Context: an optimization exercise on an open-source flow, tuned for small area, a short achievable clock period and few clock cycles per item. The choices shown serve that exercise and are no tape-out recipe.
At most, simulation tests tie the RTL to the original design; equivalence was not proved.
Some runs may be left out. An edit can pass the tests and still lose a function that they never use.
Only the layout flow was run in runs 1, 2 and 5 to 9; the RTL was not checked for function there.

==> flow/design.v, too long to show whole: its modules and the start of the top module <==
// module DSP_CONV1D: 420 lines
// module conv_mul_s1: 1207 lines
// module conv_mul_s2: 317 lines
module DSP_CONV1D #(
    parameter AXI_DATA_WIDTH = 32,
    parameter AXI_ADDR_WIDTH = 5,  
    parameter DSP_DATA_WIDTH = 32,
    parameter MAX_CONV_LEN = 256,
    parameter MAX_KERNEL_LEN = 32
)(
    input  s_axi_clk,
    input  s_axi_resetn,  
    input  [AXI_ADDR_WIDTH-1:0] s_axi_awaddr,
    input  s_axi_awvalid,
    output reg s_axi_awready,
    input  [AXI_DATA_WIDTH-1:0] s_axi_wdata,
    input  [AXI_DATA_WIDTH/8-1:0] s_axi_wstrb,
    input  s_axi_wvalid,
    output reg s_axi_wready,
    output reg  s_axi_bvalid,
    input  s_axi_bready,
    output reg [1:0] s_axi_bresp,
    input  [AXI_ADDR_WIDTH-1:0] s_axi_araddr,
    input  s_axi_arvalid,
    output reg s_axi_arready,
    output reg [AXI_DATA_WIDTH-1:0] s_axi_rdata,
    output reg [1:0] s_axi_rresp,
    output reg s_axi_rvalid,
    input  s_axi_rready,
    output interrupt_o,
    output reg [DSP_DATA_WIDTH-1:0] dsp_mem_addr_o,
    input  [DSP_DATA_WIDTH-1:0] dsp_mem_rdata_i,
    output reg dsp_mem_req_o,
    input  dsp_mem_ack_i,
    output reg dsp_mem_we_o,
    output reg [DSP_DATA_WIDTH-1:0] dsp_mem_wdata_o
);
  // ...
==> flow/run.sh <==
#!/bin/bash
# synth_recipe.tcl (not shown) runs the flow's synth.tcl, then flattens the netlist and writes it again
# the make line also repeats each setting of config.mk as NAME=value (left out here)
make -C /OpenROAD-flow-scripts/flow DESIGN_CONFIG=/design/flow/config.mk WORK_HOME=/design/flow/orfs CLKGATE_MAP_FILE= SYNTH_SCRIPT=/design/flow/synth_recipe.tcl finish
==> flow/config.mk <==
export PLATFORM = sky130hd
export DESIGN_NAME = DSP_CONV1D
export DESIGN_NICKNAME = DSP_CONV1D
export VERILOG_FILES = /design/flow/design.v
export SDC_FILE = /design/flow/constraint.sdc
export NUM_CORES = 8
export LEC_CHECK = 0
export ABC_CLOCK_PERIOD_IN_PS = 3000
export CAP_MARGIN = 20
export CORE_MARGIN = 2
export CORE_UTILIZATION = 40
export SETUP_SLACK_MARGIN = 5
export SLEW_MARGIN = 20
==> flow/constraint.sdc <==
create_clock -name core_clock -period 9.0 [get_ports {s_axi_clk}]
set_input_delay 1.8000 -clock core_clock [delete_from_list [all_inputs] [get_ports {s_axi_clk}]]
set_output_delay 1.8000 -clock core_clock [all_outputs]
set_load 0.01 [all_outputs]
Fig. 1: run 1, placed cells, one color a class
(2 px per um)
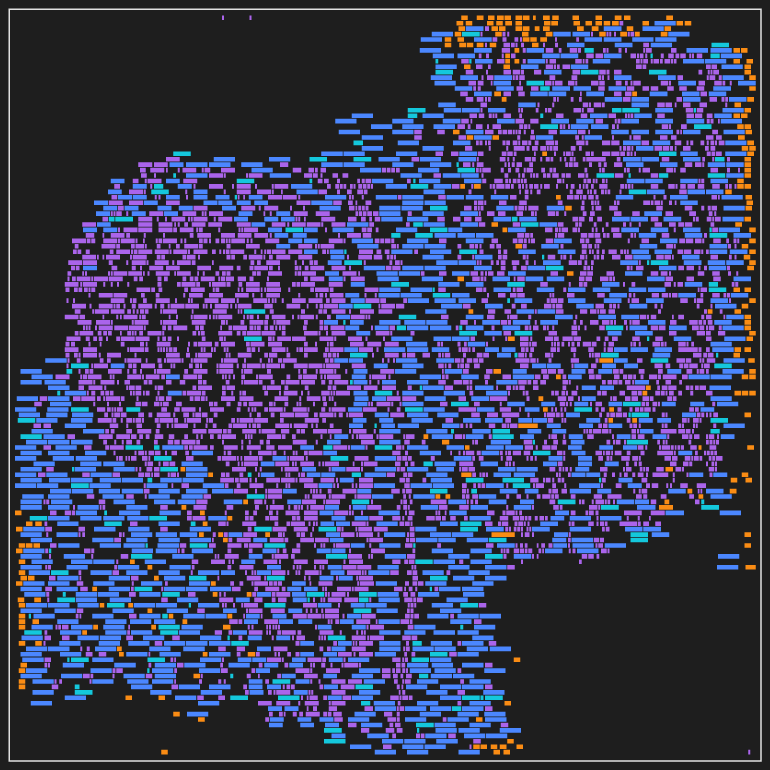
class	color	cells
sequential cells	blue	1,032
clock drivers and dummy loads	cyan	206
remaining buffers and delay cells	orange	255
remaining logic cells	purple	3,383

Fig. 2: run 1, port wiring
(1 px per um)
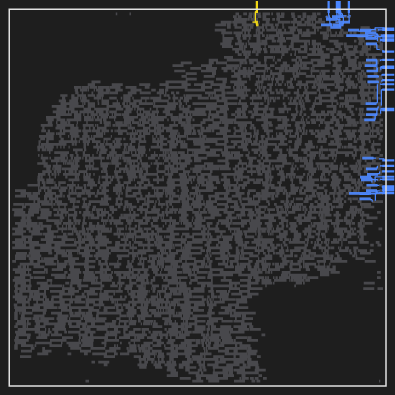
port	color	bits	direction	edge	end cells	buffers	wire
dsp_mem_addr_o	blue	32	output	26 right, 6 top	32	32	465 um
s_axi_awvalid	yellow	1	input	top	2	1	18.7 um

Fig. 3: run 1, register map, names as in the netlist
(1 px per um)
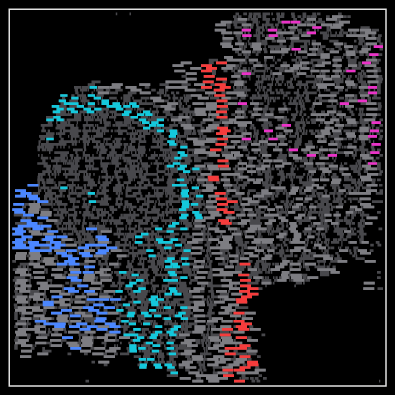
name in the netlist	color	flops
wq	red	64
dl	blue	96
rows_q	cyan	177
s_axi_rdata	magenta	32

Fig. 4: run 1, the worst timing path
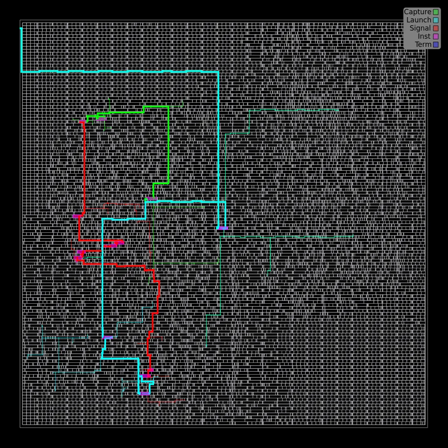
fin cells: 6,673
crit path time final: 3910 ps
Core Util, Final: 46.1%

==> key figures, run 1 <==
Logic synthesis
  • Mapped cell area: 0.0551 sq mm
  • Yosys cell types: 81
  • Syn Area/Cell: 12.0 sq um
  • Top FF cell, synth: edfxtp_1
  • Async S/R FF share, synth: 24.9%
  • Seq cells post-synth: 1,032
  • Post-synth EDFFs: 525
  • Post-Synthesis Cells: 4,607

Place
  • RD Place Congestion: 0.894
  • Placed cells: 6,451

Worst setup path
  • Buffers and inverters on the worst path: 4
  • Worst path slowest cell: fa_1
  • Reg2reg path depth: 10
  • CP startpoint kind: register
  • Crit path depth: 10
  • Reg2Reg Setup Slack: 5090 ps
  • Crit end category: register
  • Worst EP arrival: 4470 ps
  • Crit Path Max Fanout: 26

Run
  • Max-Cap Viols: 0

STA
  • Max Clock Freq: 0.255 GHz
  • Final hold vios: 0
  • Slew headroom: 32.3%

Final layout
  • Most frequent cells in the layout: inv_1 (536), edfxtp_1 (525), fa_1 (439), and2_1 (385), nand2_1 (348)
  • Share of cells above drive strength 1: 10.8%
  • Commonest non-fill, non-tap cell in the layout: inv_1

CTS
  • Clock Latency Late Sink: 730 ps
  • Post-CTS Hold Buffers: 0
  • CTS root buffer: clkbuf_16
  • Clock Pin Slew Worst Setup and Hold Paths: 60 ps
  • CTS buffer count: 109

Global routing
  • Global route total overflow: 0
  • Vias in the first global route: 35,075
  • Total GRT Usage: 19.2%

Run status
  • Status: timing/DRC/antenna clean

Drt
  • Final WL: 134,000 um
  • Initial drt markers: 2,267
run 1: Yosys cell counts (18+ instances only):
master / instances / share of area [%]
a211oi_1: 22 / 0.30
a21o_1: 29 / 0.40
a21oi_1: 168 / 1.5
a221oi_1: 34 / 0.54
and2_1: 386 / 4.4
and3_1: 21 / 0.24
buf_1: 18 / 0.12
clkbuf_1: 167 / 1.1
dfrtp_1: 255 / 12
dfxtp_1: 250 / 9.1
edfxtp_1: 525 / 29
fa_1: 440 / 16
ha_1: 134 / 3.0
inv_1: 540 / 3.7
mux2_2: 201 / 4.1
mux2i_1: 123 / 2.2
nand2_1: 351 / 2.4
nand2b_1: 22 / 0.25
nand3_1: 53 / 0.48
nand4_1: 22 / 0.25
nor2_1: 199 / 1.4
nor2b_1: 56 / 0.64
nor3_1: 26 / 0.24
nor4_1: 19 / 0.22
o21ai_0: 173 / 1.6
xnor2_1: 128 / 2.0
xor2_1: 67 / 1.1
run 1: cell families (layout without fill, tap and decap cells):
| kind of cell | Yosys count | in the layout | synth area share [%] |
|---|---|---|---|
| AO/OA/AOI/OAI | 549 | 549 | 6.11 |
| multiplexers | 324 | 324 | 6.34 |
| buffers and inverters | 738 | 1004 | 5.08 |
| AND/OR/NAND/NOR | 1194 | 1194 | 11.0 |
| XOR/XNOR | 195 | 195 | 3.10 |
| flip-flops | 1032 | 1032 | 49.4 |
| adder cells (fa/ha/maj) | 574 | 574 | 19.0 |
| other | 1 | 7 | 0.00680 |
run 1: what timing repair did:
item,in CTS,in global routing
setup buffers,8,2
cloned,2,0
setup endpoints to repair,46,19
resized for setup,17,17
pin swaps,2,1
run 1: stage by stage:
| stage | hold slack [ps] | util (%) | setup slack [ps] | instance area, sq um |
|---|---|---|---|---|
| final | 359 | 46.1 | 5090 | 63300 |
| after global routing | 366 | 46.1 | 5000 | 63300 |
| after CTS | 359 | 46.0 | 5010 | 63100 |
| after detailed placement | 337 | 43.1 | 4180 | 59200 |
| after global placement | 334 | 43.1 | 4170 | 59200 |
| after floorplan | 331 | - | 3660 | 55400 |
run 1: routing by layer:
layer | routed length [um] | vias up | GRT usage [%] | share of wire, %
li1 | - | 15655 | - | -
met1 | 58500 | 17198 | 25.6 | 44
met2 | 64600 | 853 | 32.1 | 48
met3 | 6140 | 231 | 2.67 | 4.6
met4 | 4210 | 4 | 6.47 | 3.2
met5 | 27 | - | 0 | 0.020
run 1: worst reg2reg max path, cell delays in order, from the launching register on:
cell and delay, ps:
edfxtp_1 470, buf_6 280, nand2_1 130, fa_1 510, inv_1 50, fa_1 500, inv_1 70, fa_1 530
inv_1 50, fa_1 640, fa_1 530
run 1: cell type report:
cell class	count	share of cell area, %
Inverter	543	3.24
Tap cell	1794	3.55
Multi-Input combinational cell	2840	40.3
Antenna cell	3	0.0119
Sequential cell	1032	43.0
Clock inverter	47	0.945
Timing Repair Buffer	255	3.91
Clock buffer	159	5.06
## Run 2: large edit since run 1, in outline
flow/design.v: 1944 -> 1326 lines; modules unchanged: 1
  DSP_CONV1D: edited, 420 -> 431 lines
  conv_mul_s1: edited, 1207 -> 528 lines
  conv_booth_enc: new, 50 lines
==> module conv_booth_enc as of run 2 <==
module conv_booth_enc (input [31:0] k, output [47:0] sel);
  assign sel[0] = k[0] ^ 1'b0;
  assign sel[1] = (k[1] & ~k[0] & ~1'b0) | (~k[1] & k[0] & 1'b0);
  assign sel[2] = k[1];
  assign sel[3] = k[2] ^ k[1];
  assign sel[4] = (k[3] & ~k[2] & ~k[1]) | (~k[3] & k[2] & k[1]);
  assign sel[5] = k[3];
  assign sel[6] = k[4] ^ k[3];
  assign sel[7] = (k[5] & ~k[4] & ~k[3]) | (~k[5] & k[4] & k[3]);
  assign sel[8] = k[5];
  assign sel[9] = k[6] ^ k[5];
  assign sel[10] = (k[7] & ~k[6] & ~k[5]) | (~k[7] & k[6] & k[5]);
  assign sel[11] = k[7];
  assign sel[12] = k[8] ^ k[7];
  assign sel[13] = (k[9] & ~k[8] & ~k[7]) | (~k[9] & k[8] & k[7]);
  assign sel[14] = k[9];
  assign sel[15] = k[10] ^ k[9];
  assign sel[16] = (k[11] & ~k[10] & ~k[9]) | (~k[11] & k[10] & k[9]);
  assign sel[17] = k[11];
  assign sel[18] = k[12] ^ k[11];
  assign sel[19] = (k[13] & ~k[12] & ~k[11]) | (~k[13] & k[12] & k[11]);
  assign sel[20] = k[13];
  assign sel[21] = k[14] ^ k[13];
  assign sel[22] = (k[15] & ~k[14] & ~k[13]) | (~k[15] & k[14] & k[13]);
  assign sel[23] = k[15];
  assign sel[24] = k[16] ^ k[15];
  assign sel[25] = (k[17] & ~k[16] & ~k[15]) | (~k[17] & k[16] & k[15]);
  assign sel[26] = k[17];
  assign sel[27] = k[18] ^ k[17];
  assign sel[28] = (k[19] & ~k[18] & ~k[17]) | (~k[19] & k[18] & k[17]);
  assign sel[29] = k[19];
  assign sel[30] = k[20] ^ k[19];
  assign sel[31] = (k[21] & ~k[20] & ~k[19]) | (~k[21] & k[20] & k[19]);
  assign sel[32] = k[21];
  assign sel[33] = k[22] ^ k[21];
  assign sel[34] = (k[23] & ~k[22] & ~k[21]) | (~k[23] & k[22] & k[21]);
  assign sel[35] = k[23];
  assign sel[36] = k[24] ^ k[23];
  assign sel[37] = (k[25] & ~k[24] & ~k[23]) | (~k[25] & k[24] & k[23]);
  assign sel[38] = k[25];
  assign sel[39] = k[26] ^ k[25];
  assign sel[40] = (k[27] & ~k[26] & ~k[25]) | (~k[27] & k[26] & k[25]);
  assign sel[41] = k[27];
  assign sel[42] = k[28] ^ k[27];
  assign sel[43] = (k[29] & ~k[28] & ~k[27]) | (~k[29] & k[28] & k[27]);
  assign sel[44] = k[29];
  assign sel[45] = k[30] ^ k[29];
  assign sel[46] = (k[31] & ~k[30] & ~k[29]) | (~k[31] & k[30] & k[29]);
  assign sel[47] = k[31];
endmodule
Fig. 5: run 2, the worst timing path
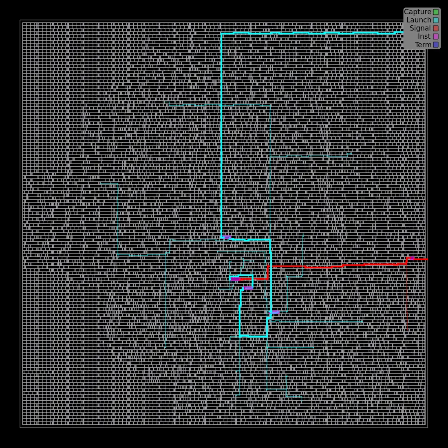
post-route setup slack: 5060 ps
Core Util, Final: 45.8%

==> key figures, run 2 <==
Worst setup path
  • CP startpoint kind: register
  • Reg2Reg Setup Slack: 5320 ps
  • Buffers and inverters on the worst path: 1
  • Crit path depth: 1
  • Worst path slowest cell: dfrtp_1
  • Crit Path Max Fanout: 5
  • Crit end category: output port
  • Worst EP arrival: 2140 ps
  • Reg2reg path depth: 13

STA
  • Max Clock Freq: 0.254 GHz
  • Slew headroom: 28.1%
  • Crit path time final: 3940 ps
  • Endpoints failing setup: 0
  • Setup tns final: 0 ps
  • Final hold vios: 0

Logic synthesis
  • Mapped cell area: 0.0535 sq mm
  • Most frequent cell after synthesis: edfxtp_1
  • Leading area contributor after synthesis: edfxtp_1
  • Seq cells post-synth: 1,095
  • Syn Area/Cell: 12.6 sq um
  • Synth top area cells: edfxtp_1 (34%), dfrtp_1 (12%), dfxtp_1 (8.7%)
  • Post-Synthesis Cells: 4,247
  • Post-synth EDFFs: 603
  • Yosys cell types: 89
  • Top FF cell, synth: edfxtp_1
  • Async S/R FF share, synth: 23.7%
  • Top cell type's share of synthesized area: 33.9%
  • Synth top cells by count: edfxtp_1 (603), inv_1 (351), xnor2_1 (335), a22oi_1 (260), dfrtp_1 (257)

Place
  • Post-place instance area: 0.0572 sq mm
  • Final HPWL DP: 86,100 um
  • RD Place Congestion: 0.824

CTS
  • Clock Pin Slew Worst Setup and Hold Paths: 60 ps
  • Clock Latency Late Sink: 780 ps
  • CTS buffer count: 114
  • CTS root buffer: clkbuf_16

Global routing
  • Vias in the first global route: 33,290
  • Pin count of the biggest net entering global routing: 82
  • Antenna violations before repair: 7
  • Total GRT Usage: 19.2%
  • Global route total overflow: 0

Final layout
  • Design area: 0.0610 sq mm
  • Share of cells above drive strength 1: 12.1%
  • Commonest non-fill, non-tap cell in the layout: edfxtp_1
  • Most frequent cells in the layout: edfxtp_1 (603), inv_1 (350), xnor2_1 (335), a22oi_1 (260), dfrtp_1 (253)
  • Area Growth Syn to Fin: 14.0%

Drt
  • Final WL: 131,000 um
  • Initial drt markers: 2,744
  • DR WL/cell: 21.0 um

Floorplanning
  • Die width: 370 um
  • Initial Utilization: 40.2%

Run
  • Max-Cap Viols: 0

Run status
  • Status: timing/DRC/antenna clean
Fig. 6: run 2, port wiring
(1 px per um)
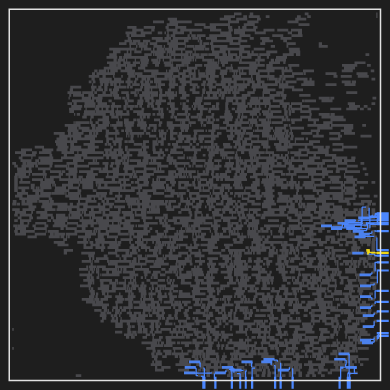
port	color	bits	direction	edge	end cells	buffers	wire
dsp_mem_addr_o	blue	32	output	19 right, 13 bottom	32	32	645 um
s_axi_awvalid	yellow	1	input	right	3	1	17.7 um

==> run 2: per-layer routing <==
metal | global-route usage (%) | up-vias | wire (um)
met5 | 0 | - | 8
met4 | 5.89 | 2 | 3400
met3 | 3.15 | 188 | 7530
met2 | 29.8 | 948 | 59000
met1 | 27.7 | 16602 | 61100
li1 | - | 15094 | -
==> run 2: what timing repair did <==
action                     4_1_cts  5_1_grt
gates cloned                     1        0
setup endpoints to repair       50       10
gates resized for setup          4        1
buffers inserted                 2        0
hold buffers                     0        0
==> run 2: kinds of logic after synthesis <==
family                     count (synthesis)  share of synthesized area [%]
xor gates and xnor gates                 482                           7.89
AOI/OAI and AO/OA                        729                           8.99
and+or+nand+nor                          672                           6.12
other                                      1                        0.00701
adders and majority gates                340                           11.1
DFF                                     1095                           54.7
muxes                                    333                           6.83
buffers and inverters                    595                           4.32
==> run 2: stage by stage <==
step                      instances  setup WS (ps)  utilization [%]  hold WS [ps]
after floorplan                4250           4650                -           331
after global placement         6032           3870             43.0           334
after detailed placement       6033           3810             43.0           335
after CTS                      6249           5030             45.8           349
after global routing           6250           5030             45.8           367
final                          6251           5060             45.8           348
==> run 2: layout make-up <==
class,count,area [sq um]
Antenna cell,2,5.00
Clock buffer,147,3060
Clock inverter,66,632
Fill cell,12011,72100
Inverter,355,1340
Multi-Input combinational cell,2561,22100
Sequential cell,1095,29300
Tap cell,1768,2210
Timing Repair Buffer,257,2410
Fig. 7: run 2, register map, names as in the netlist
(1 px per um)
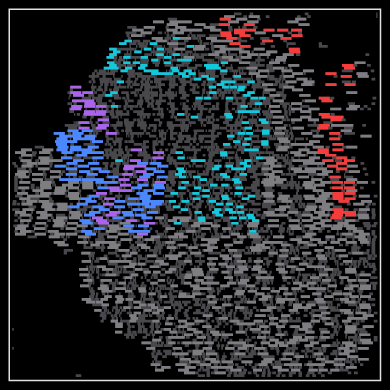

--- run 3 (diff from run 2) ---
--- a/flow/design.v
+++ b/flow/design.v
@@ -53,7 +53,8 @@
     reg [31:0] data_out_addr_r;
     reg [31:0] data_len_r;
     reg [31:0] kernel_len_r;
-    assign interrupt_o = (done_r || error_r) && interrupt_enable_r;
+    reg irq_q;       
+    assign interrupt_o = irq_q;
     wire axi_write_fire_w = s_axi_awvalid && s_axi_awready && s_axi_wvalid && s_axi_wready;
     wire axi_read_fire_w  = s_axi_arvalid && s_axi_arready;
     wire start_cmd_w = axi_write_fire_w && (s_axi_awaddr == CTRL_REG_ADDR) && s_axi_wdata[0] && !busy_r;
@@ -163,30 +164,41 @@
     reg errp_q;      
     reg start_q;     
     wire finish_w;
+    wire inten_n = (axi_write_fire_w && s_axi_awaddr == CTRL_REG_ADDR) ? s_axi_wdata[1] : interrupt_enable_r;
+    reg done_n, error_n;
+    always @(*) begin
+        done_n = done_r;
+        error_n = error_r;
+        if (start_cmd_w) begin
+            done_n = 1'b0;
+            error_n = 1'b0;
+        end else if (finish_w || errp_q) begin
+            done_n = 1'b1;
+            error_n = errp_q;
+        end else if (status_read_w) begin
+            done_n = 1'b0;
+            error_n = 1'b0;
+        end
+    end
     always @(posedge s_axi_clk or negedge s_axi_resetn) begin
         if (!s_axi_resetn) begin
             busy_r  <= 1'b0;
             done_r  <= 1'b0;
             error_r <= 1'b0;
+            irq_q   <= 1'b0;
             errp_q  <= 1'b0;
             start_q <= 1'b0;
         end else begin
             start_q <= start_cmd_w && !inv_q;
+            done_r  <= done_n;
+            error_r <= error_n;
+            irq_q   <= inten_n && (done_n || error_n);
             if (start_cmd_w) begin
                 busy_r  <= 1'b1;
-                done_r  <= 1'b0;
-                error_r <= 1'b0;
                 errp_q  <= inv_q;
-            end else begin
-                if (finish_w || errp_q) begin
-                    done_r  <= 1'b1;
-                    error_r <= errp_q;
-                    busy_r  <= 1'b0;
-                    errp_q  <= 1'b0;
-                end else if (status_read_w) begin
-                    done_r  <= 1'b0;
-                    error_r <= 1'b0;
-                end
+            end else if (finish_w || errp_q) begin
+                busy_r  <= 1'b0;
+                errp_q  <= 1'b0;
             end
         end
     end
@@ -261,26 +273,19 @@
     reg [8:0]  r_nblk;     
     reg [7:0]  r_i;        
     reg [8:0]  rx_idx;     
-    reg [31:0] raddr_q;    
-    reg        rv_q;       
     wire [7:0] r_inext = (r_nblk == 9'd2) ? lasti_q : r_i + P;
     wire r_grpend = (r_fill == 1);
     wire r_blkend = r_grpend && (r_kidx == kl_q);
-    wire r_gen = r_act && (!rv_q || do_r);
-    wire [31:0] r_addr = (r_k ? kernel_addr_r : data_in_addr_r) + (r_k ? {26'd0, r_kidx} : {23'd0, rx_idx});
+    wire r_gen = do_r;
     always @(posedge s_axi_clk or negedge s_axi_resetn) begin
         if (!s_axi_resetn) begin
             r_act <= 1'b0;
-            rv_q  <= 1'b0;
         end else begin
             if (start_q) r_act <= 1'b1;
             else if (r_gen && !r_k && r_blkend && r_nblk == 9'd1) r_act <= 1'b0;
-            if (r_gen) rv_q <= 1'b1;
-            else if (do_r) rv_q <= 1'b0;
         end
     end
     always @(posedge s_axi_clk) begin
-        if (r_gen) raddr_q <= r_addr;
         if (start_q) begin
             r_k     <= 1'b1;
             r_kidx  <= 6'd0;
@@ -306,10 +311,15 @@
         end
     end
     wire m_free = !dsp_mem_req_o || dsp_mem_ack_i;
-    wire want_r = rv_q && (f_roomy_q || f_pop);
+    wire want_r = r_act && (f_roomy_q || f_pop);
     assign do_w = m_free && wq_ne_q;
     assign do_r = m_free && !wq_ne_q && want_r;
-    reg [31:0] waddr_q;    
+    reg [8:0]  w_idx;      
+    wire [31:0] base_sel = wq_ne_q ? data_out_addr_r : (r_k ? kernel_addr_r : data_in_addr_r);
+    wire [8:0]  idx_sel  = wq_ne_q ? w_idx : (r_k ? {3'b0, r_kidx} : rx_idx);
+    wire [9:0]  addr_lo  = {1'b0, base_sel[8:0]} + {1'b0, idx_sel};
+    wire [22:0] base_inc = base_sel[31:9] + 23'd1;
+    wire [31:0] addr_nx  = {addr_lo[9] ? base_inc : base_sel[31:9], addr_lo[8:0]};
     always @(posedge s_axi_clk or negedge s_axi_resetn) begin
         if (!s_axi_resetn) begin
             dsp_mem_req_o <= 1'b0;
@@ -321,11 +331,11 @@
     end
     always @(posedge s_axi_clk) begin
         if (m_free) begin
-            dsp_mem_addr_o  <= wq_ne_q ? waddr_q : raddr_q;
+            dsp_mem_addr_o  <= addr_nx;
             dsp_mem_wdata_o <= wq[wq_rp];
         end
-        if (start_q) waddr_q <= data_out_addr_r;
-        else if (do_w) waddr_q <= waddr_q + 32'd1;
+        if (start_q) w_idx <= 9'd0;
+        else if (do_w) w_idx <= w_idx + 9'd1;
     end
     reg st_kload, st_run, st_flush, st_drain;
     reg [5:0]    c_tap;
==> flow/flow/run.sh (new file) <==
#!/bin/bash
set -euo pipefail
bash standard.sh SETUP_SLACK_MARGIN=6.4 "BUFFER_PORTS_ARGS=-buffer_cell sky130_fd_sc_hd__buf_4" finish > standard_finish.log 2>&1
==> flow/standard.sh (new file) <==
#!/bin/bash
# synth_recipe.tcl (not shown) runs the flow's synth.tcl, then flattens the netlist and writes it again
# the make line also repeats each setting of config.mk as NAME=value (left out here)
make -C /OpenROAD-flow-scripts/flow DESIGN_CONFIG=/design/flow/config.mk WORK_HOME=/design/flow/orfs CLKGATE_MAP_FILE= SYNTH_SCRIPT=/design/flow/synth_recipe.tcl "${@:-finish}"
--- a/flow/config.mk
+++ b/flow/config.mk
@@ -9,5 +9,4 @@
 export CAP_MARGIN = 20
 export CORE_MARGIN = 2
 export CORE_UTILIZATION = 40
-export SETUP_SLACK_MARGIN = 5
 export SLEW_MARGIN = 20
removed: flow/run.sh
Fig. 8: run 3, register map, names as in the netlist
(1 px per um)
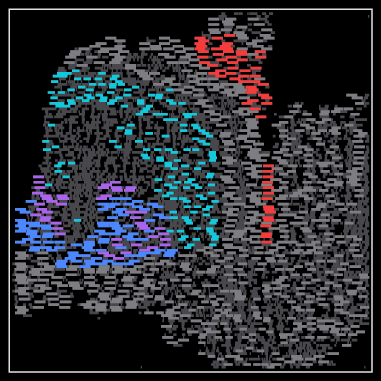
name in the netlist	color	flops
rows_q	cyan	167
dl	blue	96
wq	red	64
ksel_q	purple	48

==> key figures, run 3 <==
Run status
  • Status: timing/DRC/antenna clean

Global routing
  • Vias in the first global route: 33,596
  • Antenna violations before repair: 2
  • Total GRT Usage: 20.2%
  • Pin count of the biggest net entering global routing: 159
  • Global route total overflow: 0

CTS
  • Clock Pin Slew Worst Setup and Hold Paths: 60 ps
  • Post-CTS Hold Buffers: 0
  • CTS root buffer: clkbuf_16
  • Clock Latency Late Sink: 720 ps
  • CTS buffer count: 113

Place
  • Place WS: 4350 ps
  • Final HPWL DP: 81,400 um
  • RD Place Congestion: 0.822
  • PortBufs: 185
  • Post-place instance area: 0.0548 sq mm

Drt
  • DR WL/cell: 21.4 um
  • Final WL: 133,000 um
  • Initial drt markers: 2,421

Logic synthesis
  • Top FF cell, synth: edfxtp_1
  • Async S/R FF share, synth: 24.9%
  • Seq cells post-synth: 1,040
  • Synth top cells by count: edfxtp_1 (539), inv_1 (355), xnor2_1 (324), a22oi_1 (281), dfrtp_1 (257)
  • Top cell type's share of synthesized area: 31.7%
  • Most frequent cell after synthesis: edfxtp_1
  • Post-Synthesis Cells: 4,096
  • Leading area contributor after synthesis: edfxtp_1
  • Yosys cell types: 77
  • Seq/Total Area, Yosys: 53.9%
  • Mapped cell area: 0.0511 sq mm
  • Synth top area cells: edfxtp_1 (32%), dfrtp_1 (13%), dfxtp_1 (9.5%)
  • Post-synth EDFFs: 539
  • Syn Area/Cell: 12.5 sq um

Final layout
  • Commonest non-fill, non-tap cell in the layout: edfxtp_1
  • Area of the multi-input gates: 0.0228 sq mm
  • Fill count: 11,037
  • Share of cells above drive strength 1: 26.9%
  • Design area: 0.0624 sq mm
  • Register area: 0.0276 sq mm
  • Most frequent cells in the layout: edfxtp_1 (539), xnor2_1 (317), inv_1 (281), buf_4 (267), a22oi_1 (253)
  • Area Growth Syn to Fin: 22.2%
  • Core Util, Final: 49.1%
  • Antenna diodes: 0

Worst setup path
  • Worst EP arrival: 3630 ps
  • Worst path slowest cell: or4_4
  • Reg2reg path depth: 10
  • CP startpoint kind: register
  • Worst EP required: 9440 ps
  • Reg2Reg Setup Slack: 5810 ps
  • Crit Path Max Fanout: 36
  • Crit end category: register

STA
  • Post-route setup slack: 5810 ps
  • Slew headroom: 33.6%
  • Crit path time final: 3190 ps
  • Unrepaired setup endpoints after global routing: true
  • Max Clock Freq: 0.313 GHz
  • Endpoints failing setup: 0
  • Final hold vios: 0

Floorplanning
  • Die width: 361 um
  • Initial Utilization: 40.1%
  • Die H: 361 um
  • Row count: 131

Run
  • Max-Cap Viols: 0
Testbench counts for the RTL of run 3, summed over its fixed seeds: cycles 143,289, macs 128,917.
Fig. 9: run 3, the worst timing path
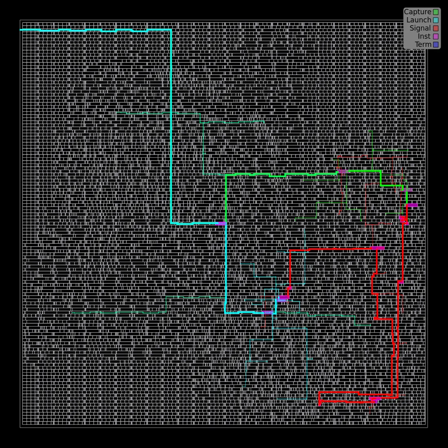
setup tns final: 0 ps
fin cells: 6,190

==> run 3: cell types whose count changed in the layout (fill, tap and decap cells not counted), sizes merged, moves of 23 or more <==
cell / before / now
buf: 74 / 446
nand2: 227 / 196
a21oi: 134 / 105
clkbuf: 147 / 170
edfxtp: 603 / 539
xor2: 147 / 122
clkdlybuf4s50: 182 / 0
==> run 3: stage by stage <==
stage | cells | hold slack (ps)
2_1_floorplan | 4099 | 331
3_3_place_gp | 5757 | 333
3_5_place_dp | 5758 | 335
4_1_cts | 6143 | 348
5_1_grt | 6190 | 354
6_report | 6190 | 345
==> run 3: layout make-up <==
cell class                      count  area share [%]
Timing Repair Buffer              462            7.83
Tap cell                         1662            3.33
Inverter                          355            2.16
Clock buffer                      167            5.20
Multi-Input combinational cell   2459            36.6
Clock inverter                     45           0.662
Sequential cell                  1040            44.2
==> run 3: metal layers <==
metal	part of all wire [%]	vias to the layer above	global-route usage, %
met5	0.017	-	0
met4	3.2	4	6.54
met3	5.7	274	3.55
met2	49	1008	34.4
met1	42	16581	26.1
li1	-	14988	-
==> run 3: logic make-up after synthesis <==
| group | synth area share [%] |
|---|---|
| muxes | 7.05 |
| AOI/OAI and AO/OA | 9.44 |
| xor gates and xnor gates | 7.65 |
| and+or+nand+nor | 5.76 |
| buffers and inverters | 4.52 |
| DFF | 53.9 |
| adders and majority gates | 11.7 |
| other | 0.00734 |
==> run 3: worst max-delay path, delay by kind of cell (launching register included) <==
kind / cells / cell delay, ps
simple gates: 3 / 840
buf+inv: 3 / 740
flops: 1 / 440
fa+ha+maj: 1 / 430
compound gates: 2 / 370
xor+xnor: 1 / 70
==> run 3: timing repair <==
| item | CTS | global route |
|---|---|---|
| buffers inserted | 152 | 44 |
| setup endpoints to repair | 485 | 602 |
| pin swaps | 102 | 75 |
| gates cloned | 21 | 3 |
| resized for setup | 309 | 221 |
Fig. 10: run 3, port wiring
(1 px per um)
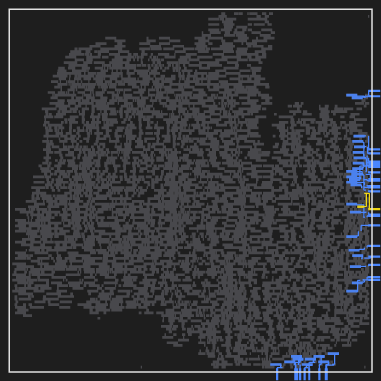

--- run 4 (diff from run 3) ---
==> flow/flow/run.sh (replaced) <==
#!/bin/bash
set -euo pipefail
bash standard.sh SETUP_SLACK_MARGIN=6 "BUFFER_PORTS_ARGS=-buffer_cell sky130_fd_sc_hd__buf_4" finish > standard_finish.log 2>&1
Fig. 11: run 4, port wiring
(1 px per um)
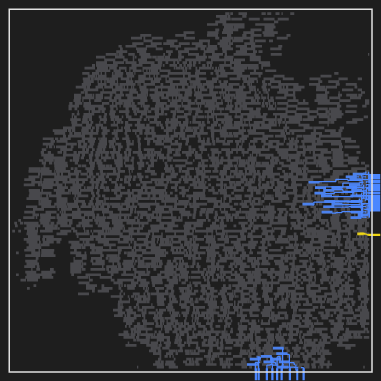
port	color	bits	direction	edge	end cells	buffers	wire
s_axi_awvalid	yellow	1	input	right	1	1	14.2 um
dsp_mem_addr_o	blue	32	output	23 right, 9 bottom	32	32	861 um

Fig. 12: run 4, placed cells, one color a class
(2 px per um)
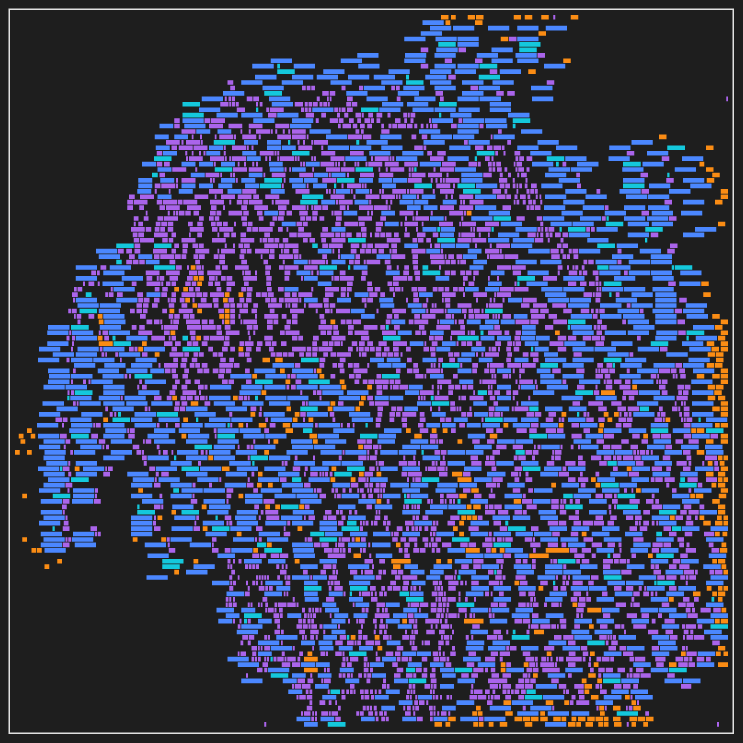
class	color	cells
clock drivers and dummy loads	cyan	211
remaining logic cells	purple	2,813
sequential cells	blue	1,040
remaining buffers and delay cells	orange	342

==> key figures, run 4 <==
Run status
  • Status: timing/DRC/antenna clean

CTS
  • CTS buffer count: 111
  • Post-CTS Hold Buffers: 0
  • CTS root buffer: clkbuf_16
  • Clock Pin Slew Worst Setup and Hold Paths: 60 ps
  • Clock Latency Late Sink: 730 ps

Logic synthesis
  • Synth Area in Compound Gates: 9.44%
  • Top FF cell, synth: edfxtp_1
  • Post-Synthesis Cells: 4,096
  • Mux cell area share after synthesis: 7.05%
  • Main combinational cell family by area after synthesis: adder cells
  • Post-Synth XOR/XNOR Area: 7.65%
  • Top cell type's share of synthesized area: 31.7%
  • Synth Area in Adders: 11.7%
  • Seq cells post-synth: 1,040
  • Simple-Gate Fraction of Synth Area: 5.76%
  • Most frequent cell after synthesis: edfxtp_1
  • Synth top cells by count: edfxtp_1 (539), inv_1 (355), xnor2_1 (324), a22oi_1 (281), dfrtp_1 (257)
  • Async S/R FF share, synth: 24.9%
  • Post-synth EDFFs: 539
  • Synth warnings: 3
  • Seq/Total Area, Yosys: 53.9%
  • Yosys cell types: 77
  • Syn Area/Cell: 12.5 sq um
  • Mapped cell area: 0.0511 sq mm
  • Synth top area cells: edfxtp_1 (32%), dfrtp_1 (13%), dfxtp_1 (9.5%)
  • Leading area contributor after synthesis: edfxtp_1

Global routing
  • Vias in the first global route: 32,493
  • Antenna violations before repair: 0
  • Global route total overflow: 0
  • Total GRT Usage: 19.6%

Drt
  • Final WL: 128,000 um
  • Initial drt markers: 2,456
  • Met1 WL: 57,000 um
  • Total number of vias: 32,161
  • Met2 Routed Length: 61,100 um
  • DR WL/cell: 21.1 um
  • Uppermost layer routed: met4

Place
  • Final HPWL DP: 82,700 um
  • PortBufs: 185
  • Place WS: 4220 ps
  • Post-place instance area: 0.0547 sq mm

Worst setup path
  • Worst EP required: 9430 ps
  • Reg2Reg Setup Slack: 5800 ps
  • Crit end category: register
  • Reg2reg path depth: 13
  • Worst EP arrival: 3630 ps
  • CP startpoint kind: register
  • Crit Path Max Fanout: 7

Final layout
  • Fill count: 11,322
  • Share of cells above drive strength 1: 19.4%
  • Design area: 0.0600 sq mm
  • Area Growth Syn to Fin: 17.5%
  • Most frequent cells in the layout: edfxtp_1 (539), inv_1 (351), xnor2_1 (323), a22oi_1 (280), dfrtp_1 (245)
  • Antenna diodes: 0
  • Commonest non-fill, non-tap cell in the layout: edfxtp_1

STA
  • Post-route setup slack: 5800 ps
  • Slew headroom: 31.2%
  • Unrepaired setup endpoints after global routing: true
  • Endpoints failing setup: 0
  • Setup tns final: 0 ps
  • Crit path time final: 3200 ps
  • Final hold vios: 0
  • Max Clock Freq: 0.313 GHz
  • Slew Limit Fails: 0

Run
  • Max-Cap Viols: 0

Floorplanning
  • Die H: 361 um
  • Die width: 361 um
  • Row count: 131
  • Initial Utilization: 40.1%
-- run 4: area by class of cell --
| type | count | area, sq um | area share [%] |
|---|---|---|---|
| flip-flops and latches | 1040 | 27500 | 45.9 |
| multi-input cells | 2458 | 22000 | 36.7 |
| repair buffers | 342 | 3210 | 5.35 |
| clock buffers | 149 | 3110 | 5.19 |
| well taps | 1662 | 2080 | 3.47 |
| inverters | 355 | 1340 | 2.23 |
| clock inverters | 62 | 697 | 1.16 |
-- run 4: stage by stage --
| step | hold WS (ps) | std cells | utilization, % |
|---|---|---|---|
| floorplan | 331 | 4099 | - |
| global placement | 333 | 5759 | 43.0 |
| detailed placement | 335 | 5760 | 43.0 |
| CTS | 349 | 6031 | 46.8 |
| global route | 358 | 6068 | 47.2 |
| finish | 347 | 6068 | 47.2 |
-- run 4: what timing repair did --
item	CTS	global route
setup buffers	54	37
resized for setup	121	49
pin swaps	12	13
setup endpoints to repair	267	344
cloned	6	0
-- run 4: worst max-delay path: stages (launching register included) --
cell and delay [ps]:
dfxtp_4 430, buf_16 160, mux2i_1 200, o21a_2 190, inv_2 60, ha_4 250, a21o_1 120, a21oi_2 60
o21ai_2 210, a41oi_4 230, or4_4 690, buf_12 180, nor2_4 70, xnor2_1 60
-- run 4: cell families after synthesis --
logic type | Yosys count
flops | 1040
compound gates | 725
simple gates | 609
buf+inv | 604
xor+xnor | 446
fa+ha+maj | 342
mux | 329
other cells | 1
-- run 4: per-layer routing --
layer,up-vias,global-route usage (%)
met5,-,0
met3,229,2.67
met2,857,32.2
li1,14759,-
met4,0,6.50
met1,16316,26.6
Fig. 13: run 4, register map, names as in the netlist
(1 px per um)
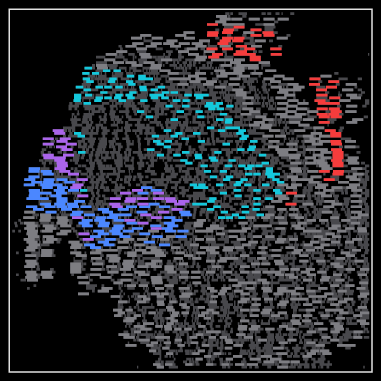

--- run 5 (diff from run 4) ---
--- a/flow/design.v
+++ b/flow/design.v
@@ -343,7 +343,6 @@
     reg [8:0]    c_nblk;
     reg          c_first;    
     reg          t0, tl, s0, sl;    
-    reg [31:0] a_q;          
     reg [47:0] ksel_q;       
     reg [31:0] dl [0:P-2];   
     wire need_f = t0 || s0 || sl;
@@ -363,7 +362,6 @@
     always @(posedge s_axi_clk) begin
         if (iss_kload || (iss_run && s0 && !t0)) ksel_q <= ksel_w;
         if (iss_run) begin
-            a_q <= x_in;
             for (di = 0; di < P-2; di = di + 1) dl[di] <= dl[di+1];
             dl[P-2] <= x_in;
         end
@@ -420,7 +418,7 @@
     end
     wire [R*32-1:0] rows_w;
     reg  [R*32-1:0] rows_q;
-    conv_mul_s1 u_s1 (.x(a_q), .sel(ksel_q), .rows(rows_w));
+    conv_mul_s1 u_s1 (.x(dl[P-2]), .sel(ksel_q), .rows(rows_w));
     always @(posedge s_axi_clk) rows_q <= rows_w;
     reg  [31:0] ring [0:P-2];
     reg  [31:0] rcs0, rcs1;
Fig. 14: run 5, register map, names as in the netlist
(1.5 px per um)
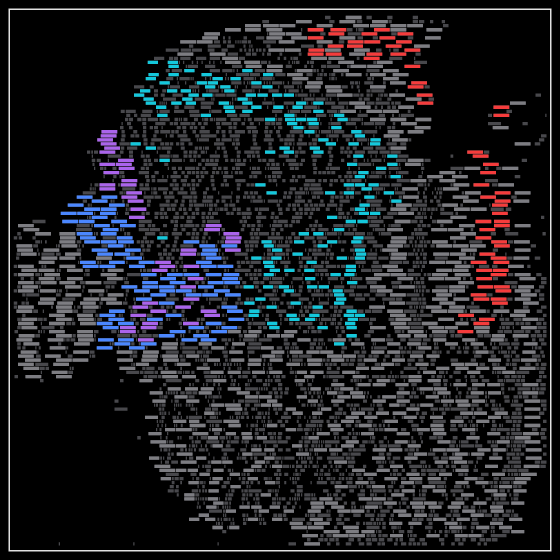
name in the netlist	color	flops
ksel_q	purple	48
rows_q	cyan	167
wq	red	64
dl	blue	96
not colored	665

==> key figures, run 5 <==
Run status
  • Status: timing/DRC/antenna clean

Global routing
  • Global route total overflow: 0
  • Total GRT Usage: 19.1%
  • Vias in the first global route: 32,212
  • Antenna violations before repair: 6
  • Global-route wire length before repair: 192,000 um
  • Pin count of the biggest net entering global routing: 159

CTS
  • CTS sink count: 1,040
  • Clock Latency Late Sink: 750 ps
  • Clock Pin Slew Worst Setup and Hold Paths: 60 ps
  • CTS root buffer: clkbuf_16
  • CTS max path bufs: 3
  • CTS tree: done
  • H-Tree Level Count: 3
  • CTS buffer count: 109
  • Post-CTS Hold Buffers: 0

Logic synthesis
  • Seq/Total Area, Yosys: 54.3%
  • Mux cell area share after synthesis: 6.15%
  • Syn Area/Cell: 12.5 sq um
  • Most frequent cell after synthesis: edfxtp_1
  • Leading area contributor after synthesis: edfxtp_1
  • Synth warnings: 5
  • Simple-Gate Fraction of Synth Area: 5.77%
  • Synth Area in Compound Gates: 9.68%
  • Mapped cell area: 0.0507 sq mm
  • Synth top cells by count: edfxtp_1 (539), inv_1 (361), xnor2_1 (328), a22oi_1 (284), dfrtp_1 (257)
  • Post-Synthesis Cells: 4,063
  • Post-Synth XOR/XNOR Area: 7.78%
  • Main combinational cell family by area after synthesis: adder cells
  • Top FF cell, synth: edfxtp_1
  • Synth Area in Adders: 11.8%
  • Synth top area cells: edfxtp_1 (32%), dfrtp_1 (13%), dfxtp_1 (9.6%)
  • Post-synth EDFFs: 539
  • Async S/R FF share, synth: 24.9%
  • Yosys cell types: 85
  • Top cell type's share of synthesized area: 31.9%
  • Seq cells post-synth: 1,040

STA
  • Clock Skew: 81.2 ps
  • Slew Limit Fails: 0
  • Crit path time final: 3160 ps
  • Final period utilization: 35.1%
  • Final hold vios: 0
  • Max Clock Freq: 0.317 GHz
  • Endpoints failing setup: 0
  • Unrepaired setup endpoints after global routing: true
  • Setup tns final: 0 ps
  • Slew headroom: 33.1%

Worst setup path
  • CP startpoint kind: register
  • Reg2Reg Setup Slack: 5940 ps
  • CP peak stage delay: 460 ps
  • Worst path slowest cell: dfrtp_2
  • Worst EP required: 7200 ps
  • Crit Path Max Fanout: 2
  • Crit end category: output port
  • Setup CP Type: register to output port
  • Crit-path cells: buf_6
  • Crit path depth: 1
  • Worst EP arrival: 1360 ps
  • Buffers and inverters on the worst path: 1
  • CP delay by family, top: flip-flops
  • Reg2reg path depth: 16

Final layout
  • Area Growth Syn to Fin: 17.5%
  • Fin cells: 6,038
  • Core Util, Final: 47.4%
  • Register area: 0.0275 sq mm
  • Commonest non-fill, non-tap cell in the layout: edfxtp_1
  • Area of the multi-input gates: 0.0217 sq mm
  • Most frequent cells in the layout: edfxtp_1 (539), inv_1 (357), xnor2_1 (328), a22oi_1 (279), dfrtp_1 (245)
  • Share of cells above drive strength 1: 19.0%
  • Fill count: 11,141
  • Post-layout nets: 4,717

Drt
  • Vias per cell: 5.26
  • DR WL/cell: 20.5 um
  • Pre-antenna DRT Iters: 6
  • Final ANT Viol Nets: 0
  • Final WL: 124,000 um
  • Initial drt markers: 2,712
  • Total number of vias: 31,734

Place
  • Final HPWL DP: 79,000 um
  • PortBufs: 185
  • Placed cells: 5,726
  • RD Place Congestion: 0.810

Floorplanning
  • Core footprint: 0.126 sq mm
  • Initial Utilization: 40.3%
  • Die width: 360 um
  • Die H: 360 um
  • Row count: 130

Run
  • Max-Cap Viols: 0
Fig. 15: run 5, port wiring
(1 px per um)
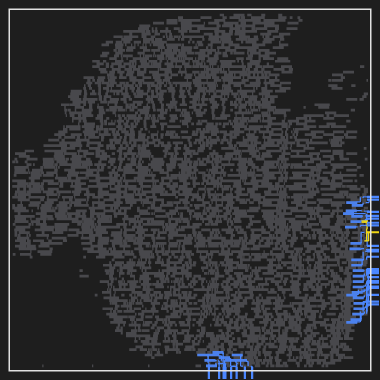
port	color	bits	direction	edge	end cells	buffers	wire
dsp_mem_addr_o	blue	32	output	23 right, 9 bottom	32	32	497 um
s_axi_awvalid	yellow	1	input	right	1	1	36.2 um

==> run 5: changes by cell type in the layout (fill, tap and decap cells not counted), sizes merged, moves of 6 or more <==
cell | previous run | this run
nand3 | 53 | 45
o21a | 42 | 22
mux2i | 94 | 81
clkbuf | 149 | 137
a21oi | 105 | 129
a222oi | 0 | 20
mux2 | 234 | 205
nand2b | 16 | 10
nor2 | 144 | 186
o21ai | 172 | 146
inv | 358 | 366
clkinv | 41 | 48
a221oi | 30 | 24
==> run 5: final cells by class <==
class | count | area share [%]
Multi-Input combinational cell | 2428 | 36.5
Timing Repair Buffer | 346 | 5.35
Clock inverter | 71 | 1.19
Tap cell | 1650 | 3.47
Timing Repair inverter | 1 | 0.00840
Antenna cell | 3 | 0.0126
Sequential cell | 1040 | 46.2
Clock buffer | 136 | 4.94
Inverter | 363 | 2.30
==> run 5: layer usage <==
layer | GRT usage, % | part of all wire [%]
met2 | 29.6 | 46
met5 | 0 | 0.020
met4 | 6.17 | 2.5
met3 | 3.10 | 5.9
met1 | 27.4 | 46
==> run 5: cells by family (layout without fill, tap and decap cells) <==
logic type / after synthesis / count (layout)
adders and majority gates: 342 / 342
buffers and inverters: 599 / 917
muxes: 286 / 286
AOI/OAI and AO/OA: 721 / 721
DFF: 1040 / 1040
xor gates and xnor gates: 450 / 450
and+or+nand+nor: 624 / 625
other: 1 / 7
==> run 5: what timing repair did <==
item                       CTS  global route
setup endpoints to repair  157           273
gates cloned                 4             2
pin swaps                   21            22
gates resized for setup    112            66
buffers inserted            63            32
==> run 5: through the flow <==
step	worst slack, ps	instance area (sq um)	hold slack (ps)
2_1_floorplan	4610	51500	331
3_3_place_gp	4130	54300	339
3_5_place_dp	4120	54300	337
4_1_cts	5790	59000	357
5_1_grt	5800	59600	365
6_report	5840	59600	354
Fig. 16: run 5, the worst timing path
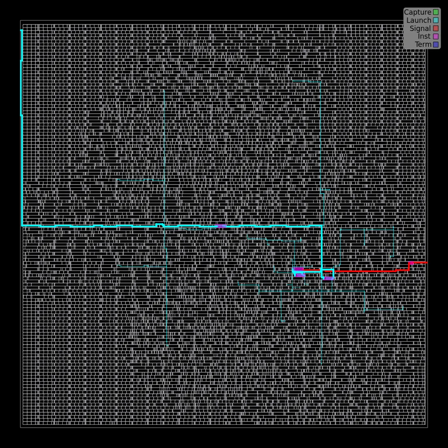

--- run 6 (diff from run 5) ---
--- a/flow/design.v
+++ b/flow/design.v
@@ -343,7 +343,7 @@
     reg [8:0]    c_nblk;
     reg          c_first;    
     reg          t0, tl, s0, sl;    
-    reg [47:0] ksel_q;       
+    reg [31:0] k_q;          
     reg [31:0] dl [0:P-2];   
     wire need_f = t0 || s0 || sl;
     wire wr_op  = t0 && !c_first;
@@ -355,12 +355,12 @@
     assign w0_n = (iss_run && wr_op) || (iss_flush && flush_wr);
     wire [31:0] x_in = (t0 || sl) ? f_head : dl[0];
     wire [47:0] ksel_w;
-    conv_booth_enc u_enc (.k(f_head), .sel(ksel_w));
+    conv_booth_enc u_enc (.k(k_q), .sel(ksel_w));
     wire drained = !v0 && !v1 && !wq_ne_q && !dsp_mem_req_o;
     assign finish_w = st_drain && drained;
     integer di;
     always @(posedge s_axi_clk) begin
-        if (iss_kload || (iss_run && s0 && !t0)) ksel_q <= ksel_w;
+        if (iss_kload || (iss_run && s0 && !t0)) k_q <= f_head;
         if (iss_run) begin
             for (di = 0; di < P-2; di = di + 1) dl[di] <= dl[di+1];
             dl[P-2] <= x_in;
@@ -418,7 +418,7 @@
     end
     wire [R*32-1:0] rows_w;
     reg  [R*32-1:0] rows_q;
-    conv_mul_s1 u_s1 (.x(dl[P-2]), .sel(ksel_q), .rows(rows_w));
+    conv_mul_s1 u_s1 (.x(dl[P-2]), .sel(ksel_w), .rows(rows_w));
     always @(posedge s_axi_clk) rows_q <= rows_w;
     reg  [31:0] ring [0:P-2];
     reg  [31:0] rcs0, rcs1;
Fig. 17: run 6, the worst timing path
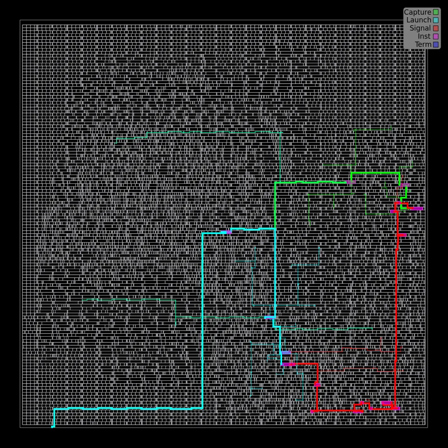
fin cells: 7,400
crit path time final: 3300 ps
Core Util, Final: 48.8%

==> key figures, run 6 <==
Run status
  • Status: timing/DRC/antenna clean

Worst setup path
  • Buffers and inverters on the worst path: 2
  • Worst path slowest cell: dfxtp_4
  • CP startpoint kind: register
  • Reg2Reg Setup Slack: 5700 ps
  • Crit path depth: 13
  • Worst EP required: 9460 ps
  • CP delay by family, top: compound AO/OA/AOI/OAI gates
  • Worst EP arrival: 3760 ps
  • Setup CP Type: register to register
  • Crit end category: register
  • Reg2reg path depth: 13
  • Crit Path Max Fanout: 8

Place
  • RD Place Congestion: 0.870
  • Place WS: 4390 ps
  • Placed cells: 6,955
  • PortBufs: 185
  • Final HPWL DP: 98,700 um

Drt
  • Final WL: 159,000 um
  • Initial drt markers: 3,941
  • Vias per cell: 5.58
  • Pre-antenna DRT Iters: 6
  • DR WL/cell: 21.5 um

Global routing
  • Antenna violations before repair: 1
  • Pin count of the biggest net entering global routing: 154
  • Global-route wire length before repair: 238,000 um
  • Vias in the first global route: 39,557
  • Global route total overflow: 0
  • Total GRT Usage: 21.6%

Logic synthesis
  • Synth warnings: 5
  • Seq cells post-synth: 1,024
  • Yosys cell types: 90
  • Seq/Total Area, Yosys: 48.5%
  • Post-Synthesis Cells: 5,299
  • Most frequent cell after synthesis: edfxtp_1
  • Top cell type's share of synthesized area: 28.2%
  • Async S/R FF share, synth: 25.3%
  • Mapped cell area: 0.0557 sq mm
  • Synth top cells by count: edfxtp_1 (523), nand2_1 (459), nor2_1 (450), inv_1 (398), a21oi_1 (366)
  • Top FF cell, synth: edfxtp_1
  • Synth top area cells: edfxtp_1 (28%), dfrtp_1 (12%), dfxtp_1 (8.7%)
  • Syn Area/Cell: 10.5 sq um
  • Post-synth EDFFs: 523

CTS
  • CTS buffer count: 111
  • Clock Pin Slew Worst Setup and Hold Paths: 60 ps
  • CTS tree: done
  • Clock Latency Late Sink: 740 ps
  • CTS root buffer: clkbuf_16
  • H-Tree Level Count: 3
  • CTS sink count: 1,024

Final layout
  • Most frequent cells in the layout: edfxtp_1 (523), nand2_1 (443), nor2_1 (431), inv_1 (373), a21oi_1 (347)
  • Commonest non-fill, non-tap cell in the layout: edfxtp_1
  • Area Growth Syn to Fin: 20.7%
  • Share of cells above drive strength 1: 20.6%

Floorplanning
  • Die H: 377 um
  • Core footprint: 0.138 sq mm
  • Die width: 377 um
  • Initial Utilization: 40.4%

Run
  • Max-Cap Viols: 0

STA
  • Clock Skew: 60.1 ps
  • Endpoints failing setup: 0
  • Slew headroom: 30.1%
  • Final period utilization: 36.7%
  • Slew Limit Fails: 0
  • Post-route setup slack: 5700 ps
  • Unrepaired setup endpoints after global routing: true
  • Setup tns final: 0 ps
  • Final hold vios: 0
Fig. 18: run 6, register map, names as in the netlist
(1 px per um)
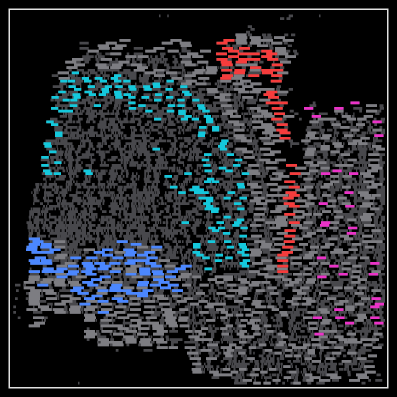
name in the netlist	color	flops
wq	red	64
rows_q	cyan	167
dl	blue	96
s_axi_rdata	magenta	32
not colored	665

run 6: cell count changes after synthesis, sizes merged, moves of 30 or more:
cell and change:
buf +36, a22oi -220, a221oi +82, nor2 +265
o22ai +91, inv +39, xnor2 -182, a211oi +102
maj3 +62, nand2 +263, xor2 -30, clkbuf +140
a21oi +239, o21ai +228
run 6: what timing repair did:
| item | 4_1_cts | 5_1_grt |
|---|---|---|
| hold buffers | 0 | 0 |
| resized for setup | 310 | 175 |
| setup buffers | 138 | 54 |
| endpoints found under the setup margin | 387 | 282 |
| gates cloned | 28 | 13 |
| pin swaps | 45 | 75 |
run 6: cell type report:
type	count	area, sq um
Timing Repair inverter	2	18.8
Clock buffer	155	3100
Multi-Input combinational cell	3466	27100
Tap cell	1794	2240
Inverter	402	1590
Fill cell	12274	70600
Antenna cell	2	5.00
Sequential cell	1024	27000
Timing Repair Buffer	501	5530
Clock inverter	54	563
run 6: metrics by stage:
step | instance area (sq um) | hold slack (ps)
global route | 67200 | 361
global placement | 59100 | 335
floorplan | 56700 | 331
CTS | 65900 | 349
finish | 67200 | 347
detailed placement | 59100 | 336
run 6: metal layers:
layer	GRT usage, %	part of all wire (%)	wire (um)	vias to the layer above
met1	28.3	41	65300	20331
met5	0	0.040	63	-
met3	3.62	7.0	11100	410
met2	35.2	47	74100	1598
li1	-	-	-	18957
met4	9.62	5.2	8340	4
run 6: cells by family (layout without fill, tap and decap cells):
| kind of cell | count (synthesis) | in the layout | share of synthesized area [%] |
|---|---|---|---|
| compound gates | 1281 | 1281 | 14.3 |
| xor+xnor | 238 | 238 | 3.74 |
| fa+ha+maj | 405 | 405 | 11.9 |
| buf+inv | 814 | 1114 | 5.60 |
| flops | 1024 | 1024 | 48.5 |
| mux | 334 | 334 | 6.52 |
| other cells | 1 | 6 | 0.00673 |
| simple gates | 1202 | 1204 | 9.46 |
Fig. 19: run 6, port wiring
(1 px per um)
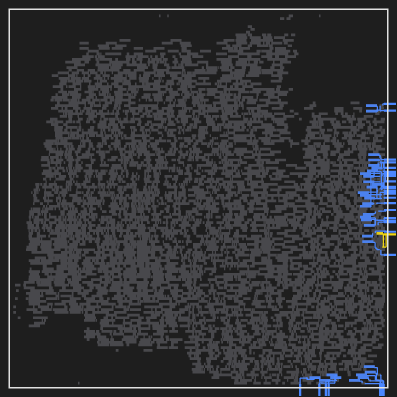

--- run 7 (diff from run 6) ---
--- a/flow/config.mk
+++ b/flow/config.mk
@@ -5,7 +5,7 @@
 export SDC_FILE = /design/flow/constraint.sdc
 export NUM_CORES = 8
 export LEC_CHECK = 0
-export ABC_CLOCK_PERIOD_IN_PS = 3000
+export ABC_AREA = 1
 export CAP_MARGIN = 20
 export CORE_MARGIN = 2
 export CORE_UTILIZATION = 40
Fig. 20: run 7, port wiring
(1 px per um)
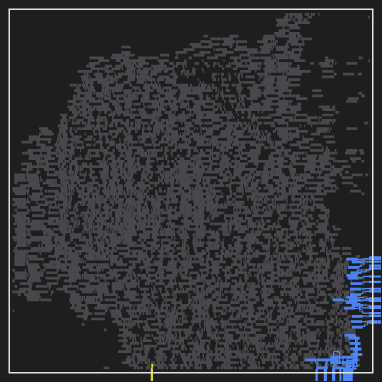
port	color	bits	direction	edge	end cells	buffers	wire
dsp_mem_addr_o	blue	32	output	18 right, 14 bottom	32	32	605 um
s_axi_awvalid	yellow	1	input	bottom	1	1	7.20 um

==> key figures, run 7 <==
STA
  • Clock Skew: 44.3 ps
  • Max Clock Freq: 0.308 GHz
  • Final period utilization: 36.1%
  • Final hold vios: 0
  • Post-route setup slack: 5750 ps
  • Hold slack: 353 ps
  • Slew Limit Fails: 0
  • Unrepaired setup endpoints after global routing: true
  • Endpoints failing setup: 0
  • Setup tns final: 0 ps
  • Slew headroom: 24.3%
  • Worst-Margin Slew: 1120 ps

Drt
  • Total number of vias: 36,789
  • # DRC: 0
  • Vias per cell: 5.17
  • Final ANT Viol Nets: 0
  • DR WL/cell: 19.8 um
  • Initial drt markers: 3,271
  • Pre-antenna DRT Iters: 6
  • Final WL: 141,000 um

CTS
  • CTS tree: done
  • H-Tree Level Count: 3
  • CTS buffer count: 110
  • CTS root buffer: clkbuf_16
  • Clock Latency Late Sink: 760 ps
  • CTS max path bufs: 3
  • Clock Pin Slew Worst Setup and Hold Paths: 60 ps
  • CTS sink count: 1,024

Worst setup path
  • Worst EP required: 7200 ps
  • Crit Path Max Fanout: 2
  • CP delay by family, top: flip-flops
  • Reg2Reg Setup Slack: 5770 ps
  • Worst EP arrival: 1450 ps
  • Worst path slowest cell: dfrtp_4
  • Crit end category: output port
  • Reg2reg path depth: 11
  • Setup CP Type: register to output port
  • CP startpoint kind: register
  • CP peak stage delay: 540 ps
  • Crit-path cells: buf_6
  • Crit path depth: 1
  • Buffers and inverters on the worst path: 1

Global routing
  • Pin count of the biggest net entering global routing: 152
  • Global route total overflow: 0
  • Antenna violations before repair: 2
  • Total GRT Usage: 21.5%
  • Vias in the first global route: 36,820
  • Global-route wire length before repair: 217,000 um

Logic synthesis
  • Seq/Total Area, Yosys: 52.7%
  • Post-Synthesis Cells: 5,073
  • Async S/R FF share, synth: 25.3%
  • Synth top cells by count: nand2_1 (1,040), inv_1 (662), edfxtp_1 (523), xor2_1 (343), nor2_1 (297)
  • Synth top area cells: edfxtp_1 (31%), dfrtp_1 (13%), dfxtp_1 (9.4%)
  • Post-synth EDFFs: 523
  • Most frequent cell after synthesis: nand2_1
  • Leading area contributor after synthesis: edfxtp_1
  • Yosys cell types: 64
  • Seq cells post-synth: 1,024
  • Mapped cell area: 0.0513 sq mm
  • Synth warnings: 5
  • Syn Area/Cell: 10.1 sq um
  • Top cell type's share of synthesized area: 30.6%
  • Top FF cell, synth: edfxtp_1

Floorplanning
  • Row count: 131
  • Initial Utilization: 40.3%
  • Die H: 362 um
  • Core footprint: 0.127 sq mm
  • Die width: 362 um

Final layout
  • Post-layout nets: 5,785
  • Design area: 0.0615 sq mm
  • Share of cells above drive strength 1: 15.3%
  • Max FFs per register: 167
  • Commonest non-fill, non-tap cell in the layout: nand2_1
  • Register area: 0.0270 sq mm
  • Area of the multi-input gates: 0.0219 sq mm
  • Area Growth Syn to Fin: 20.0%
  • Fill count: 11,418
  • Most frequent cells in the layout: nand2_1 (997), inv_1 (632), edfxtp_1 (523), xor2_1 (333), nor2_1 (280)

Place
  • Place WS: 4690 ps
  • RD Place Congestion: 0.908
  • Final HPWL DP: 90,900 um
  • PortBufs: 185
  • Post-place instance area: 0.0545 sq mm

Run status
  • Status: timing/DRC/antenna clean

Worst hold path
  • Worst hold path type: register to register
  • Hold Crit Depth: 0

Run
  • Max-Cap Viols: 0
Fig. 21: run 7, the worst timing path
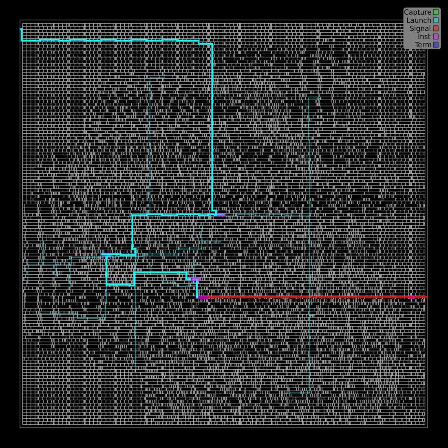
Core Util, Final: 48.3%
fin cells: 7,114
crit path time final: 3250 ps

[run 7: cell types whose count changed in the layout (fill, tap and decap cells not counted), moves of 75 or more]
cell	previous run	this run
nand2_1	443	997
inv_1	373	632
xor2_1	88	333
a21oi_1	347	113
nor2_1	431	280
o22ai_1	80	216
mux2_2	136	1
mux2i_1	103	0
nand3_1	47	149
mux2_4	93	0
xnor2_1	145	59
a211oi_1	105	20
a221oi_1	77	2
[run 7: kinds of logic after synthesis]
logic type      share of synthesized area [%]
mux                                    0.0220
flops                                    52.7
compound gates                           8.69
simple gates                             13.0
buf+inv                                  7.02
fa+ha+maj                                11.7
other cells                           0.00731
xor+xnor                                 6.90
[run 7: repair_timing]
action	CTS	global route
buffers inserted	84	42
resized for setup	278	118
hold endpoints to repair	0	0
hold buffers	0	0
setup endpoints to repair	331	175
pin swaps	65	59
gates cloned	25	3
[run 7: layer usage]
layer	global-route usage [%]	up-vias	wire, um
met5	0	-	0
met1	29.4	17991	60500
met3	3.91	307	10600
met2	33.6	1292	64000
li1	-	17199	-
met4	8.70	0	5500
[run 7: worst register-to-register path: stages, from the launching register on]
cell        delay [ps]
edfxtp_1           430
buf_12             160
nand2_4             50
inv_2               40
nor2_4             110
clkinvlp_4         220
o22ai_4            240
xor2_2             210
fa_2               510
fa_2               600
inv_2               40
fa_2               520
[run 7: area by class of cell]
| cell class | instances | share of cell area (%) |
|---|---|---|
| Antenna cell | 1 | 0.00407 |
| Clock buffer | 145 | 5.09 |
| Clock inverter | 62 | 1.48 |
| Inverter | 692 | 4.44 |
| Multi-Input combinational cell | 3152 | 35.5 |
| Sequential cell | 1024 | 44.0 |
| Tap cell | 1662 | 3.38 |
| Timing Repair Buffer | 371 | 6.06 |
| Timing Repair inverter | 5 | 0.0508 |
[run 7: stage by stage]
stage / utilization (%) / instances
after floorplan: - / 5076
after global placement: 42.7 / 6751
after detailed placement: 42.8 / 6752
after CTS: 47.6 / 7068
after global routing: 48.3 / 7113
final: 48.3 / 7114
Fig. 22: run 7, register map, names as in the netlist
(1 px per um)
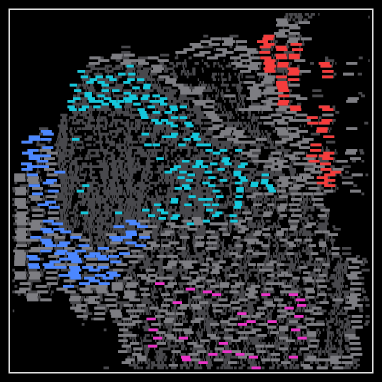

--- run 8 (diff from run 7) ---
--- a/flow/design.v
+++ b/flow/design.v
@@ -312,11 +312,12 @@
     end
     wire m_free = !dsp_mem_req_o || dsp_mem_ack_i;
     wire want_r = r_act && (f_roomy_q || f_pop);
-    assign do_w = m_free && wq_ne_q;
-    assign do_r = m_free && !wq_ne_q && want_r;
+    wire wsel = wq_ne_q && !(want_r && f_cnt < 2);    
+    assign do_w = m_free && wsel;
+    assign do_r = m_free && !wsel && want_r;
     reg [8:0]  w_idx;      
-    wire [31:0] base_sel = wq_ne_q ? data_out_addr_r : (r_k ? kernel_addr_r : data_in_addr_r);
-    wire [8:0]  idx_sel  = wq_ne_q ? w_idx : (r_k ? {3'b0, r_kidx} : rx_idx);
+    wire [31:0] base_sel = wsel ? data_out_addr_r : (r_k ? kernel_addr_r : data_in_addr_r);
+    wire [8:0]  idx_sel  = wsel ? w_idx : (r_k ? {3'b0, r_kidx} : rx_idx);
     wire [9:0]  addr_lo  = {1'b0, base_sel[8:0]} + {1'b0, idx_sel};
     wire [22:0] base_inc = base_sel[31:9] + 23'd1;
     wire [31:0] addr_nx  = {addr_lo[9] ? base_inc : base_sel[31:9], addr_lo[8:0]};
@@ -326,7 +327,7 @@
             dsp_mem_we_o  <= 1'b0;
         end else if (m_free) begin
             dsp_mem_req_o <= wq_ne_q || want_r;
-            dsp_mem_we_o  <= wq_ne_q;
+            dsp_mem_we_o  <= wsel;
         end
     end
     always @(posedge s_axi_clk) begin
@@ -343,7 +344,7 @@
     reg [8:0]    c_nblk;
     reg          c_first;    
     reg          t0, tl, s0, sl;    
-    reg [31:0] k_q;          
+    reg [47:0] ksel_q;       
     reg [31:0] dl [0:P-2];   
     wire need_f = t0 || s0 || sl;
     wire wr_op  = t0 && !c_first;
@@ -355,12 +356,12 @@
     assign w0_n = (iss_run && wr_op) || (iss_flush && flush_wr);
     wire [31:0] x_in = (t0 || sl) ? f_head : dl[0];
     wire [47:0] ksel_w;
-    conv_booth_enc u_enc (.k(k_q), .sel(ksel_w));
+    conv_booth_enc u_enc (.k(f_head), .sel(ksel_w));
     wire drained = !v0 && !v1 && !wq_ne_q && !dsp_mem_req_o;
     assign finish_w = st_drain && drained;
     integer di;
     always @(posedge s_axi_clk) begin
-        if (iss_kload || (iss_run && s0 && !t0)) k_q <= f_head;
+        if (iss_kload || (iss_run && s0 && !t0)) ksel_q <= ksel_w;
         if (iss_run) begin
             for (di = 0; di < P-2; di = di + 1) dl[di] <= dl[di+1];
             dl[P-2] <= x_in;
@@ -418,7 +419,7 @@
     end
     wire [R*32-1:0] rows_w;
     reg  [R*32-1:0] rows_q;
-    conv_mul_s1 u_s1 (.x(dl[P-2]), .sel(ksel_w), .rows(rows_w));
+    conv_mul_s1 u_s1 (.x(dl[P-2]), .sel(ksel_q), .rows(rows_w));
     always @(posedge s_axi_clk) rows_q <= rows_w;
     reg  [31:0] ring [0:P-2];
     reg  [31:0] rcs0, rcs1;
--- a/flow/config.mk
+++ b/flow/config.mk
@@ -5,8 +5,8 @@
 export SDC_FILE = /design/flow/constraint.sdc
 export NUM_CORES = 8
 export LEC_CHECK = 0
-export ABC_AREA = 1
+export ABC_CLOCK_PERIOD_IN_PS = 3000
 export CAP_MARGIN = 20
 export CORE_MARGIN = 2
-export CORE_UTILIZATION = 40
+export CORE_UTILIZATION = 55
 export SLEW_MARGIN = 20
Fig. 23: run 8, register map, names as in the netlist
(1.5 px per um)
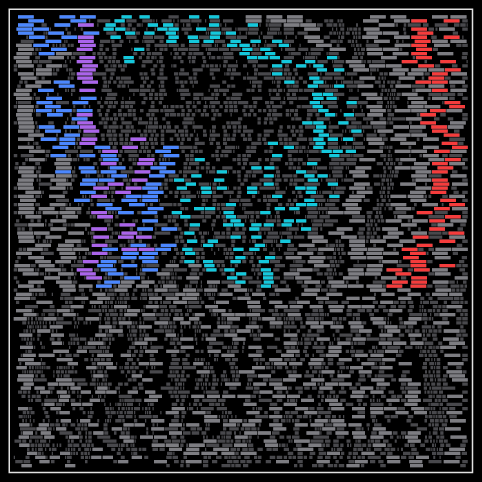
name in the netlist	color	flops
ksel_q	purple	48
rows_q	cyan	167
dl	blue	96
wq	red	64
not colored	665

==> key figures, run 8 <==
Final layout
  • Design area: 0.0594 sq mm
  • Register area: 0.0275 sq mm
  • Area Growth Syn to Fin: 17.1%
  • Area of the multi-input gates: 0.0222 sq mm
  • Max FFs per register: 167
  • Fill count: 6,866
  • Commonest non-fill, non-tap cell in the layout: edfxtp_1
  • Core Util, Final: 64.9%
  • Most frequent cells in the layout: edfxtp_1 (539), xnor2_1 (332), a22oi_1 (278), inv_1 (276), buf_4 (248)
  • Post-layout nets: 4,731
  • Fin cells: 5,586
  • Share of cells above drive strength 1: 20.3%

Logic synthesis
  • Synth top cells by count: edfxtp_1 (539), xnor2_1 (335), inv_1 (281), a22oi_1 (278), dfrtp_1 (257)
  • Top FF cell, synth: edfxtp_1
  • Simple-Gate Fraction of Synth Area: 6.36%
  • Mux cell area share after synthesis: 6.35%
  • Main combinational cell family by area after synthesis: adder cells
  • Mapped cell area: 0.0508 sq mm
  • Post-synth EDFFs: 539
  • Async S/R FF share, synth: 24.9%
  • Leading area contributor after synthesis: edfxtp_1
  • Synth Area in Compound Gates: 9.41%
  • Yosys cell types: 78
  • Most frequent cell after synthesis: edfxtp_1
  • Post-Synth XOR/XNOR Area: 7.99%
  • Synth Area in Adders: 11.7%
  • Post-Synthesis Cells: 4,050
  • Top cell type's share of synthesized area: 31.9%
  • Synth warnings: 5
  • Seq cells post-synth: 1,040
  • Synth top area cells: edfxtp_1 (32%), dfrtp_1 (13%), dfxtp_1 (9.5%)
  • Syn Area/Cell: 12.5 sq um

Drt
  • Total number of vias: 32,662
  • # DRC: 0
  • Initial drt markers: 2,927
  • Vias per cell: 5.85
  • DR WL/cell: 23.1 um
  • Final ANT Viol Nets: 0
  • Pre-antenna DRT Iters: 8
  • Final WL: 129,000 um

CTS
  • Clock Latency Late Sink: 690 ps
  • CTS tree: done
  • Clock Pin Slew Worst Setup and Hold Paths: 70 ps
  • CTS root buffer: clkbuf_16
  • H-Tree Level Count: 3
  • CTS sink count: 1,040
  • CTS max path bufs: 3
  • CTS buffer count: 108
  • Post-CTS Hold Buffers: 0

Floorplanning
  • Row count: 111
  • Initial Utilization: 55.5%
  • Die H: 308 um
  • Core footprint: 0.0915 sq mm
  • Die width: 308 um

Worst setup path
  • Worst EP arrival: 4280 ps
  • CP peak stage delay: 530 ps
  • CP startpoint kind: register
  • Setup CP Type: register to register
  • Crit-path cells: nor3b_2, o41a_1, a21o_4, buf_12, buf_8, nand2_2, o21ai_2, ha_4, o21ai_2, o211ai_1, a41o_1, buf_12, nand2_8, nor2_4, nand2_1, or4b_1, xnor2_1
  • Reg2Reg Setup Slack: 5140 ps
  • Worst EP required: 9420 ps
  • Crit Path Max Fanout: 6
  • Reg2reg path depth: 17
  • Worst path slowest cell: or4b_1
  • Crit end category: register

STA
  • Clock Skew: 34.1 ps
  • Final hold vios: 0
  • Crit path time final: 3860 ps
  • Setup tns final: 0 ps
  • Max Clock Freq: 0.259 GHz
  • Slew headroom: 31.3%
  • Unrepaired setup endpoints after global routing: true
  • Final period utilization: 42.9%
  • Endpoints failing setup: 0
  • Slew Limit Fails: 0
  • Worst-Margin Slew: 1030 ps

Global routing
  • Vias in the first global route: 33,508
  • Global-route wire length before repair: 198,000 um
  • Antenna violations before repair: 2
  • Total GRT Usage: 27.2%

Run status
  • Status: timing/DRC/antenna clean

Worst hold path
  • Worst hold path type: register to register
  • Hold Crit Depth: 0

Place
  • PortBufs: 185
  • Final HPWL DP: 83,800 um
  • RD Place Congestion: 0.872

Run
  • Max-Cap Viols: 0
Fig. 24: run 8, port wiring
(1 px per um)
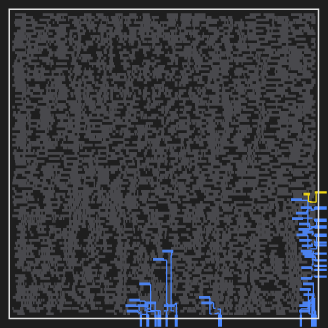
port	color	bits	direction	edge	end cells	buffers	wire
dsp_mem_addr_o	blue	32	output	17 bottom, 15 right	32	32	694 um
s_axi_awvalid	yellow	1	input	right	1	1	30.0 um

## run 8: changes by cell type in the layout (fill, tap and decap cells not counted), sizes merged, moves of 45 or more
cell	previous run	this run
a22oi	3	278
inv	675	288
mux2	1	201
mux2i	0	96
nand2	1054	204
nand3	159	69
nor2	313	178
nor2b	0	45
o21ai	305	138
o22ai	245	2
xnor2	61	335
xor2	343	128
## run 8: layout make-up
type	instances	area share, %
inverters	283	1.80
clock buffers	135	4.85
flip-flops and latches	1040	46.3
diodes	2	0.00842
clock inverters	69	1.31
multi-input cells	2490	37.3
well taps	1186	2.50
repair buffers	381	5.88
## run 8: worst max-delay path: cells and delay by family, from the launching register on
| kind | cells | cell delay [ps] |
|---|---|---|
| AOI/OAI and AO/OA | 6 | 1290 |
| and+or+nand+nor | 6 | 1050 |
| DFF | 1 | 430 |
| buffers and inverters | 3 | 420 |
| adders and majority gates | 1 | 280 |
| xor gates and xnor gates | 1 | 140 |
## run 8: routing by layer
metal / GRT usage, % / vias to the layer above / wire, um
met5: 0 / - / 0
met4: 8.98 / 0 / 3930
met3: 4.37 / 266 / 8020
met2: 41.8 / 1171 / 58000
met1: 39.7 / 16441 / 58900
li1: - / 14784 / -
## run 8: kinds of logic (layout without fill, tap and decap cells)
group | Yosys count | count (layout)
compound gates | 707 | 707
xor+xnor | 463 | 463
fa+ha+maj | 341 | 341
buf+inv | 526 | 868
flops | 1040 | 1040
mux | 297 | 297
other cells | 1 | 6
simple gates | 675 | 678
## run 8: stage by stage
step / hold slack, ps / worst slack (ps)
final: 350 / 5140
after global routing: 354 / 5060
after CTS: 352 / 5160
after detailed placement: 339 / 4170
after global placement: 336 / 4270
after floorplan: 331 / 4570
## run 8: timing repair
item,4_1_cts,5_1_grt
gates cloned,4,2
pin swaps,27,41
resized for setup,160,81
endpoints found under the hold margin,0,0
endpoints found under the setup margin,331,215
buffers inserted,63,67
Fig. 25: run 8, placed cells, one color a class
(2 px per um)
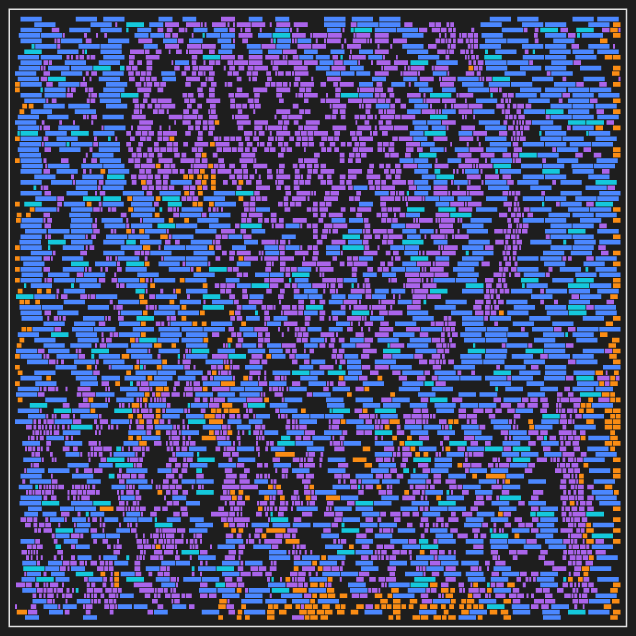

--- run 9 (diff from run 8) ---
--- a/flow/config.mk
+++ b/flow/config.mk
@@ -8,5 +8,5 @@
 export ABC_CLOCK_PERIOD_IN_PS = 3000
 export CAP_MARGIN = 20
 export CORE_MARGIN = 2
-export CORE_UTILIZATION = 55
+export CORE_UTILIZATION = 65
 export SLEW_MARGIN = 20
Fig. 26: run 9, placed cells, one color a class
(2 px per um)
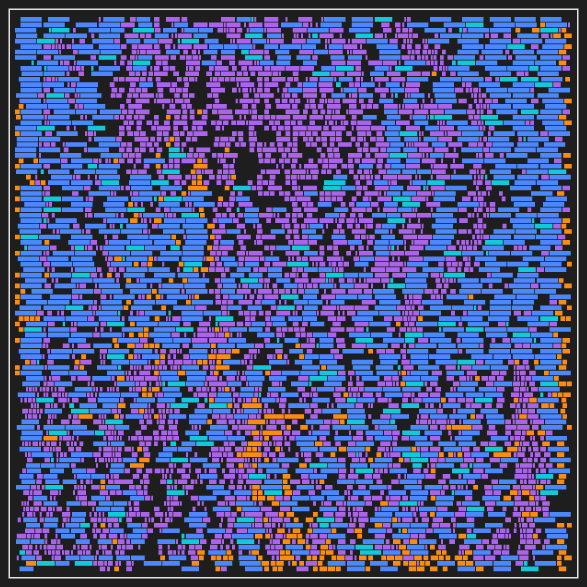
class	color	cells
remaining buffers and delay cells	orange	381
remaining logic cells	purple	2,772
clock drivers and dummy loads	cyan	195
sequential cells	blue	1,040

==> key figures, run 9 <==
Worst setup path
  • Reg2Reg Setup Slack: 5100 ps
  • Crit-path cells: nor3b_4, o41a_1, a21o_4, buf_12, buf_16, o21ai_2, ha_1, o21ai_2, o211ai_1, a41o_1, buf_12, nand2_8, buf_6, nor3b_4, nand2_1, xnor2_1, mux2i_1
  • Crit end category: register
  • CP startpoint kind: register
  • Crit path depth: 17
  • Reg2reg path depth: 17
  • Buffers and inverters on the worst path: 4
  • Worst EP required: 9390 ps
  • CP peak stage delay: 570 ps
  • Worst EP arrival: 4290 ps
  • Worst path slowest cell: dfstp_2
  • Crit Path Max Fanout: 6
  • Setup CP Type: register to register
  • CP delay by family, top: compound AO/OA/AOI/OAI gates

Drt
  • Final ANT Viol Nets: 0
  • Final WL: 126,000 um
  • DR WL/cell: 23.2 um
  • # DRC: 0
  • Vias per cell: 6.11
  • Pre-antenna DRT Iters: 7
  • Total number of vias: 33,164
  • Initial drt markers: 3,120

Final layout
  • Area of the multi-input gates: 0.0223 sq mm
  • Most frequent cells in the layout: edfxtp_1 (539), xnor2_1 (327), inv_1 (277), a22oi_1 (276), buf_4 (249)
  • Post-layout nets: 4,726
  • Design area: 0.0593 sq mm
  • Register area: 0.0275 sq mm
  • Fill count: 4,793
  • Share of cells above drive strength 1: 20.6%
  • Commonest non-fill, non-tap cell in the layout: edfxtp_1
  • Area Growth Syn to Fin: 16.8%
  • Max FFs per register: 167
  • Fin cells: 5,429

Logic synthesis
  • Seq cells post-synth: 1,040
  • Synth top cells by count: edfxtp_1 (539), xnor2_1 (335), inv_1 (281), a22oi_1 (278), dfrtp_1 (257)
  • Top cell type's share of synthesized area: 31.9%
  • Mapped cell area: 0.0508 sq mm
  • Most frequent cell after synthesis: edfxtp_1
  • Seq/Total Area, Yosys: 54.2%
  • Syn Area/Cell: 12.5 sq um
  • Synth warnings: 5
  • Leading area contributor after synthesis: edfxtp_1
  • Top FF cell, synth: edfxtp_1
  • Post-synth EDFFs: 539
  • Yosys cell types: 78
  • Async S/R FF share, synth: 24.9%
  • Synth top area cells: edfxtp_1 (32%), dfrtp_1 (13%), dfxtp_1 (9.5%)
  • Post-Synthesis Cells: 4,050

Global routing
  • Met1 usage: 44.8%
  • Global route total overflow: 0
  • Gr busiest metal: met2
  • GR Util met2: 48.3%
  • Global-route wire length before repair: 195,000 um
  • Vias in the first global route: 34,108
  • M3 GR Usage: 5.18%
  • Pin count of the biggest net entering global routing: 123
  • Total GRT Usage: 31.1%
  • Antenna violations before repair: 1

CTS
  • Clock Pin Slew Worst Setup and Hold Paths: 60 ps
  • CTS max path bufs: 3
  • H-Tree Level Count: 3
  • CTS buffer count: 104
  • CTS tree: done
  • CTS sink count: 1,040
  • CTS root buffer: clkbuf_16
  • Post-CTS Hold Buffers: 0
  • Clock Latency Late Sink: 660 ps

Place
  • PortBufs: 185
  • Post-place instance area: 0.0536 sq mm
  • Final HPWL DP: 80,500 um
  • RD Place Congestion: 0.870
  • Placed cells: 5,094
  • Place WS: 4230 ps

STA
  • Setup tns final: 0 ps
  • Slew Limit Fails: 0
  • Worst-Margin Slew: 1210 ps
  • Slew headroom: 17.2%
  • Post-route setup slack: 5100 ps
  • Crit path time final: 3900 ps
  • Final period utilization: 43.3%
  • Clock Skew: 15.0 ps
  • Unrepaired setup endpoints after global routing: true
  • Endpoints failing setup: 0
  • Max Clock Freq: 0.257 GHz
  • Final hold vios: 0

Floorplanning
  • Initial Utilization: 65.7%
  • Die H: 283 um
  • DIE AREA: 0.0804 sq mm
  • Num ports: 194
  • Core footprint: 0.0773 sq mm
  • Die width: 283 um
  • Row count: 102

Worst hold path
  • Hold Crit Depth: 0
  • Worst hold path type: register to register

Run
  • Max-Cap Viols: 0

Run status
  • Status: timing/DRC/antenna clean
Fig. 27: run 9, register map, names as in the netlist
(1.5 px per um)
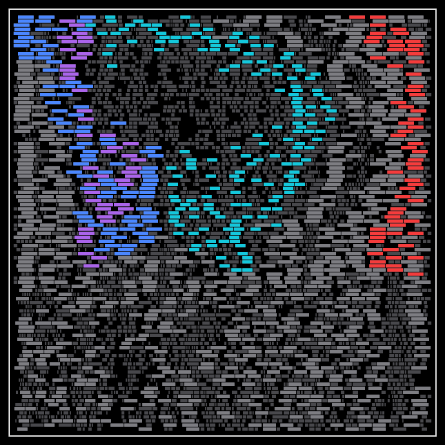
name in the netlist	color	flops
rows_q	cyan	167
dl	blue	96
wq	red	64
ksel_q	purple	48
not colored	665

## run 9: what timing repair did
item,CTS,global route
setup buffers,55,74
gates cloned,7,3
pin swaps,36,49
resized for setup,159,104
endpoints found under the hold margin,0,0
endpoints found under the setup margin,314,186
## run 9: layout make-up
type,instances,area share (%)
diodes,1,0.00422
clock buffers,154,5.34
clock inverters,41,0.612
inverters,283,1.80
multi-input cells,2489,37.6
flip-flops and latches,1040,46.4
well taps,1040,2.19
repair buffers,381,6.05
## run 9: metrics by stage
stage	hold slack, ps	util [%]
CTS	353	75.3
finish	354	76.7
floorplan	331	-
global route	363	76.7
detailed placement	340	69.3
global placement	339	69.2
## run 9: worst reg2reg max path: stages, from the launching register on
cell and delay (ps):
dfstp_2 570, nor3b_4 60, o41a_1 380, a21o_4 320, buf_12 170, buf_16 130
o21ai_2 110, ha_1 190, o21ai_2 70, o211ai_1 270, a41o_1 280, buf_12 150
nand2_8 60, buf_6 140, nor3b_4 330, nand2_1 120, xnor2_1 200, mux2i_1 100
## run 9: cell families (layout without fill, tap and decap cells)
logic type,after synthesis,count (layout),synth area share [%]
xor gates and xnor gates,463,463,7.99
adders and majority gates,341,341,11.7
and+or+nand+nor,675,677,6.36
muxes,297,297,6.35
AOI/OAI and AO/OA,707,707,9.41
buffers and inverters,526,859,3.96
DFF,1040,1040,54.2
other,1,5,0.00739
## run 9: metal layers
metal | vias to the layer above | share of wire [%]
li1 | 14738 | -
met1 | 16637 | 42
met2 | 1508 | 46
met3 | 281 | 8.4
met4 | 0 | 3.5
met5 | - | 0
Fig. 28: run 9, port wiring
(1.5 px per um)
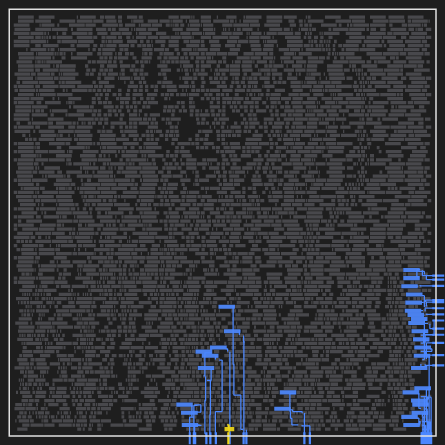

--- run 10 (diff from run 9) ---
--- a/flow/design.v
+++ b/flow/design.v
@@ -33,7 +33,7 @@
     output reg [DSP_DATA_WIDTH-1:0] dsp_mem_wdata_o
 );
     localparam P   = 4;    
-    localparam LP  = 2;    
+    localparam SW  = (P > 2) ? $clog2(P) : 1;    
     localparam R   = 6;    
     localparam FD  = 3;    
     localparam WQD = 2;    
@@ -148,9 +148,7 @@
     reg [5:0]  kl_q;         
     reg [8:0]  dlm1_q;       
     reg [7:0]  lasti_q;      
-    reg [8:0]  nblk_q;       
     reg        small_q;      
-    reg [LP-1:0] skip_q;     
     always @(posedge s_axi_clk) begin
         inv_q   <= kz_w || kbig_w || nlt_w || nbig_w;
         nm1_q   <= data_len_r[7:0] - {2'b0, kl6_w};
@@ -158,8 +156,6 @@
         dlm1_q  <= data_len_r[8:0] - 9'd1;
         small_q <= (nm1_q < P - 1);
         lasti_q <= (nm1_q < P - 1) ? 8'd0 : (nm1_q + 8'd1 - P);
-        nblk_q  <= {1'b0, nm1_q >> LP} + 9'd1;
-        skip_q  <= (P - 1) - nm1_q[LP-1:0];
     end
     reg errp_q;      
     reg start_q;     
@@ -246,7 +242,6 @@
     reg           v0, f0, w0;    
     reg           v1, f1, w1;
     reg  [WPW+1:0] w_pend;
-    wire [WPW+1:0] w_pend_n = w_pend + w0_n - do_w;
     always @(posedge s_axi_clk) begin
         if (wq_push) wq[wq_wp] <= wq_din;
     end
@@ -262,18 +257,21 @@
                 2'b01: begin wq_cnt <= wq_cnt - 1'b1; wq_ne_q <= (wq_cnt != 1); end
                 default: ;
             endcase
-            w_pend <= w_pend_n;
-            wcredit_q <= (w_pend_n < WQD);
+            case ({w0_n, do_w})
+                2'b10: begin w_pend <= w_pend + 1'b1; wcredit_q <= (w_pend < WQD - 1); end
+                2'b01: begin w_pend <= w_pend - 1'b1; wcredit_q <= 1'b1; end
+                default: ;
+            endcase
         end
     end
     reg        r_act;      
     reg        r_k;        
-    reg [LP:0] r_fill;     
+    reg [SW:0] r_fill;     
     reg [5:0]  r_kidx;     
-    reg [8:0]  r_nblk;     
     reg [7:0]  r_i;        
     reg [8:0]  rx_idx;     
-    wire [7:0] r_inext = (r_nblk == 9'd2) ? lasti_q : r_i + P;
+    wire [7:0] r_inext = (r_i + P >= lasti_q) ? lasti_q : r_i + P;
+    wire r_last = (r_i == lasti_q);
     wire r_grpend = (r_fill == 1);
     wire r_blkend = r_grpend && (r_kidx == kl_q);
     wire r_gen = do_r;
@@ -282,14 +280,13 @@
             r_act <= 1'b0;
         end else begin
             if (start_q) r_act <= 1'b1;
-            else if (r_gen && !r_k && r_blkend && r_nblk == 9'd1) r_act <= 1'b0;
+            else if (r_gen && !r_k && r_blkend && r_last) r_act <= 1'b0;
         end
     end
     always @(posedge s_axi_clk) begin
         if (start_q) begin
             r_k     <= 1'b1;
             r_kidx  <= 6'd0;
-            r_nblk  <= nblk_q;
             r_i     <= 8'd0;
             rx_idx  <= 9'd0;
         end else if (r_gen) begin
@@ -303,7 +300,6 @@
                 if (r_grpend) r_k <= 1'b1;
                 if (r_blkend) begin                  
                     r_kidx  <= 6'd0;
-                    r_nblk  <= r_nblk - 9'd1;
                     r_i     <= r_inext;
                     rx_idx  <= {1'b0, r_inext};
                 end
@@ -312,15 +308,15 @@
     end
     wire m_free = !dsp_mem_req_o || dsp_mem_ack_i;
     wire want_r = r_act && (f_roomy_q || f_pop);
-    wire wsel = wq_ne_q && !(want_r && f_cnt < 2);    
+    wire wsel = wq_ne_q && !(r_act && f_roomy_q && f_cnt < 2);
     assign do_w = m_free && wsel;
     assign do_r = m_free && !wsel && want_r;
     reg [8:0]  w_idx;      
-    wire [31:0] base_sel = wsel ? data_out_addr_r : (r_k ? kernel_addr_r : data_in_addr_r);
-    wire [8:0]  idx_sel  = wsel ? w_idx : (r_k ? {3'b0, r_kidx} : rx_idx);
-    wire [9:0]  addr_lo  = {1'b0, base_sel[8:0]} + {1'b0, idx_sel};
-    wire [22:0] base_inc = base_sel[31:9] + 23'd1;
-    wire [31:0] addr_nx  = {addr_lo[9] ? base_inc : base_sel[31:9], addr_lo[8:0]};
+    wire [31:0] rbase   = r_k ? kernel_addr_r : data_in_addr_r;
+    wire [8:0]  ridx    = r_k ? {3'b0, r_kidx} : rx_idx;
+    wire [31:0] raddr_w = rbase + {23'd0, ridx};
+    wire [31:0] waddr_w = data_out_addr_r + {23'd0, w_idx};
+    wire [31:0] addr_nx = wsel ? waddr_w : raddr_w;
     always @(posedge s_axi_clk or negedge s_axi_resetn) begin
         if (!s_axi_resetn) begin
             dsp_mem_req_o <= 1'b0;
@@ -340,8 +336,9 @@
     end
     reg st_kload, st_run, st_flush, st_drain;
     reg [5:0]    c_tap;
-    reg [LP-1:0] c_slot;
-    reg [8:0]    c_nblk;
+    reg [SW-1:0] c_slot;
+    reg [7:0]    c_i;        
+    reg [SW-1:0] skip_q;     
     reg          c_first;    
     reg          t0, tl, s0, sl;    
     reg [47:0] ksel_q;       
@@ -349,7 +346,7 @@
     wire need_f = t0 || s0 || sl;
     wire wr_op  = t0 && !c_first;
     wire iss_run = st_run && (!need_f || f_avail_q) && (!wr_op || wcredit_q);
-    wire flush_wr = small_q ? ({1'b0, c_slot} <= nm1_q[LP:0]) : (c_slot >= skip_q);
+    wire flush_wr = small_q ? (c_slot <= nm1_q) : (c_slot >= skip_q);
     wire iss_flush = st_flush && (!flush_wr || wcredit_q);
     wire iss_kload = st_kload && f_avail_q;
     assign f_pop = iss_kload || (iss_run && need_f);
@@ -370,7 +367,7 @@
     always @(posedge s_axi_clk or negedge s_axi_resetn) begin
         if (!s_axi_resetn) begin
             st_kload <= 1'b0; st_run <= 1'b0; st_flush <= 1'b0; st_drain <= 1'b0;
-            c_tap <= 6'd0; c_slot <= 0; c_nblk <= 9'd0; c_first <= 1'b0;
+            c_tap <= 6'd0; c_slot <= 0; c_i <= 8'd0; skip_q <= 0; c_first <= 1'b0;
             t0 <= 1'b0; tl <= 1'b0; s0 <= 1'b0; sl <= 1'b0;
             v0 <= 1'b0; f0 <= 1'b0; w0 <= 1'b0;
             v1 <= 1'b0; f1 <= 1'b0; w1 <= 1'b0;
@@ -381,7 +378,8 @@
             w0 <= w0_n;
             if (start_q) begin
                 st_kload <= 1'b1;
-                c_nblk <= nblk_q;
+                c_i <= 8'd0;
+                skip_q <= 0;
                 c_first <= 1'b1;
                 c_tap <= 6'd0; c_slot <= 0;
                 t0 <= 1'b1; tl <= (kl_q == 6'd1); s0 <= 1'b1; sl <= 1'b0;
@@ -391,7 +389,7 @@
                 st_run <= 1'b1;
             end
             if (iss_run || iss_flush) begin
-                c_slot <= c_slot + 1'b1;
+                c_slot <= sl ? 0 : c_slot + 1'b1;
                 s0 <= sl;
                 sl <= (c_slot == P-2);
             end
@@ -404,9 +402,10 @@
                     t0 <= 1'b1;
                     tl <= (kl_q == 6'd1);
                     c_first <= 1'b0;
-                    c_nblk <= c_nblk - 9'd1;
+                    c_i <= (c_i + P >= lasti_q) ? lasti_q : c_i + P;
+                    if (c_i != lasti_q) skip_q <= c_i + P - lasti_q;
                     st_run <= 1'b0;
-                    if (c_nblk == 9'd1) st_flush <= 1'b1;
+                    if (c_i == lasti_q) st_flush <= 1'b1;
                     else st_kload <= 1'b1;
                 end
             end
--- a/flow/config.mk
+++ b/flow/config.mk
@@ -8,5 +8,5 @@
 export ABC_CLOCK_PERIOD_IN_PS = 3000
 export CAP_MARGIN = 20
 export CORE_MARGIN = 2
-export CORE_UTILIZATION = 65
+export CORE_UTILIZATION = 40
 export SLEW_MARGIN = 20
Fig. 29: run 10, port wiring
(1 px per um)
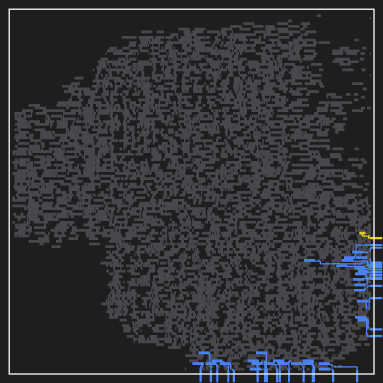
port	color	bits	direction	edge	end cells	buffers	wire
s_axi_awvalid	yellow	1	input	right	1	1	17.5 um
dsp_mem_addr_o	blue	32	output	17 bottom, 15 right	32	32	516 um

==> key figures, run 10 <==
Worst setup path
  • Crit-path cells: buf_6
  • Reg2Reg Setup Slack: 5920 ps
  • Worst path slowest cell: dfrtp_2
  • Worst EP required: 7200 ps
  • CP startpoint kind: register
  • CP delay by family, top: flip-flops
  • Worst EP arrival: 1360 ps
  • Crit Path Max Fanout: 2
  • Crit end category: output port
  • CP peak stage delay: 470 ps
  • Crit path depth: 1
  • Buffers and inverters on the worst path: 1

Final layout
  • Fill count: 11,400
  • Max FFs per register: 167
  • Commonest non-fill, non-tap cell in the layout: edfxtp_1
  • Area Growth Syn to Fin: 17.6%
  • Post-layout nets: 4,842

Place
  • RD Place Congestion: 0.866
  • Final HPWL DP: 84,500 um

CTS
  • CTS max path bufs: 3
  • Post-CTS Hold Buffers: 0
  • Clock Pin Slew Worst Setup and Hold Paths: 60 ps
  • CTS root buffer: clkbuf_16
  • CTS sink count: 1,023
  • CTS buffer count: 112
  • CTS tree: done

Floorplanning
  • DIE AREA: 0.132 sq mm
  • Core footprint: 0.128 sq mm
  • Row count: 131
  • Initial Utilization: 40.4%

Logic synthesis
  • Synth warnings: 5
  • Async S/R FF share, synth: 25.4%
  • Top cell type's share of synthesized area: 30.8%
  • Seq cells post-synth: 1,023
  • Top FF cell, synth: edfxtp_1
  • Post-Synthesis Cells: 4,178
  • Synth top cells by count: edfxtp_1 (530), inv_1 (358), xnor2_1 (336), a22oi_1 (274), dfrtp_1 (258)
  • Yosys cell types: 87

STA
  • Max Clock Freq: 0.316 GHz
  • Slew headroom: 28.2%
  • Setup tns final: 0 ps
  • Final period utilization: 35.1%
  • Worst-Margin Slew: 1080 ps
  • Endpoints failing setup: 0
  • Final hold vios: 0
  • Unrepaired setup endpoints after global routing: true

Global routing
  • Global-route wire length before repair: 202,000 um
  • Antenna violations before repair: 3
  • Pin count of the biggest net entering global routing: 140

Worst hold path
  • Hold Crit Depth: 0

Drt
  • Total number of vias: 33,186
  • Final WL: 132,000 um
  • Final ANT Viol Nets: 0

Run status
  • Status: timing/DRC/antenna clean
Testbench counts for the RTL of run 10, summed over its fixed seeds: cycles 141,951, macs 128,917.
Fig. 30: run 10, the worst timing path
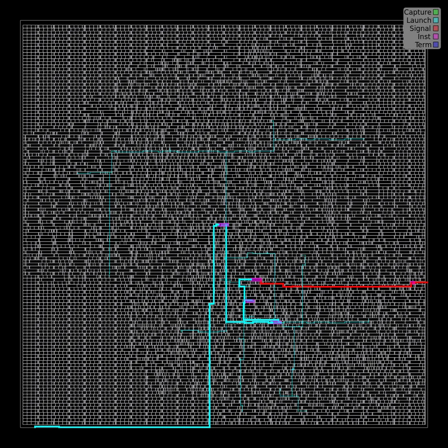
crit path time final: 3160 ps
Core Util, Final: 47.5%

run 10: cell types whose count changed in the layout (fill, tap and decap cells not counted), sizes merged, moves of 17 or more:
cell	before	now
inv	288	361
buf	379	340
nor2	178	143
ha	115	136
a21o	17	37
clkinv	27	46
o21ai	138	119
mux2	201	219
clkbuf	156	139
xor2	128	145
run 10: logic make-up (layout without fill, tap and decap cells):
kind of cell / after synthesis / after routing / share of synthesized area [%]
adder cells (fa/ha/maj): 361 / 361 / 12.0
XOR/XNOR: 481 / 481 / 8.16
AO/OA/AOI/OAI: 743 / 743 / 9.92
AND/OR/NAND/NOR: 669 / 669 / 6.52
other: 1 / 5 / 0.00727
flip-flops: 1023 / 1023 / 52.5
multiplexers: 300 / 300 / 6.37
buffers and inverters: 600 / 907 / 4.50
run 10: per-stage QoR:
stage	cells	hold slack (ps)	worst slack [ps]	cell area (sq um)
floorplan	4181	331	5550	52400
global placement	5846	335	4980	55200
detailed placement	5846	336	4970	55200
CTS	6105	351	5790	59900
global route	6150	357	5800	60700
finish	6151	348	5840	60700
run 10: what timing repair did:
item	in CTS	in global routing
gates cloned	2	0
buffers inserted	50	44
pin swaps	8	26
setup endpoints to repair	175	220
endpoints found under the hold margin	0	0
resized for setup	117	97
run 10: layout make-up:
type | instances | area [sq um] | share of cell area [%]
Tap cell | 1662 | 2080 | 3.42
Multi-Input combinational cell | 2558 | 23200 | 38.3
Antenna cell | 1 | 2.50 | 0.00412
Inverter | 358 | 1350 | 2.22
Clock inverter | 68 | 778 | 1.28
Sequential cell | 1023 | 27100 | 44.7
Clock buffer | 139 | 3010 | 4.96
Timing Repair Buffer | 342 | 3150 | 5.19
run 10: metal layers:
| layer | track usage (%) | vias up | routed length [um] |
|---|---|---|---|
| li1 | - | 15106 | - |
| met1 | 29.0 | 16665 | 61000 |
| met2 | 29.9 | 1150 | 57900 |
| met3 | 3.20 | 259 | 8780 |
| met4 | 6.60 | 6 | 4030 |
| met5 | 0 | - | 39 |
Fig. 31: run 10, placed cells, one color a class
(2 px per um)
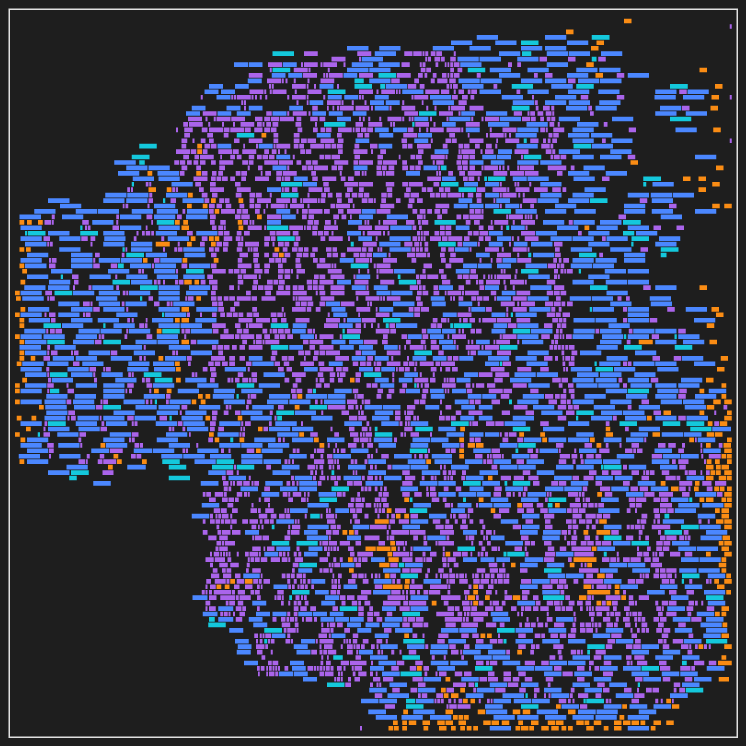

--- run 11 (diff from run 10) ---
==> flow/flow/run.sh (replaced) <==
#!/bin/bash
set -euo pipefail
bash standard.sh SETUP_SLACK_MARGIN=5.6 "BUFFER_PORTS_ARGS=-buffer_cell sky130_fd_sc_hd__buf_4" finish > standard_finish.log 2>&1
Fig. 32: run 11, placed cells, one color a class
(2 px per um)
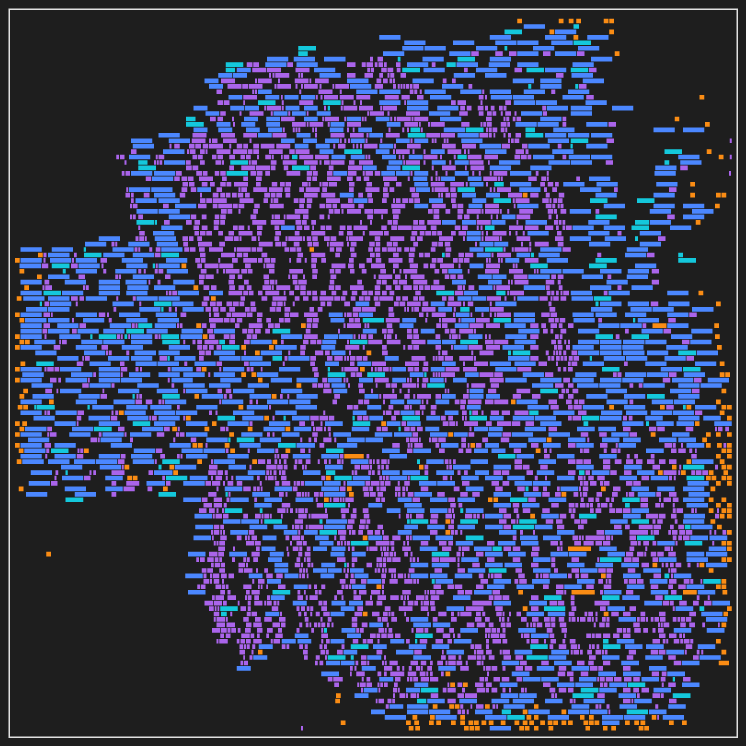
class	color	cells
remaining buffers and delay cells	orange	264
sequential cells	blue	1,023
clock drivers and dummy loads	cyan	206
remaining logic cells	purple	2,916

Fig. 33: run 11, register map, names as in the netlist
(1 px per um)
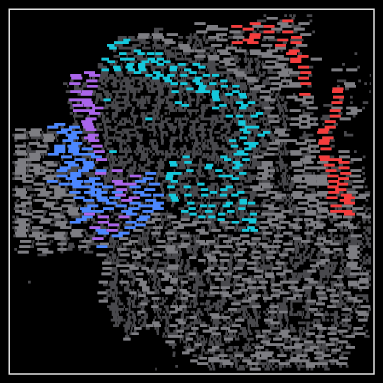
name in the netlist	color	flops
rows_q	cyan	167
dl	blue	96
wq	red	64
ksel_q	purple	48

==> key figures, run 11 <==
Run status
  • Status: timing/DRC/antenna clean

Worst setup path
  • Worst path slowest cell: nor2_1
  • Setup CP Type: register to register
  • Worst EP required: 9460 ps
  • Crit end category: register
  • CP startpoint kind: register
  • Crit-path cells: buf_16, mux2_2, ha_1, a21o_1, a21o_1, nor2_1, a2111oi_0, xor2_1, mux2i_1, mux2i_1
  • Reg2Reg Setup Slack: 5660 ps
  • CP delay by family, top: multiplexers

Final layout
  • Share of cells above drive strength 1: 16.2%
  • Design area: 0.0588 sq mm
  • Area Growth Syn to Fin: 13.9%
  • Fill count: 11,522
  • Most frequent cells in the layout: edfxtp_1 (530), inv_1 (357), xnor2_1 (336), a22oi_1 (274), buf_4 (258)
  • Commonest non-fill, non-tap cell in the layout: edfxtp_1

Drt
  • Initial drt markers: 2,671
  • Total number of vias: 32,271
  • Uppermost layer routed: met5
  • Met3 WL: 6460 um
  • Pre-antenna DRT Iters: 9

Run
  • Max-Cap Viols: 0

Logic synthesis
  • Synth top cells by count: edfxtp_1 (530), inv_1 (358), xnor2_1 (336), a22oi_1 (274), dfrtp_1 (258)
  • Mapped cell area: 0.0516 sq mm
  • Post-synth EDFFs: 530
  • Synth warnings: 5
  • Seq/Total Area, Yosys: 52.5%
  • Top cell type's share of synthesized area: 30.8%
  • Syn Area/Cell: 12.4 sq um
  • Synth top area cells: edfxtp_1 (31%), dfrtp_1 (13%), dfxtp_1 (9.0%)
  • Most frequent cell after synthesis: edfxtp_1
  • Seq cells post-synth: 1,023
  • Yosys cell types: 87
  • Async S/R FF share, synth: 25.4%

Global routing
  • Global route total overflow: 0
  • Total GRT Usage: 19.0%
  • Vias in the first global route: 32,329
  • Pin count of the biggest net entering global routing: 146
  • Global-route wire length before repair: 195,000 um

STA
  • Endpoints failing setup: 0
  • Setup tns final: 0 ps
  • Final hold vios: 0
  • Clock Skew: 56.3 ps
  • Worst-Margin Slew: 1090 ps
  • Unrepaired setup endpoints after global routing: true
  • Crit path time final: 3340 ps
  • Slew headroom: 27.3%

Floorplanning
  • Row count: 131
  • Num ports: 194
  • DIE AREA: 0.132 sq mm

Place
  • Post-place instance area: 0.0548 sq mm
  • RD Place Congestion: 0.842

CTS
  • CTS tree: done
  • CTS sink count: 1,023
  • CTS root buffer: clkbuf_16
  • CTS max path bufs: 3
  • H-Tree Level Count: 3

Worst hold path
  • Hold Crit Depth: 0
  • Worst hold path type: register to register
run 11: what timing repair did:
action,CTS,global route
pin swaps,1,1
hold buffers,0,0
gates resized for setup,6,13
cloned,2,0
hold endpoints to repair,0,0
endpoints found under the setup margin,25,21
setup buffers,4,6
run 11: final cells by class:
| type | instances | area [sq um] | share of cell area, % |
|---|---|---|---|
| antenna | 4 | 10.0 | 0.0170 |
| clock buffer | 146 | 3090 | 5.26 |
| clock inverter | 60 | 682 | 1.16 |
| inverter | 358 | 1350 | 2.29 |
| multi-input combinational | 2558 | 22400 | 38.1 |
| sequential | 1023 | 27100 | 46.1 |
| tap | 1662 | 2080 | 3.54 |
| timing repair buffer | 264 | 2080 | 3.54 |
run 11: worst register-to-register path, stage by stage, from the launching register on:
cell	delay, ps
dfxtp_4	440
buf_16	190
mux2_2	360
ha_1	330
a21o_1	190
a21o_1	200
nor2_1	580
a2111oi_0	280
xor2_1	190
mux2i_1	190
mux2i_1	140
run 11: cell families after synthesis:
group	Yosys count	synth area share (%)
DFF	1023	52.5
other	1	0.00727
and+or+nand+nor	669	6.52
xor gates and xnor gates	481	8.16
adders and majority gates	361	12.0
muxes	300	6.37
buffers and inverters	600	4.50
AOI/OAI and AO/OA	743	9.92
run 11: per-stage QoR:
stage	instances	worst slack (ps)	util (%)	hold slack, ps
3_5_place_dp	5852	4930	42.8	339
2_1_floorplan	4181	5550	-	331
5_1_grt	6071	5480	46.0	343
4_1_cts	6064	5640	45.9	331
3_3_place_gp	5852	4980	42.8	338
6_report	6075	5660	46.0	330
run 11: layer usage:
| layer | global-route usage, % | vias up |
|---|---|---|
| li1 | - | 14962 |
| met1 | 27.7 | 16272 |
| met2 | 29.4 | 859 |
| met3 | 2.95 | 176 |
| met4 | 5.18 | 2 |
| met5 | 0 | - |
Fig. 34: run 11, port wiring
(1 px per um)
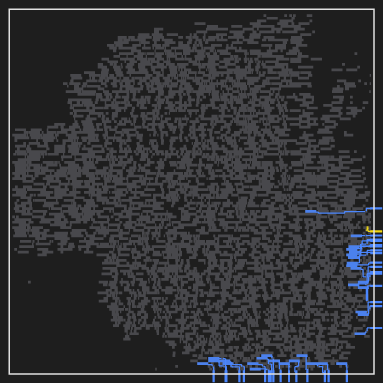

--- run 12 (diff from run 11) ---
==> flow/flow/run.sh (replaced) <==
#!/bin/bash
set -euo pipefail
bash standard.sh SETUP_SLACK_MARGIN=5.4 "BUFFER_PORTS_ARGS=-buffer_cell sky130_fd_sc_hd__buf_4" finish > standard_finish.log 2>&1
Fig. 35: run 12, port wiring
(1 px per um)
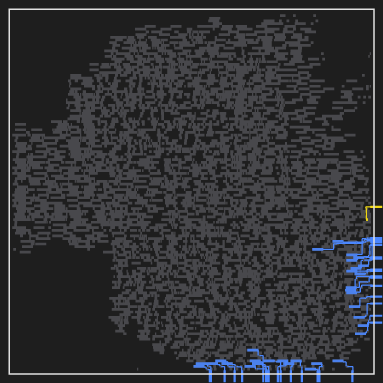
port	color	bits	direction	edge	end cells	buffers	wire
dsp_mem_addr_o	blue	32	output	16 bottom, 16 right	32	32	611 um
s_axi_awvalid	yellow	1	input	right	1	1	20.6 um

==> key figures, run 12 <==
Run status
  • Status: timing/DRC/antenna clean

CTS
  • Post-CTS Hold Buffers: 0
  • CTS tree: done
  • CTS sink count: 1,023
  • H-Tree Level Count: 3
  • CTS root buffer: clkbuf_16
  • CTS buffer count: 111
  • Clock Pin Slew Worst Setup and Hold Paths: 60 ps
  • Clock Latency Late Sink: 750 ps
  • CTS max path bufs: 3

STA
  • Clock Skew: 56.2 ps
  • Post-route setup slack: 5490 ps
  • Crit path time final: 3510 ps
  • Final period utilization: 39.0%
  • Slew Limit Fails: 0
  • Unrepaired setup endpoints after global routing: true
  • Slew headroom: 25.0%
  • Endpoints failing setup: 0
  • Setup tns final: 0 ps
  • Worst-Margin Slew: 1110 ps
  • Final hold vios: 0
  • Max Clock Freq: 0.285 GHz

Logic synthesis
  • Seq cells post-synth: 1,023
  • Post-Synthesis Cells: 4,178
  • Synth top area cells: edfxtp_1 (31%), dfrtp_1 (13%), dfxtp_1 (9.0%)
  • Leading area contributor after synthesis: edfxtp_1
  • Synth warnings: 5
  • Mapped cell area: 0.0516 sq mm
  • Synth top cells by count: edfxtp_1 (530), inv_1 (358), xnor2_1 (336), a22oi_1 (274), dfrtp_1 (258)
  • Seq/Total Area, Yosys: 52.5%
  • Top cell type's share of synthesized area: 30.8%
  • Async S/R FF share, synth: 25.4%
  • Yosys cell types: 87
  • Post-synth EDFFs: 530
  • Most frequent cell after synthesis: edfxtp_1
  • Syn Area/Cell: 12.4 sq um

Floorplanning
  • Die H: 363 um
  • Num ports: 194
  • Die width: 363 um
  • Row count: 131
  • Core footprint: 0.128 sq mm
  • Initial Utilization: 40.4%
  • DIE AREA: 0.132 sq mm

Final layout
  • Core Util, Final: 46.0%
  • Area Growth Syn to Fin: 14.1%
  • Max FFs per register: 167
  • Antenna diodes: 0
  • Share of cells above drive strength 1: 15.8%
  • Commonest non-fill, non-tap cell in the layout: edfxtp_1
  • Fin cells: 6,068
  • Area of the multi-input gates: 0.0224 sq mm
  • Most frequent cells in the layout: edfxtp_1 (530), inv_1 (357), xnor2_1 (336), a22oi_1 (274), dfrtp_1 (255)
  • Post-layout nets: 4,754
  • Fill count: 11,578

Worst setup path
  • Reg2reg path depth: 10
  • Crit-path cells: buf_16, mux2_2, ha_1, a21o_1, a21o_1, o21bai_1, a21oi_1, nand2_1, xor2_1, a21oi_1
  • CP peak stage delay: 830 ps
  • Worst EP arrival: 3990 ps
  • Crit Path Max Fanout: 31
  • Worst path slowest cell: o21bai_1
  • Setup CP Type: register to register
  • CP startpoint kind: register
  • Reg2Reg Setup Slack: 5490 ps
  • Crit end category: register

Place
  • Place WS: 4840 ps
  • Final HPWL DP: 84,500 um
  • RD Place Congestion: 0.844
  • Placed cells: 5,852
  • PortBufs: 185

Global routing
  • Vias in the first global route: 32,480
  • Pin count of the biggest net entering global routing: 158
  • Global-route wire length before repair: 196,000 um
  • Total GRT Usage: 19.1%
  • Global route total overflow: 0

Run
  • Max-Cap Viols: 0

Worst hold path
  • Hold Crit Depth: 0
  • Worst hold path type: register to register

Drt
  • Final WL: 125,000 um
  • Initial drt markers: 2,764
  • Vias per cell: 5.35
  • # DRC: 0
  • Pre-antenna DRT Iters: 6
Fig. 36: run 12, register map, names as in the netlist
(1 px per um)
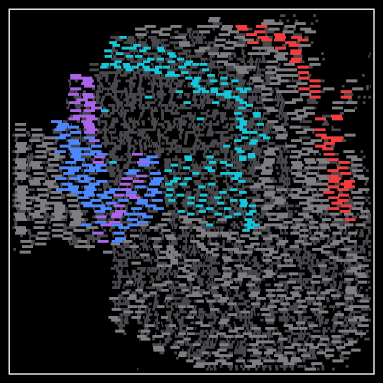
name in the netlist	color	flops
rows_q	cyan	167
dl	blue	96
ksel_q	purple	48
wq	red	64

==> run 12: changes by cell type in the layout (fill, tap and decap cells not counted), sizes merged <==
cell,change
inv,-2
clkinvlp,-1
bufinv,+3
bufbuf,-1
buf,-8
clkbuf,+6
diode,-4
==> run 12: through the flow <==
step,area [sq um],hold slack [ps]
floorplan,51700,331
global placement,54700,336
detailed placement,54800,340
CTS,58800,300
global route,58900,315
finish,58900,302
==> run 12: final cells by class <==
type,count,share of cell area (%)
well taps,1662,3.53
inverters,358,2.29
repair buffers,255,3.39
multi-input cells,2558,38.0
clock buffers,152,5.44
flip-flops and latches,1023,46.0
clock inverters,60,1.28
==> run 12: critical path: cells and delay by family (launching register included) <==
family,cells,cell delay [ps]
mux,1,370
compound gates,5,1530
xor+xnor,1,190
flops,1,440
simple gates,1,140
buf+inv,1,240
fa+ha+maj,1,330
==> run 12: kinds of logic after synthesis <==
kind of cell               Yosys count  synth area share [%]
AOI/OAI and AO/OA                  743                  9.92
xor gates and xnor gates           481                  8.16
adders and majority gates          361                  12.0
buffers and inverters              600                  4.50
DFF                               1023                  52.5
muxes                              300                  6.37
other                                1               0.00727
and+or+nand+nor                    669                  6.52
==> run 12: routing by layer <==
layer / GRT usage (%) / share of wire, % / vias to the layer above
met5: 0 / 0.027 / -
met4: 4.78 / 2.1 / 6
met1: 28.1 / 47 / 16298
met3: 3.22 / 5.9 / 180
met2: 29.3 / 45 / 1014
li1: - / - / 14952
==> run 12: timing repair <==
action / 4_1_cts / 5_1_grt
cloned: 1 / 0
setup buffers: 3 / 0
resized for setup: 7 / 11
endpoints found under the setup margin: 24 / 22
pin swaps: 1 / 0
endpoints found under the hold margin: 0 / 0
Fig. 37: run 12, the worst timing path
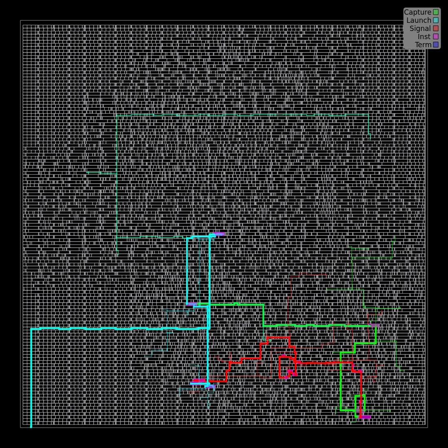

--- run 13 (diff from run 12) ---
==> flow/flow/run.sh (replaced) <==
#!/bin/bash
set -euo pipefail
bash standard.sh SETUP_SLACK_MARGIN=5.8 "BUFFER_PORTS_ARGS=-buffer_cell sky130_fd_sc_hd__buf_4" finish > standard_finish.log 2>&1
Fig. 38: run 13, the worst timing path
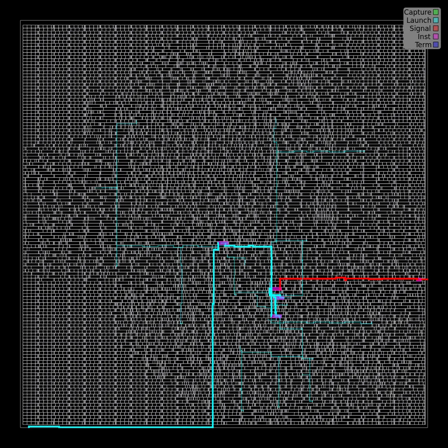
fin cells: 6,072
crit path time final: 3180 ps

==> key figures, run 13 <==
Drt
  • DR WL/cell: 20.7 um
  • Pre-antenna DRT Iters: 8
  • Vias per cell: 5.33
  • Final WL: 126,000 um

Logic synthesis
  • Most frequent cell after synthesis: edfxtp_1
  • Post-Synthesis Cells: 4,178
  • Top FF cell, synth: edfxtp_1
  • Synth top area cells: edfxtp_1 (31%), dfrtp_1 (13%), dfxtp_1 (9.0%)
  • Mapped cell area: 0.0516 sq mm
  • Synth top cells by count: edfxtp_1 (530), inv_1 (358), xnor2_1 (336), a22oi_1 (274), dfrtp_1 (258)
  • Async S/R FF share, synth: 25.4%

Worst setup path
  • Reg2Reg Setup Slack: 5910 ps
  • CP startpoint kind: register
  • CP delay by family, top: flip-flops
  • Crit path depth: 1
  • Crit-path cells: buf_6
  • Crit Path Max Fanout: 2
  • Worst EP required: 7200 ps
  • Reg2reg path depth: 10
  • Buffers and inverters on the worst path: 1
  • Crit end category: output port

STA
  • Setup tns final: 0 ps
  • Final hold vios: 0
  • Max Clock Freq: 0.314 GHz
  • Slew Limit Fails: 0
  • Clock Skew: 68.9 ps
  • Final period utilization: 35.4%

Final layout
  • Most frequent cells in the layout: edfxtp_1 (530), inv_1 (355), xnor2_1 (335), a22oi_1 (274)
  • Area Growth Syn to Fin: 14.1%
  • Post-layout nets: 4,762
  • Share of cells above drive strength 1: 16.6%

CTS
  • Post-CTS Hold Buffers: 0
  • CTS tree: done
  • Clock Latency Late Sink: 750 ps
  • CTS buffer count: 108
  • Clock Pin Slew Worst Setup and Hold Paths: 60 ps

Floorplanning
  • Die width: 363 um
  • Die H: 363 um
  • Num ports: 194

Place
  • Placed cells: 5,850
  • Final HPWL DP: 84,000 um

Global routing
  • Pin count of the biggest net entering global routing: 96
  • Global route total overflow: 0
  • Total GRT Usage: 19.0%

Worst hold path
  • Worst hold path type: register to register
  • Hold Crit Depth: 0

Run status
  • Status: timing/DRC/antenna clean
Fig. 39: run 13, port wiring
(1 px per um)
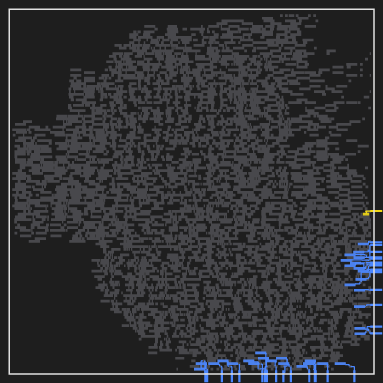
port	color	bits	direction	edge	end cells	buffers	wire
s_axi_awvalid	yellow	1	input	right	1	1	10.6 um
dsp_mem_addr_o	blue	32	output	17 bottom, 15 right	32	32	443 um

==> run 13: cell count changes in the layout (fill, tap and decap cells not counted), moves of 6 or more <==
| cell | before | now |
|---|---|---|
| ha_4 | 0 | 7 |
| buf_6 | 1 | 10 |
| mux2_4 | 0 | 7 |
| ha_1 | 136 | 128 |
| dfrtp_1 | 255 | 249 |
| clkbuf_16 | 117 | 109 |
| mux2_2 | 219 | 212 |
| bufinv_16 | 13 | 5 |
| dfrtp_2 | 2 | 8 |
==> run 13: metal layers <==
layer | part of all wire (%) | global-route usage [%] | vias to the layer above | routed length [um]
li1 | - | - | 14958 | -
met1 | 47 | 27.6 | 16280 | 59000
met2 | 44 | 29.1 | 938 | 55900
met3 | 5.9 | 3.23 | 202 | 7370
met4 | 2.7 | 5.86 | 8 | 3370
met5 | 0.037 | 0 | - | 47
==> run 13: stage by stage <==
| step | setup slack, ps | instance area [sq um] |
|---|---|---|
| 2_1_floorplan | 5550 | 51900 |
| 3_3_place_gp | 4820 | 54900 |
| 3_5_place_dp | 4790 | 54900 |
| 4_1_cts | 5780 | 58700 |
| 5_1_grt | 5780 | 58900 |
| 6_report | 5820 | 58900 |
==> run 13: cell type report <==
class / count / area, sq um / area share (%)
clock buffer: 144 / 3000 / 5.09
clock inverter: 61 / 566 / 0.960
inverter: 358 / 1350 / 2.29
multi-input combinational: 2558 / 22600 / 38.4
sequential: 1023 / 27100 / 46.0
tap: 1662 / 2080 / 3.53
timing repair buffer: 266 / 2140 / 3.64
==> run 13: logic make-up (layout without fill, tap and decap cells) <==
logic type	Yosys count	in the layout	share of synthesized area [%]
AND/OR/NAND/NOR	669	669	6.52
XOR/XNOR	481	481	8.16
adder cells (fa/ha/maj)	361	361	12.0
multiplexers	300	300	6.37
other	1	4	0.00727
flip-flops	1023	1023	52.5
buffers and inverters	600	829	4.50
AO/OA/AOI/OAI	743	743	9.92
==> run 13: repair_timing <==
action / 4_1_cts / 5_1_grt
setup buffers: 8 / 6
resized for setup: 27 / 23
hold endpoints to repair: 0 / 0
setup endpoints to repair: 70 / 90
pin swaps: 1 / 5
cloned: 2 / 0
Fig. 40: run 13, placed cells, one color a class
(2 px per um)
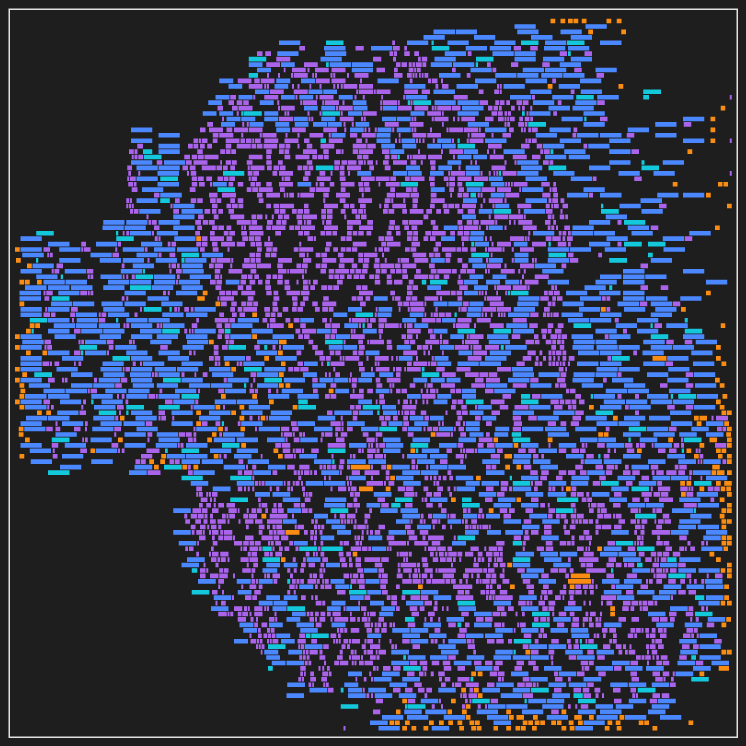

--- run 14 (diff from run 13) ---
--- a/flow/config.mk
+++ b/flow/config.mk
@@ -10,3 +10,4 @@
 export CORE_MARGIN = 2
 export CORE_UTILIZATION = 40
 export SLEW_MARGIN = 20
+export TNS_END_PERCENT = 30
Fig. 41: run 14, placed cells, one color a class
(2 px per um)
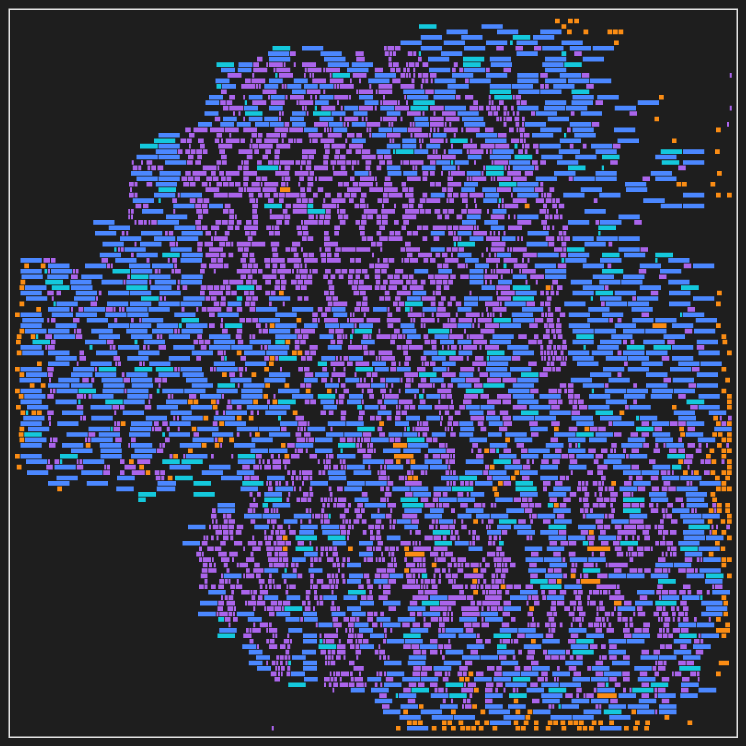
class	color	cells
sequential cells	blue	1,023
clock drivers and dummy loads	cyan	210
remaining logic cells	purple	2,917
remaining buffers and delay cells	orange	271

==> key figures, run 14 <==
Floorplanning
  • Core footprint: 0.128 sq mm
  • DIE AREA: 0.132 sq mm
  • Initial Utilization: 40.4%
  • Row count: 131

Global routing
  • Antenna violations before repair: 3
  • Vias in the first global route: 32,674
  • Global-route wire length before repair: 197,000 um
  • Pin count of the biggest net entering global routing: 137
  • Global route total overflow: 0

Worst setup path
  • CP delay by family, top: simple AND/OR/NAND/NOR gates
  • CP peak stage delay: 620 ps
  • Crit end category: register
  • Setup CP Type: input pin to register
  • Crit path depth: 8
  • Reg2reg path depth: 12
  • Crit Path Max Fanout: 14

Worst hold path
  • Hold Crit Depth: 0

STA
  • Setup tns final: 0 ps
  • Post-route setup slack: 5780 ps
  • Unrepaired setup endpoints after global routing: true
  • Final period utilization: 35.8%
  • Max Clock Freq: 0.310 GHz
  • Final hold vios: 0
  • Endpoints failing setup: 0

CTS
  • CTS max path bufs: 3
  • Clock Latency Late Sink: 760 ps
  • H-Tree Level Count: 3
  • CTS sink count: 1,023
  • CTS root buffer: clkbuf_16

Logic synthesis
  • Synth top area cells: edfxtp_1 (31%), dfrtp_1 (13%), dfxtp_1 (9.0%)
  • Top cell type's share of synthesized area: 30.8%
  • Post-synth EDFFs: 530
  • Syn Area/Cell: 12.4 sq um
  • Async S/R FF share, synth: 25.4%
  • Most frequent cell after synthesis: edfxtp_1
  • Top FF cell, synth: edfxtp_1

Final layout
  • Area Growth Syn to Fin: 15.1%
  • Commonest non-fill, non-tap cell in the layout: edfxtp_1
  • Share of cells above drive strength 1: 16.8%
  • Max FFs per register: 167

Place
  • PortBufs: 185

Drt
  • Vias per cell: 5.35

Run status
  • Status: timing/DRC/antenna clean
Fig. 42: run 14, register map, names as in the netlist
(1 px per um)
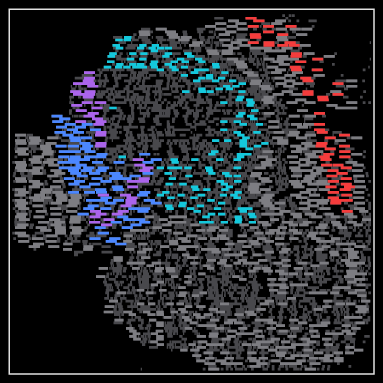
name in the netlist	color	flops
ksel_q	purple	48
rows_q	cyan	167
dl	blue	96
wq	red	64

-- run 14: cell types whose count changed in the layout (fill, tap and decap cells not counted), moves of 3 or more --
cell       previous run  this run
bufinv_16             5        20
buf_4               249       260
clkbuf_8             14         4
buf_6                10         1
clkbuf_16           109       116
dfrtp_1             249       255
dfrtp_2               8         2
clkbuf_1             21        16
clkinv_1             21        17
mux2_2              212       215
mux2_4                7         4
-- run 14: cells by family (layout without fill, tap and decap cells) --
group | Yosys count | count (layout) | synth area share (%)
mux | 300 | 300 | 6.37
other cells | 1 | 4 | 0.00727
fa+ha+maj | 361 | 361 | 12.0
simple gates | 669 | 669 | 6.52
compound gates | 743 | 744 | 9.92
buf+inv | 600 | 839 | 4.50
flops | 1023 | 1023 | 52.5
xor+xnor | 481 | 481 | 8.16
-- run 14: repair_timing --
action / CTS / global route
setup endpoints to repair: 60 / 78
gates resized for setup: 25 / 45
hold buffers: 0 / 0
setup buffers: 4 / 10
gates cloned: 3 / 1
pin swaps: 2 / 11
-- run 14: area by class of cell --
class | instances | area [sq um]
Clock buffer | 136 | 3020
Fill cell | 11541 | 68500
Inverter | 358 | 1350
Tap cell | 1662 | 2080
Timing Repair Buffer | 271 | 2200
Sequential cell | 1023 | 27100
Multi-Input combinational cell | 2559 | 22600
Clock inverter | 74 | 1020
-- run 14: layer usage --
layer  vias to the layer above  GRT usage [%]  wire (um)
li1                      14980              -          -
met1                     16352           28.0      58900
met2                      1017           29.6      56800
met3                       206           3.38       8070
met4                         2           5.32       3130
met5                         -              0         13
-- run 14: metrics by stage --
stage	instances	instance area, sq um	utilization [%]	hold slack (ps)
final	6083	59400	46.4	348
after floorplan	4181	51700	-	331
after CTS	6069	59000	46.2	349
after detailed placement	5852	54700	42.8	335
after global placement	5852	54700	42.8	334
after global routing	6083	59400	46.4	351

[static timing again, ports no longer ideal]
Ports are ideal in the flow. The routed layouts listed here were re-timed in OpenROAD. Step 1: set_driving_cell puts a clkbuf_16 on s_axi_clk and a buf_2 on each other input, an assumption about the parent block. Step 2 also shifts input and output timing later by t, the mid clock arrival at the registers, as if the neighbouring blocks saw the same clock. a / b / c = ideal / step 1 / step 2; a / b = the first two.
| run | t (ns) | setup slack, ns | worst slew at a driven data input, ns |
|---|---|---|---|
| run 1 | 0.790 | 5.085 / 5.085 / 4.509 | 0.14 |
| run 2 | 0.824 | 5.058 / 4.978 / 4.355 | 0.14 |
| run 3 | 0.784 | 5.808 / 5.755 / 5.381 | 0.10 |
| run 4 | 0.787 | 5.804 / 5.785 / 5.305 | 0.14 |
| run 5 | 0.776 | 5.845 / 5.775 / 5.274 | 0.14 |
| run 6 | 0.794 | 5.699 / 5.699 / 5.262 | 0.10 |
| run 7 | 0.810 | 5.751 / 5.679 / 5.314 | 0.07 |
| run 8 | 0.744 | 5.141 / 5.141 / 5.141 | 0.11 |
| run 9 | 0.724 | 5.102 / 5.102 / 5.102 | 0.11 |
| run 10 | 0.780 | 5.838 / 5.769 / 5.277 | 0.14 |
| run 11 | 0.789 | 5.660 / 5.660 / 5.039 | 0.14 |
| run 12 | 0.796 | 5.487 / 5.487 / 4.804 | 0.13 |
| run 13 | 0.784 | 5.817 / 5.750 / 5.214 | 0.17 |
| run 14 | 0.796 | 5.776 / 5.702 / 4.906 | 0.14 |
After both steps every run listed still meets setup and hold. For run 14, which loses most, drivers alone change the setup slack by -0.074 ns; drivers and shift together by -0.870 ns.
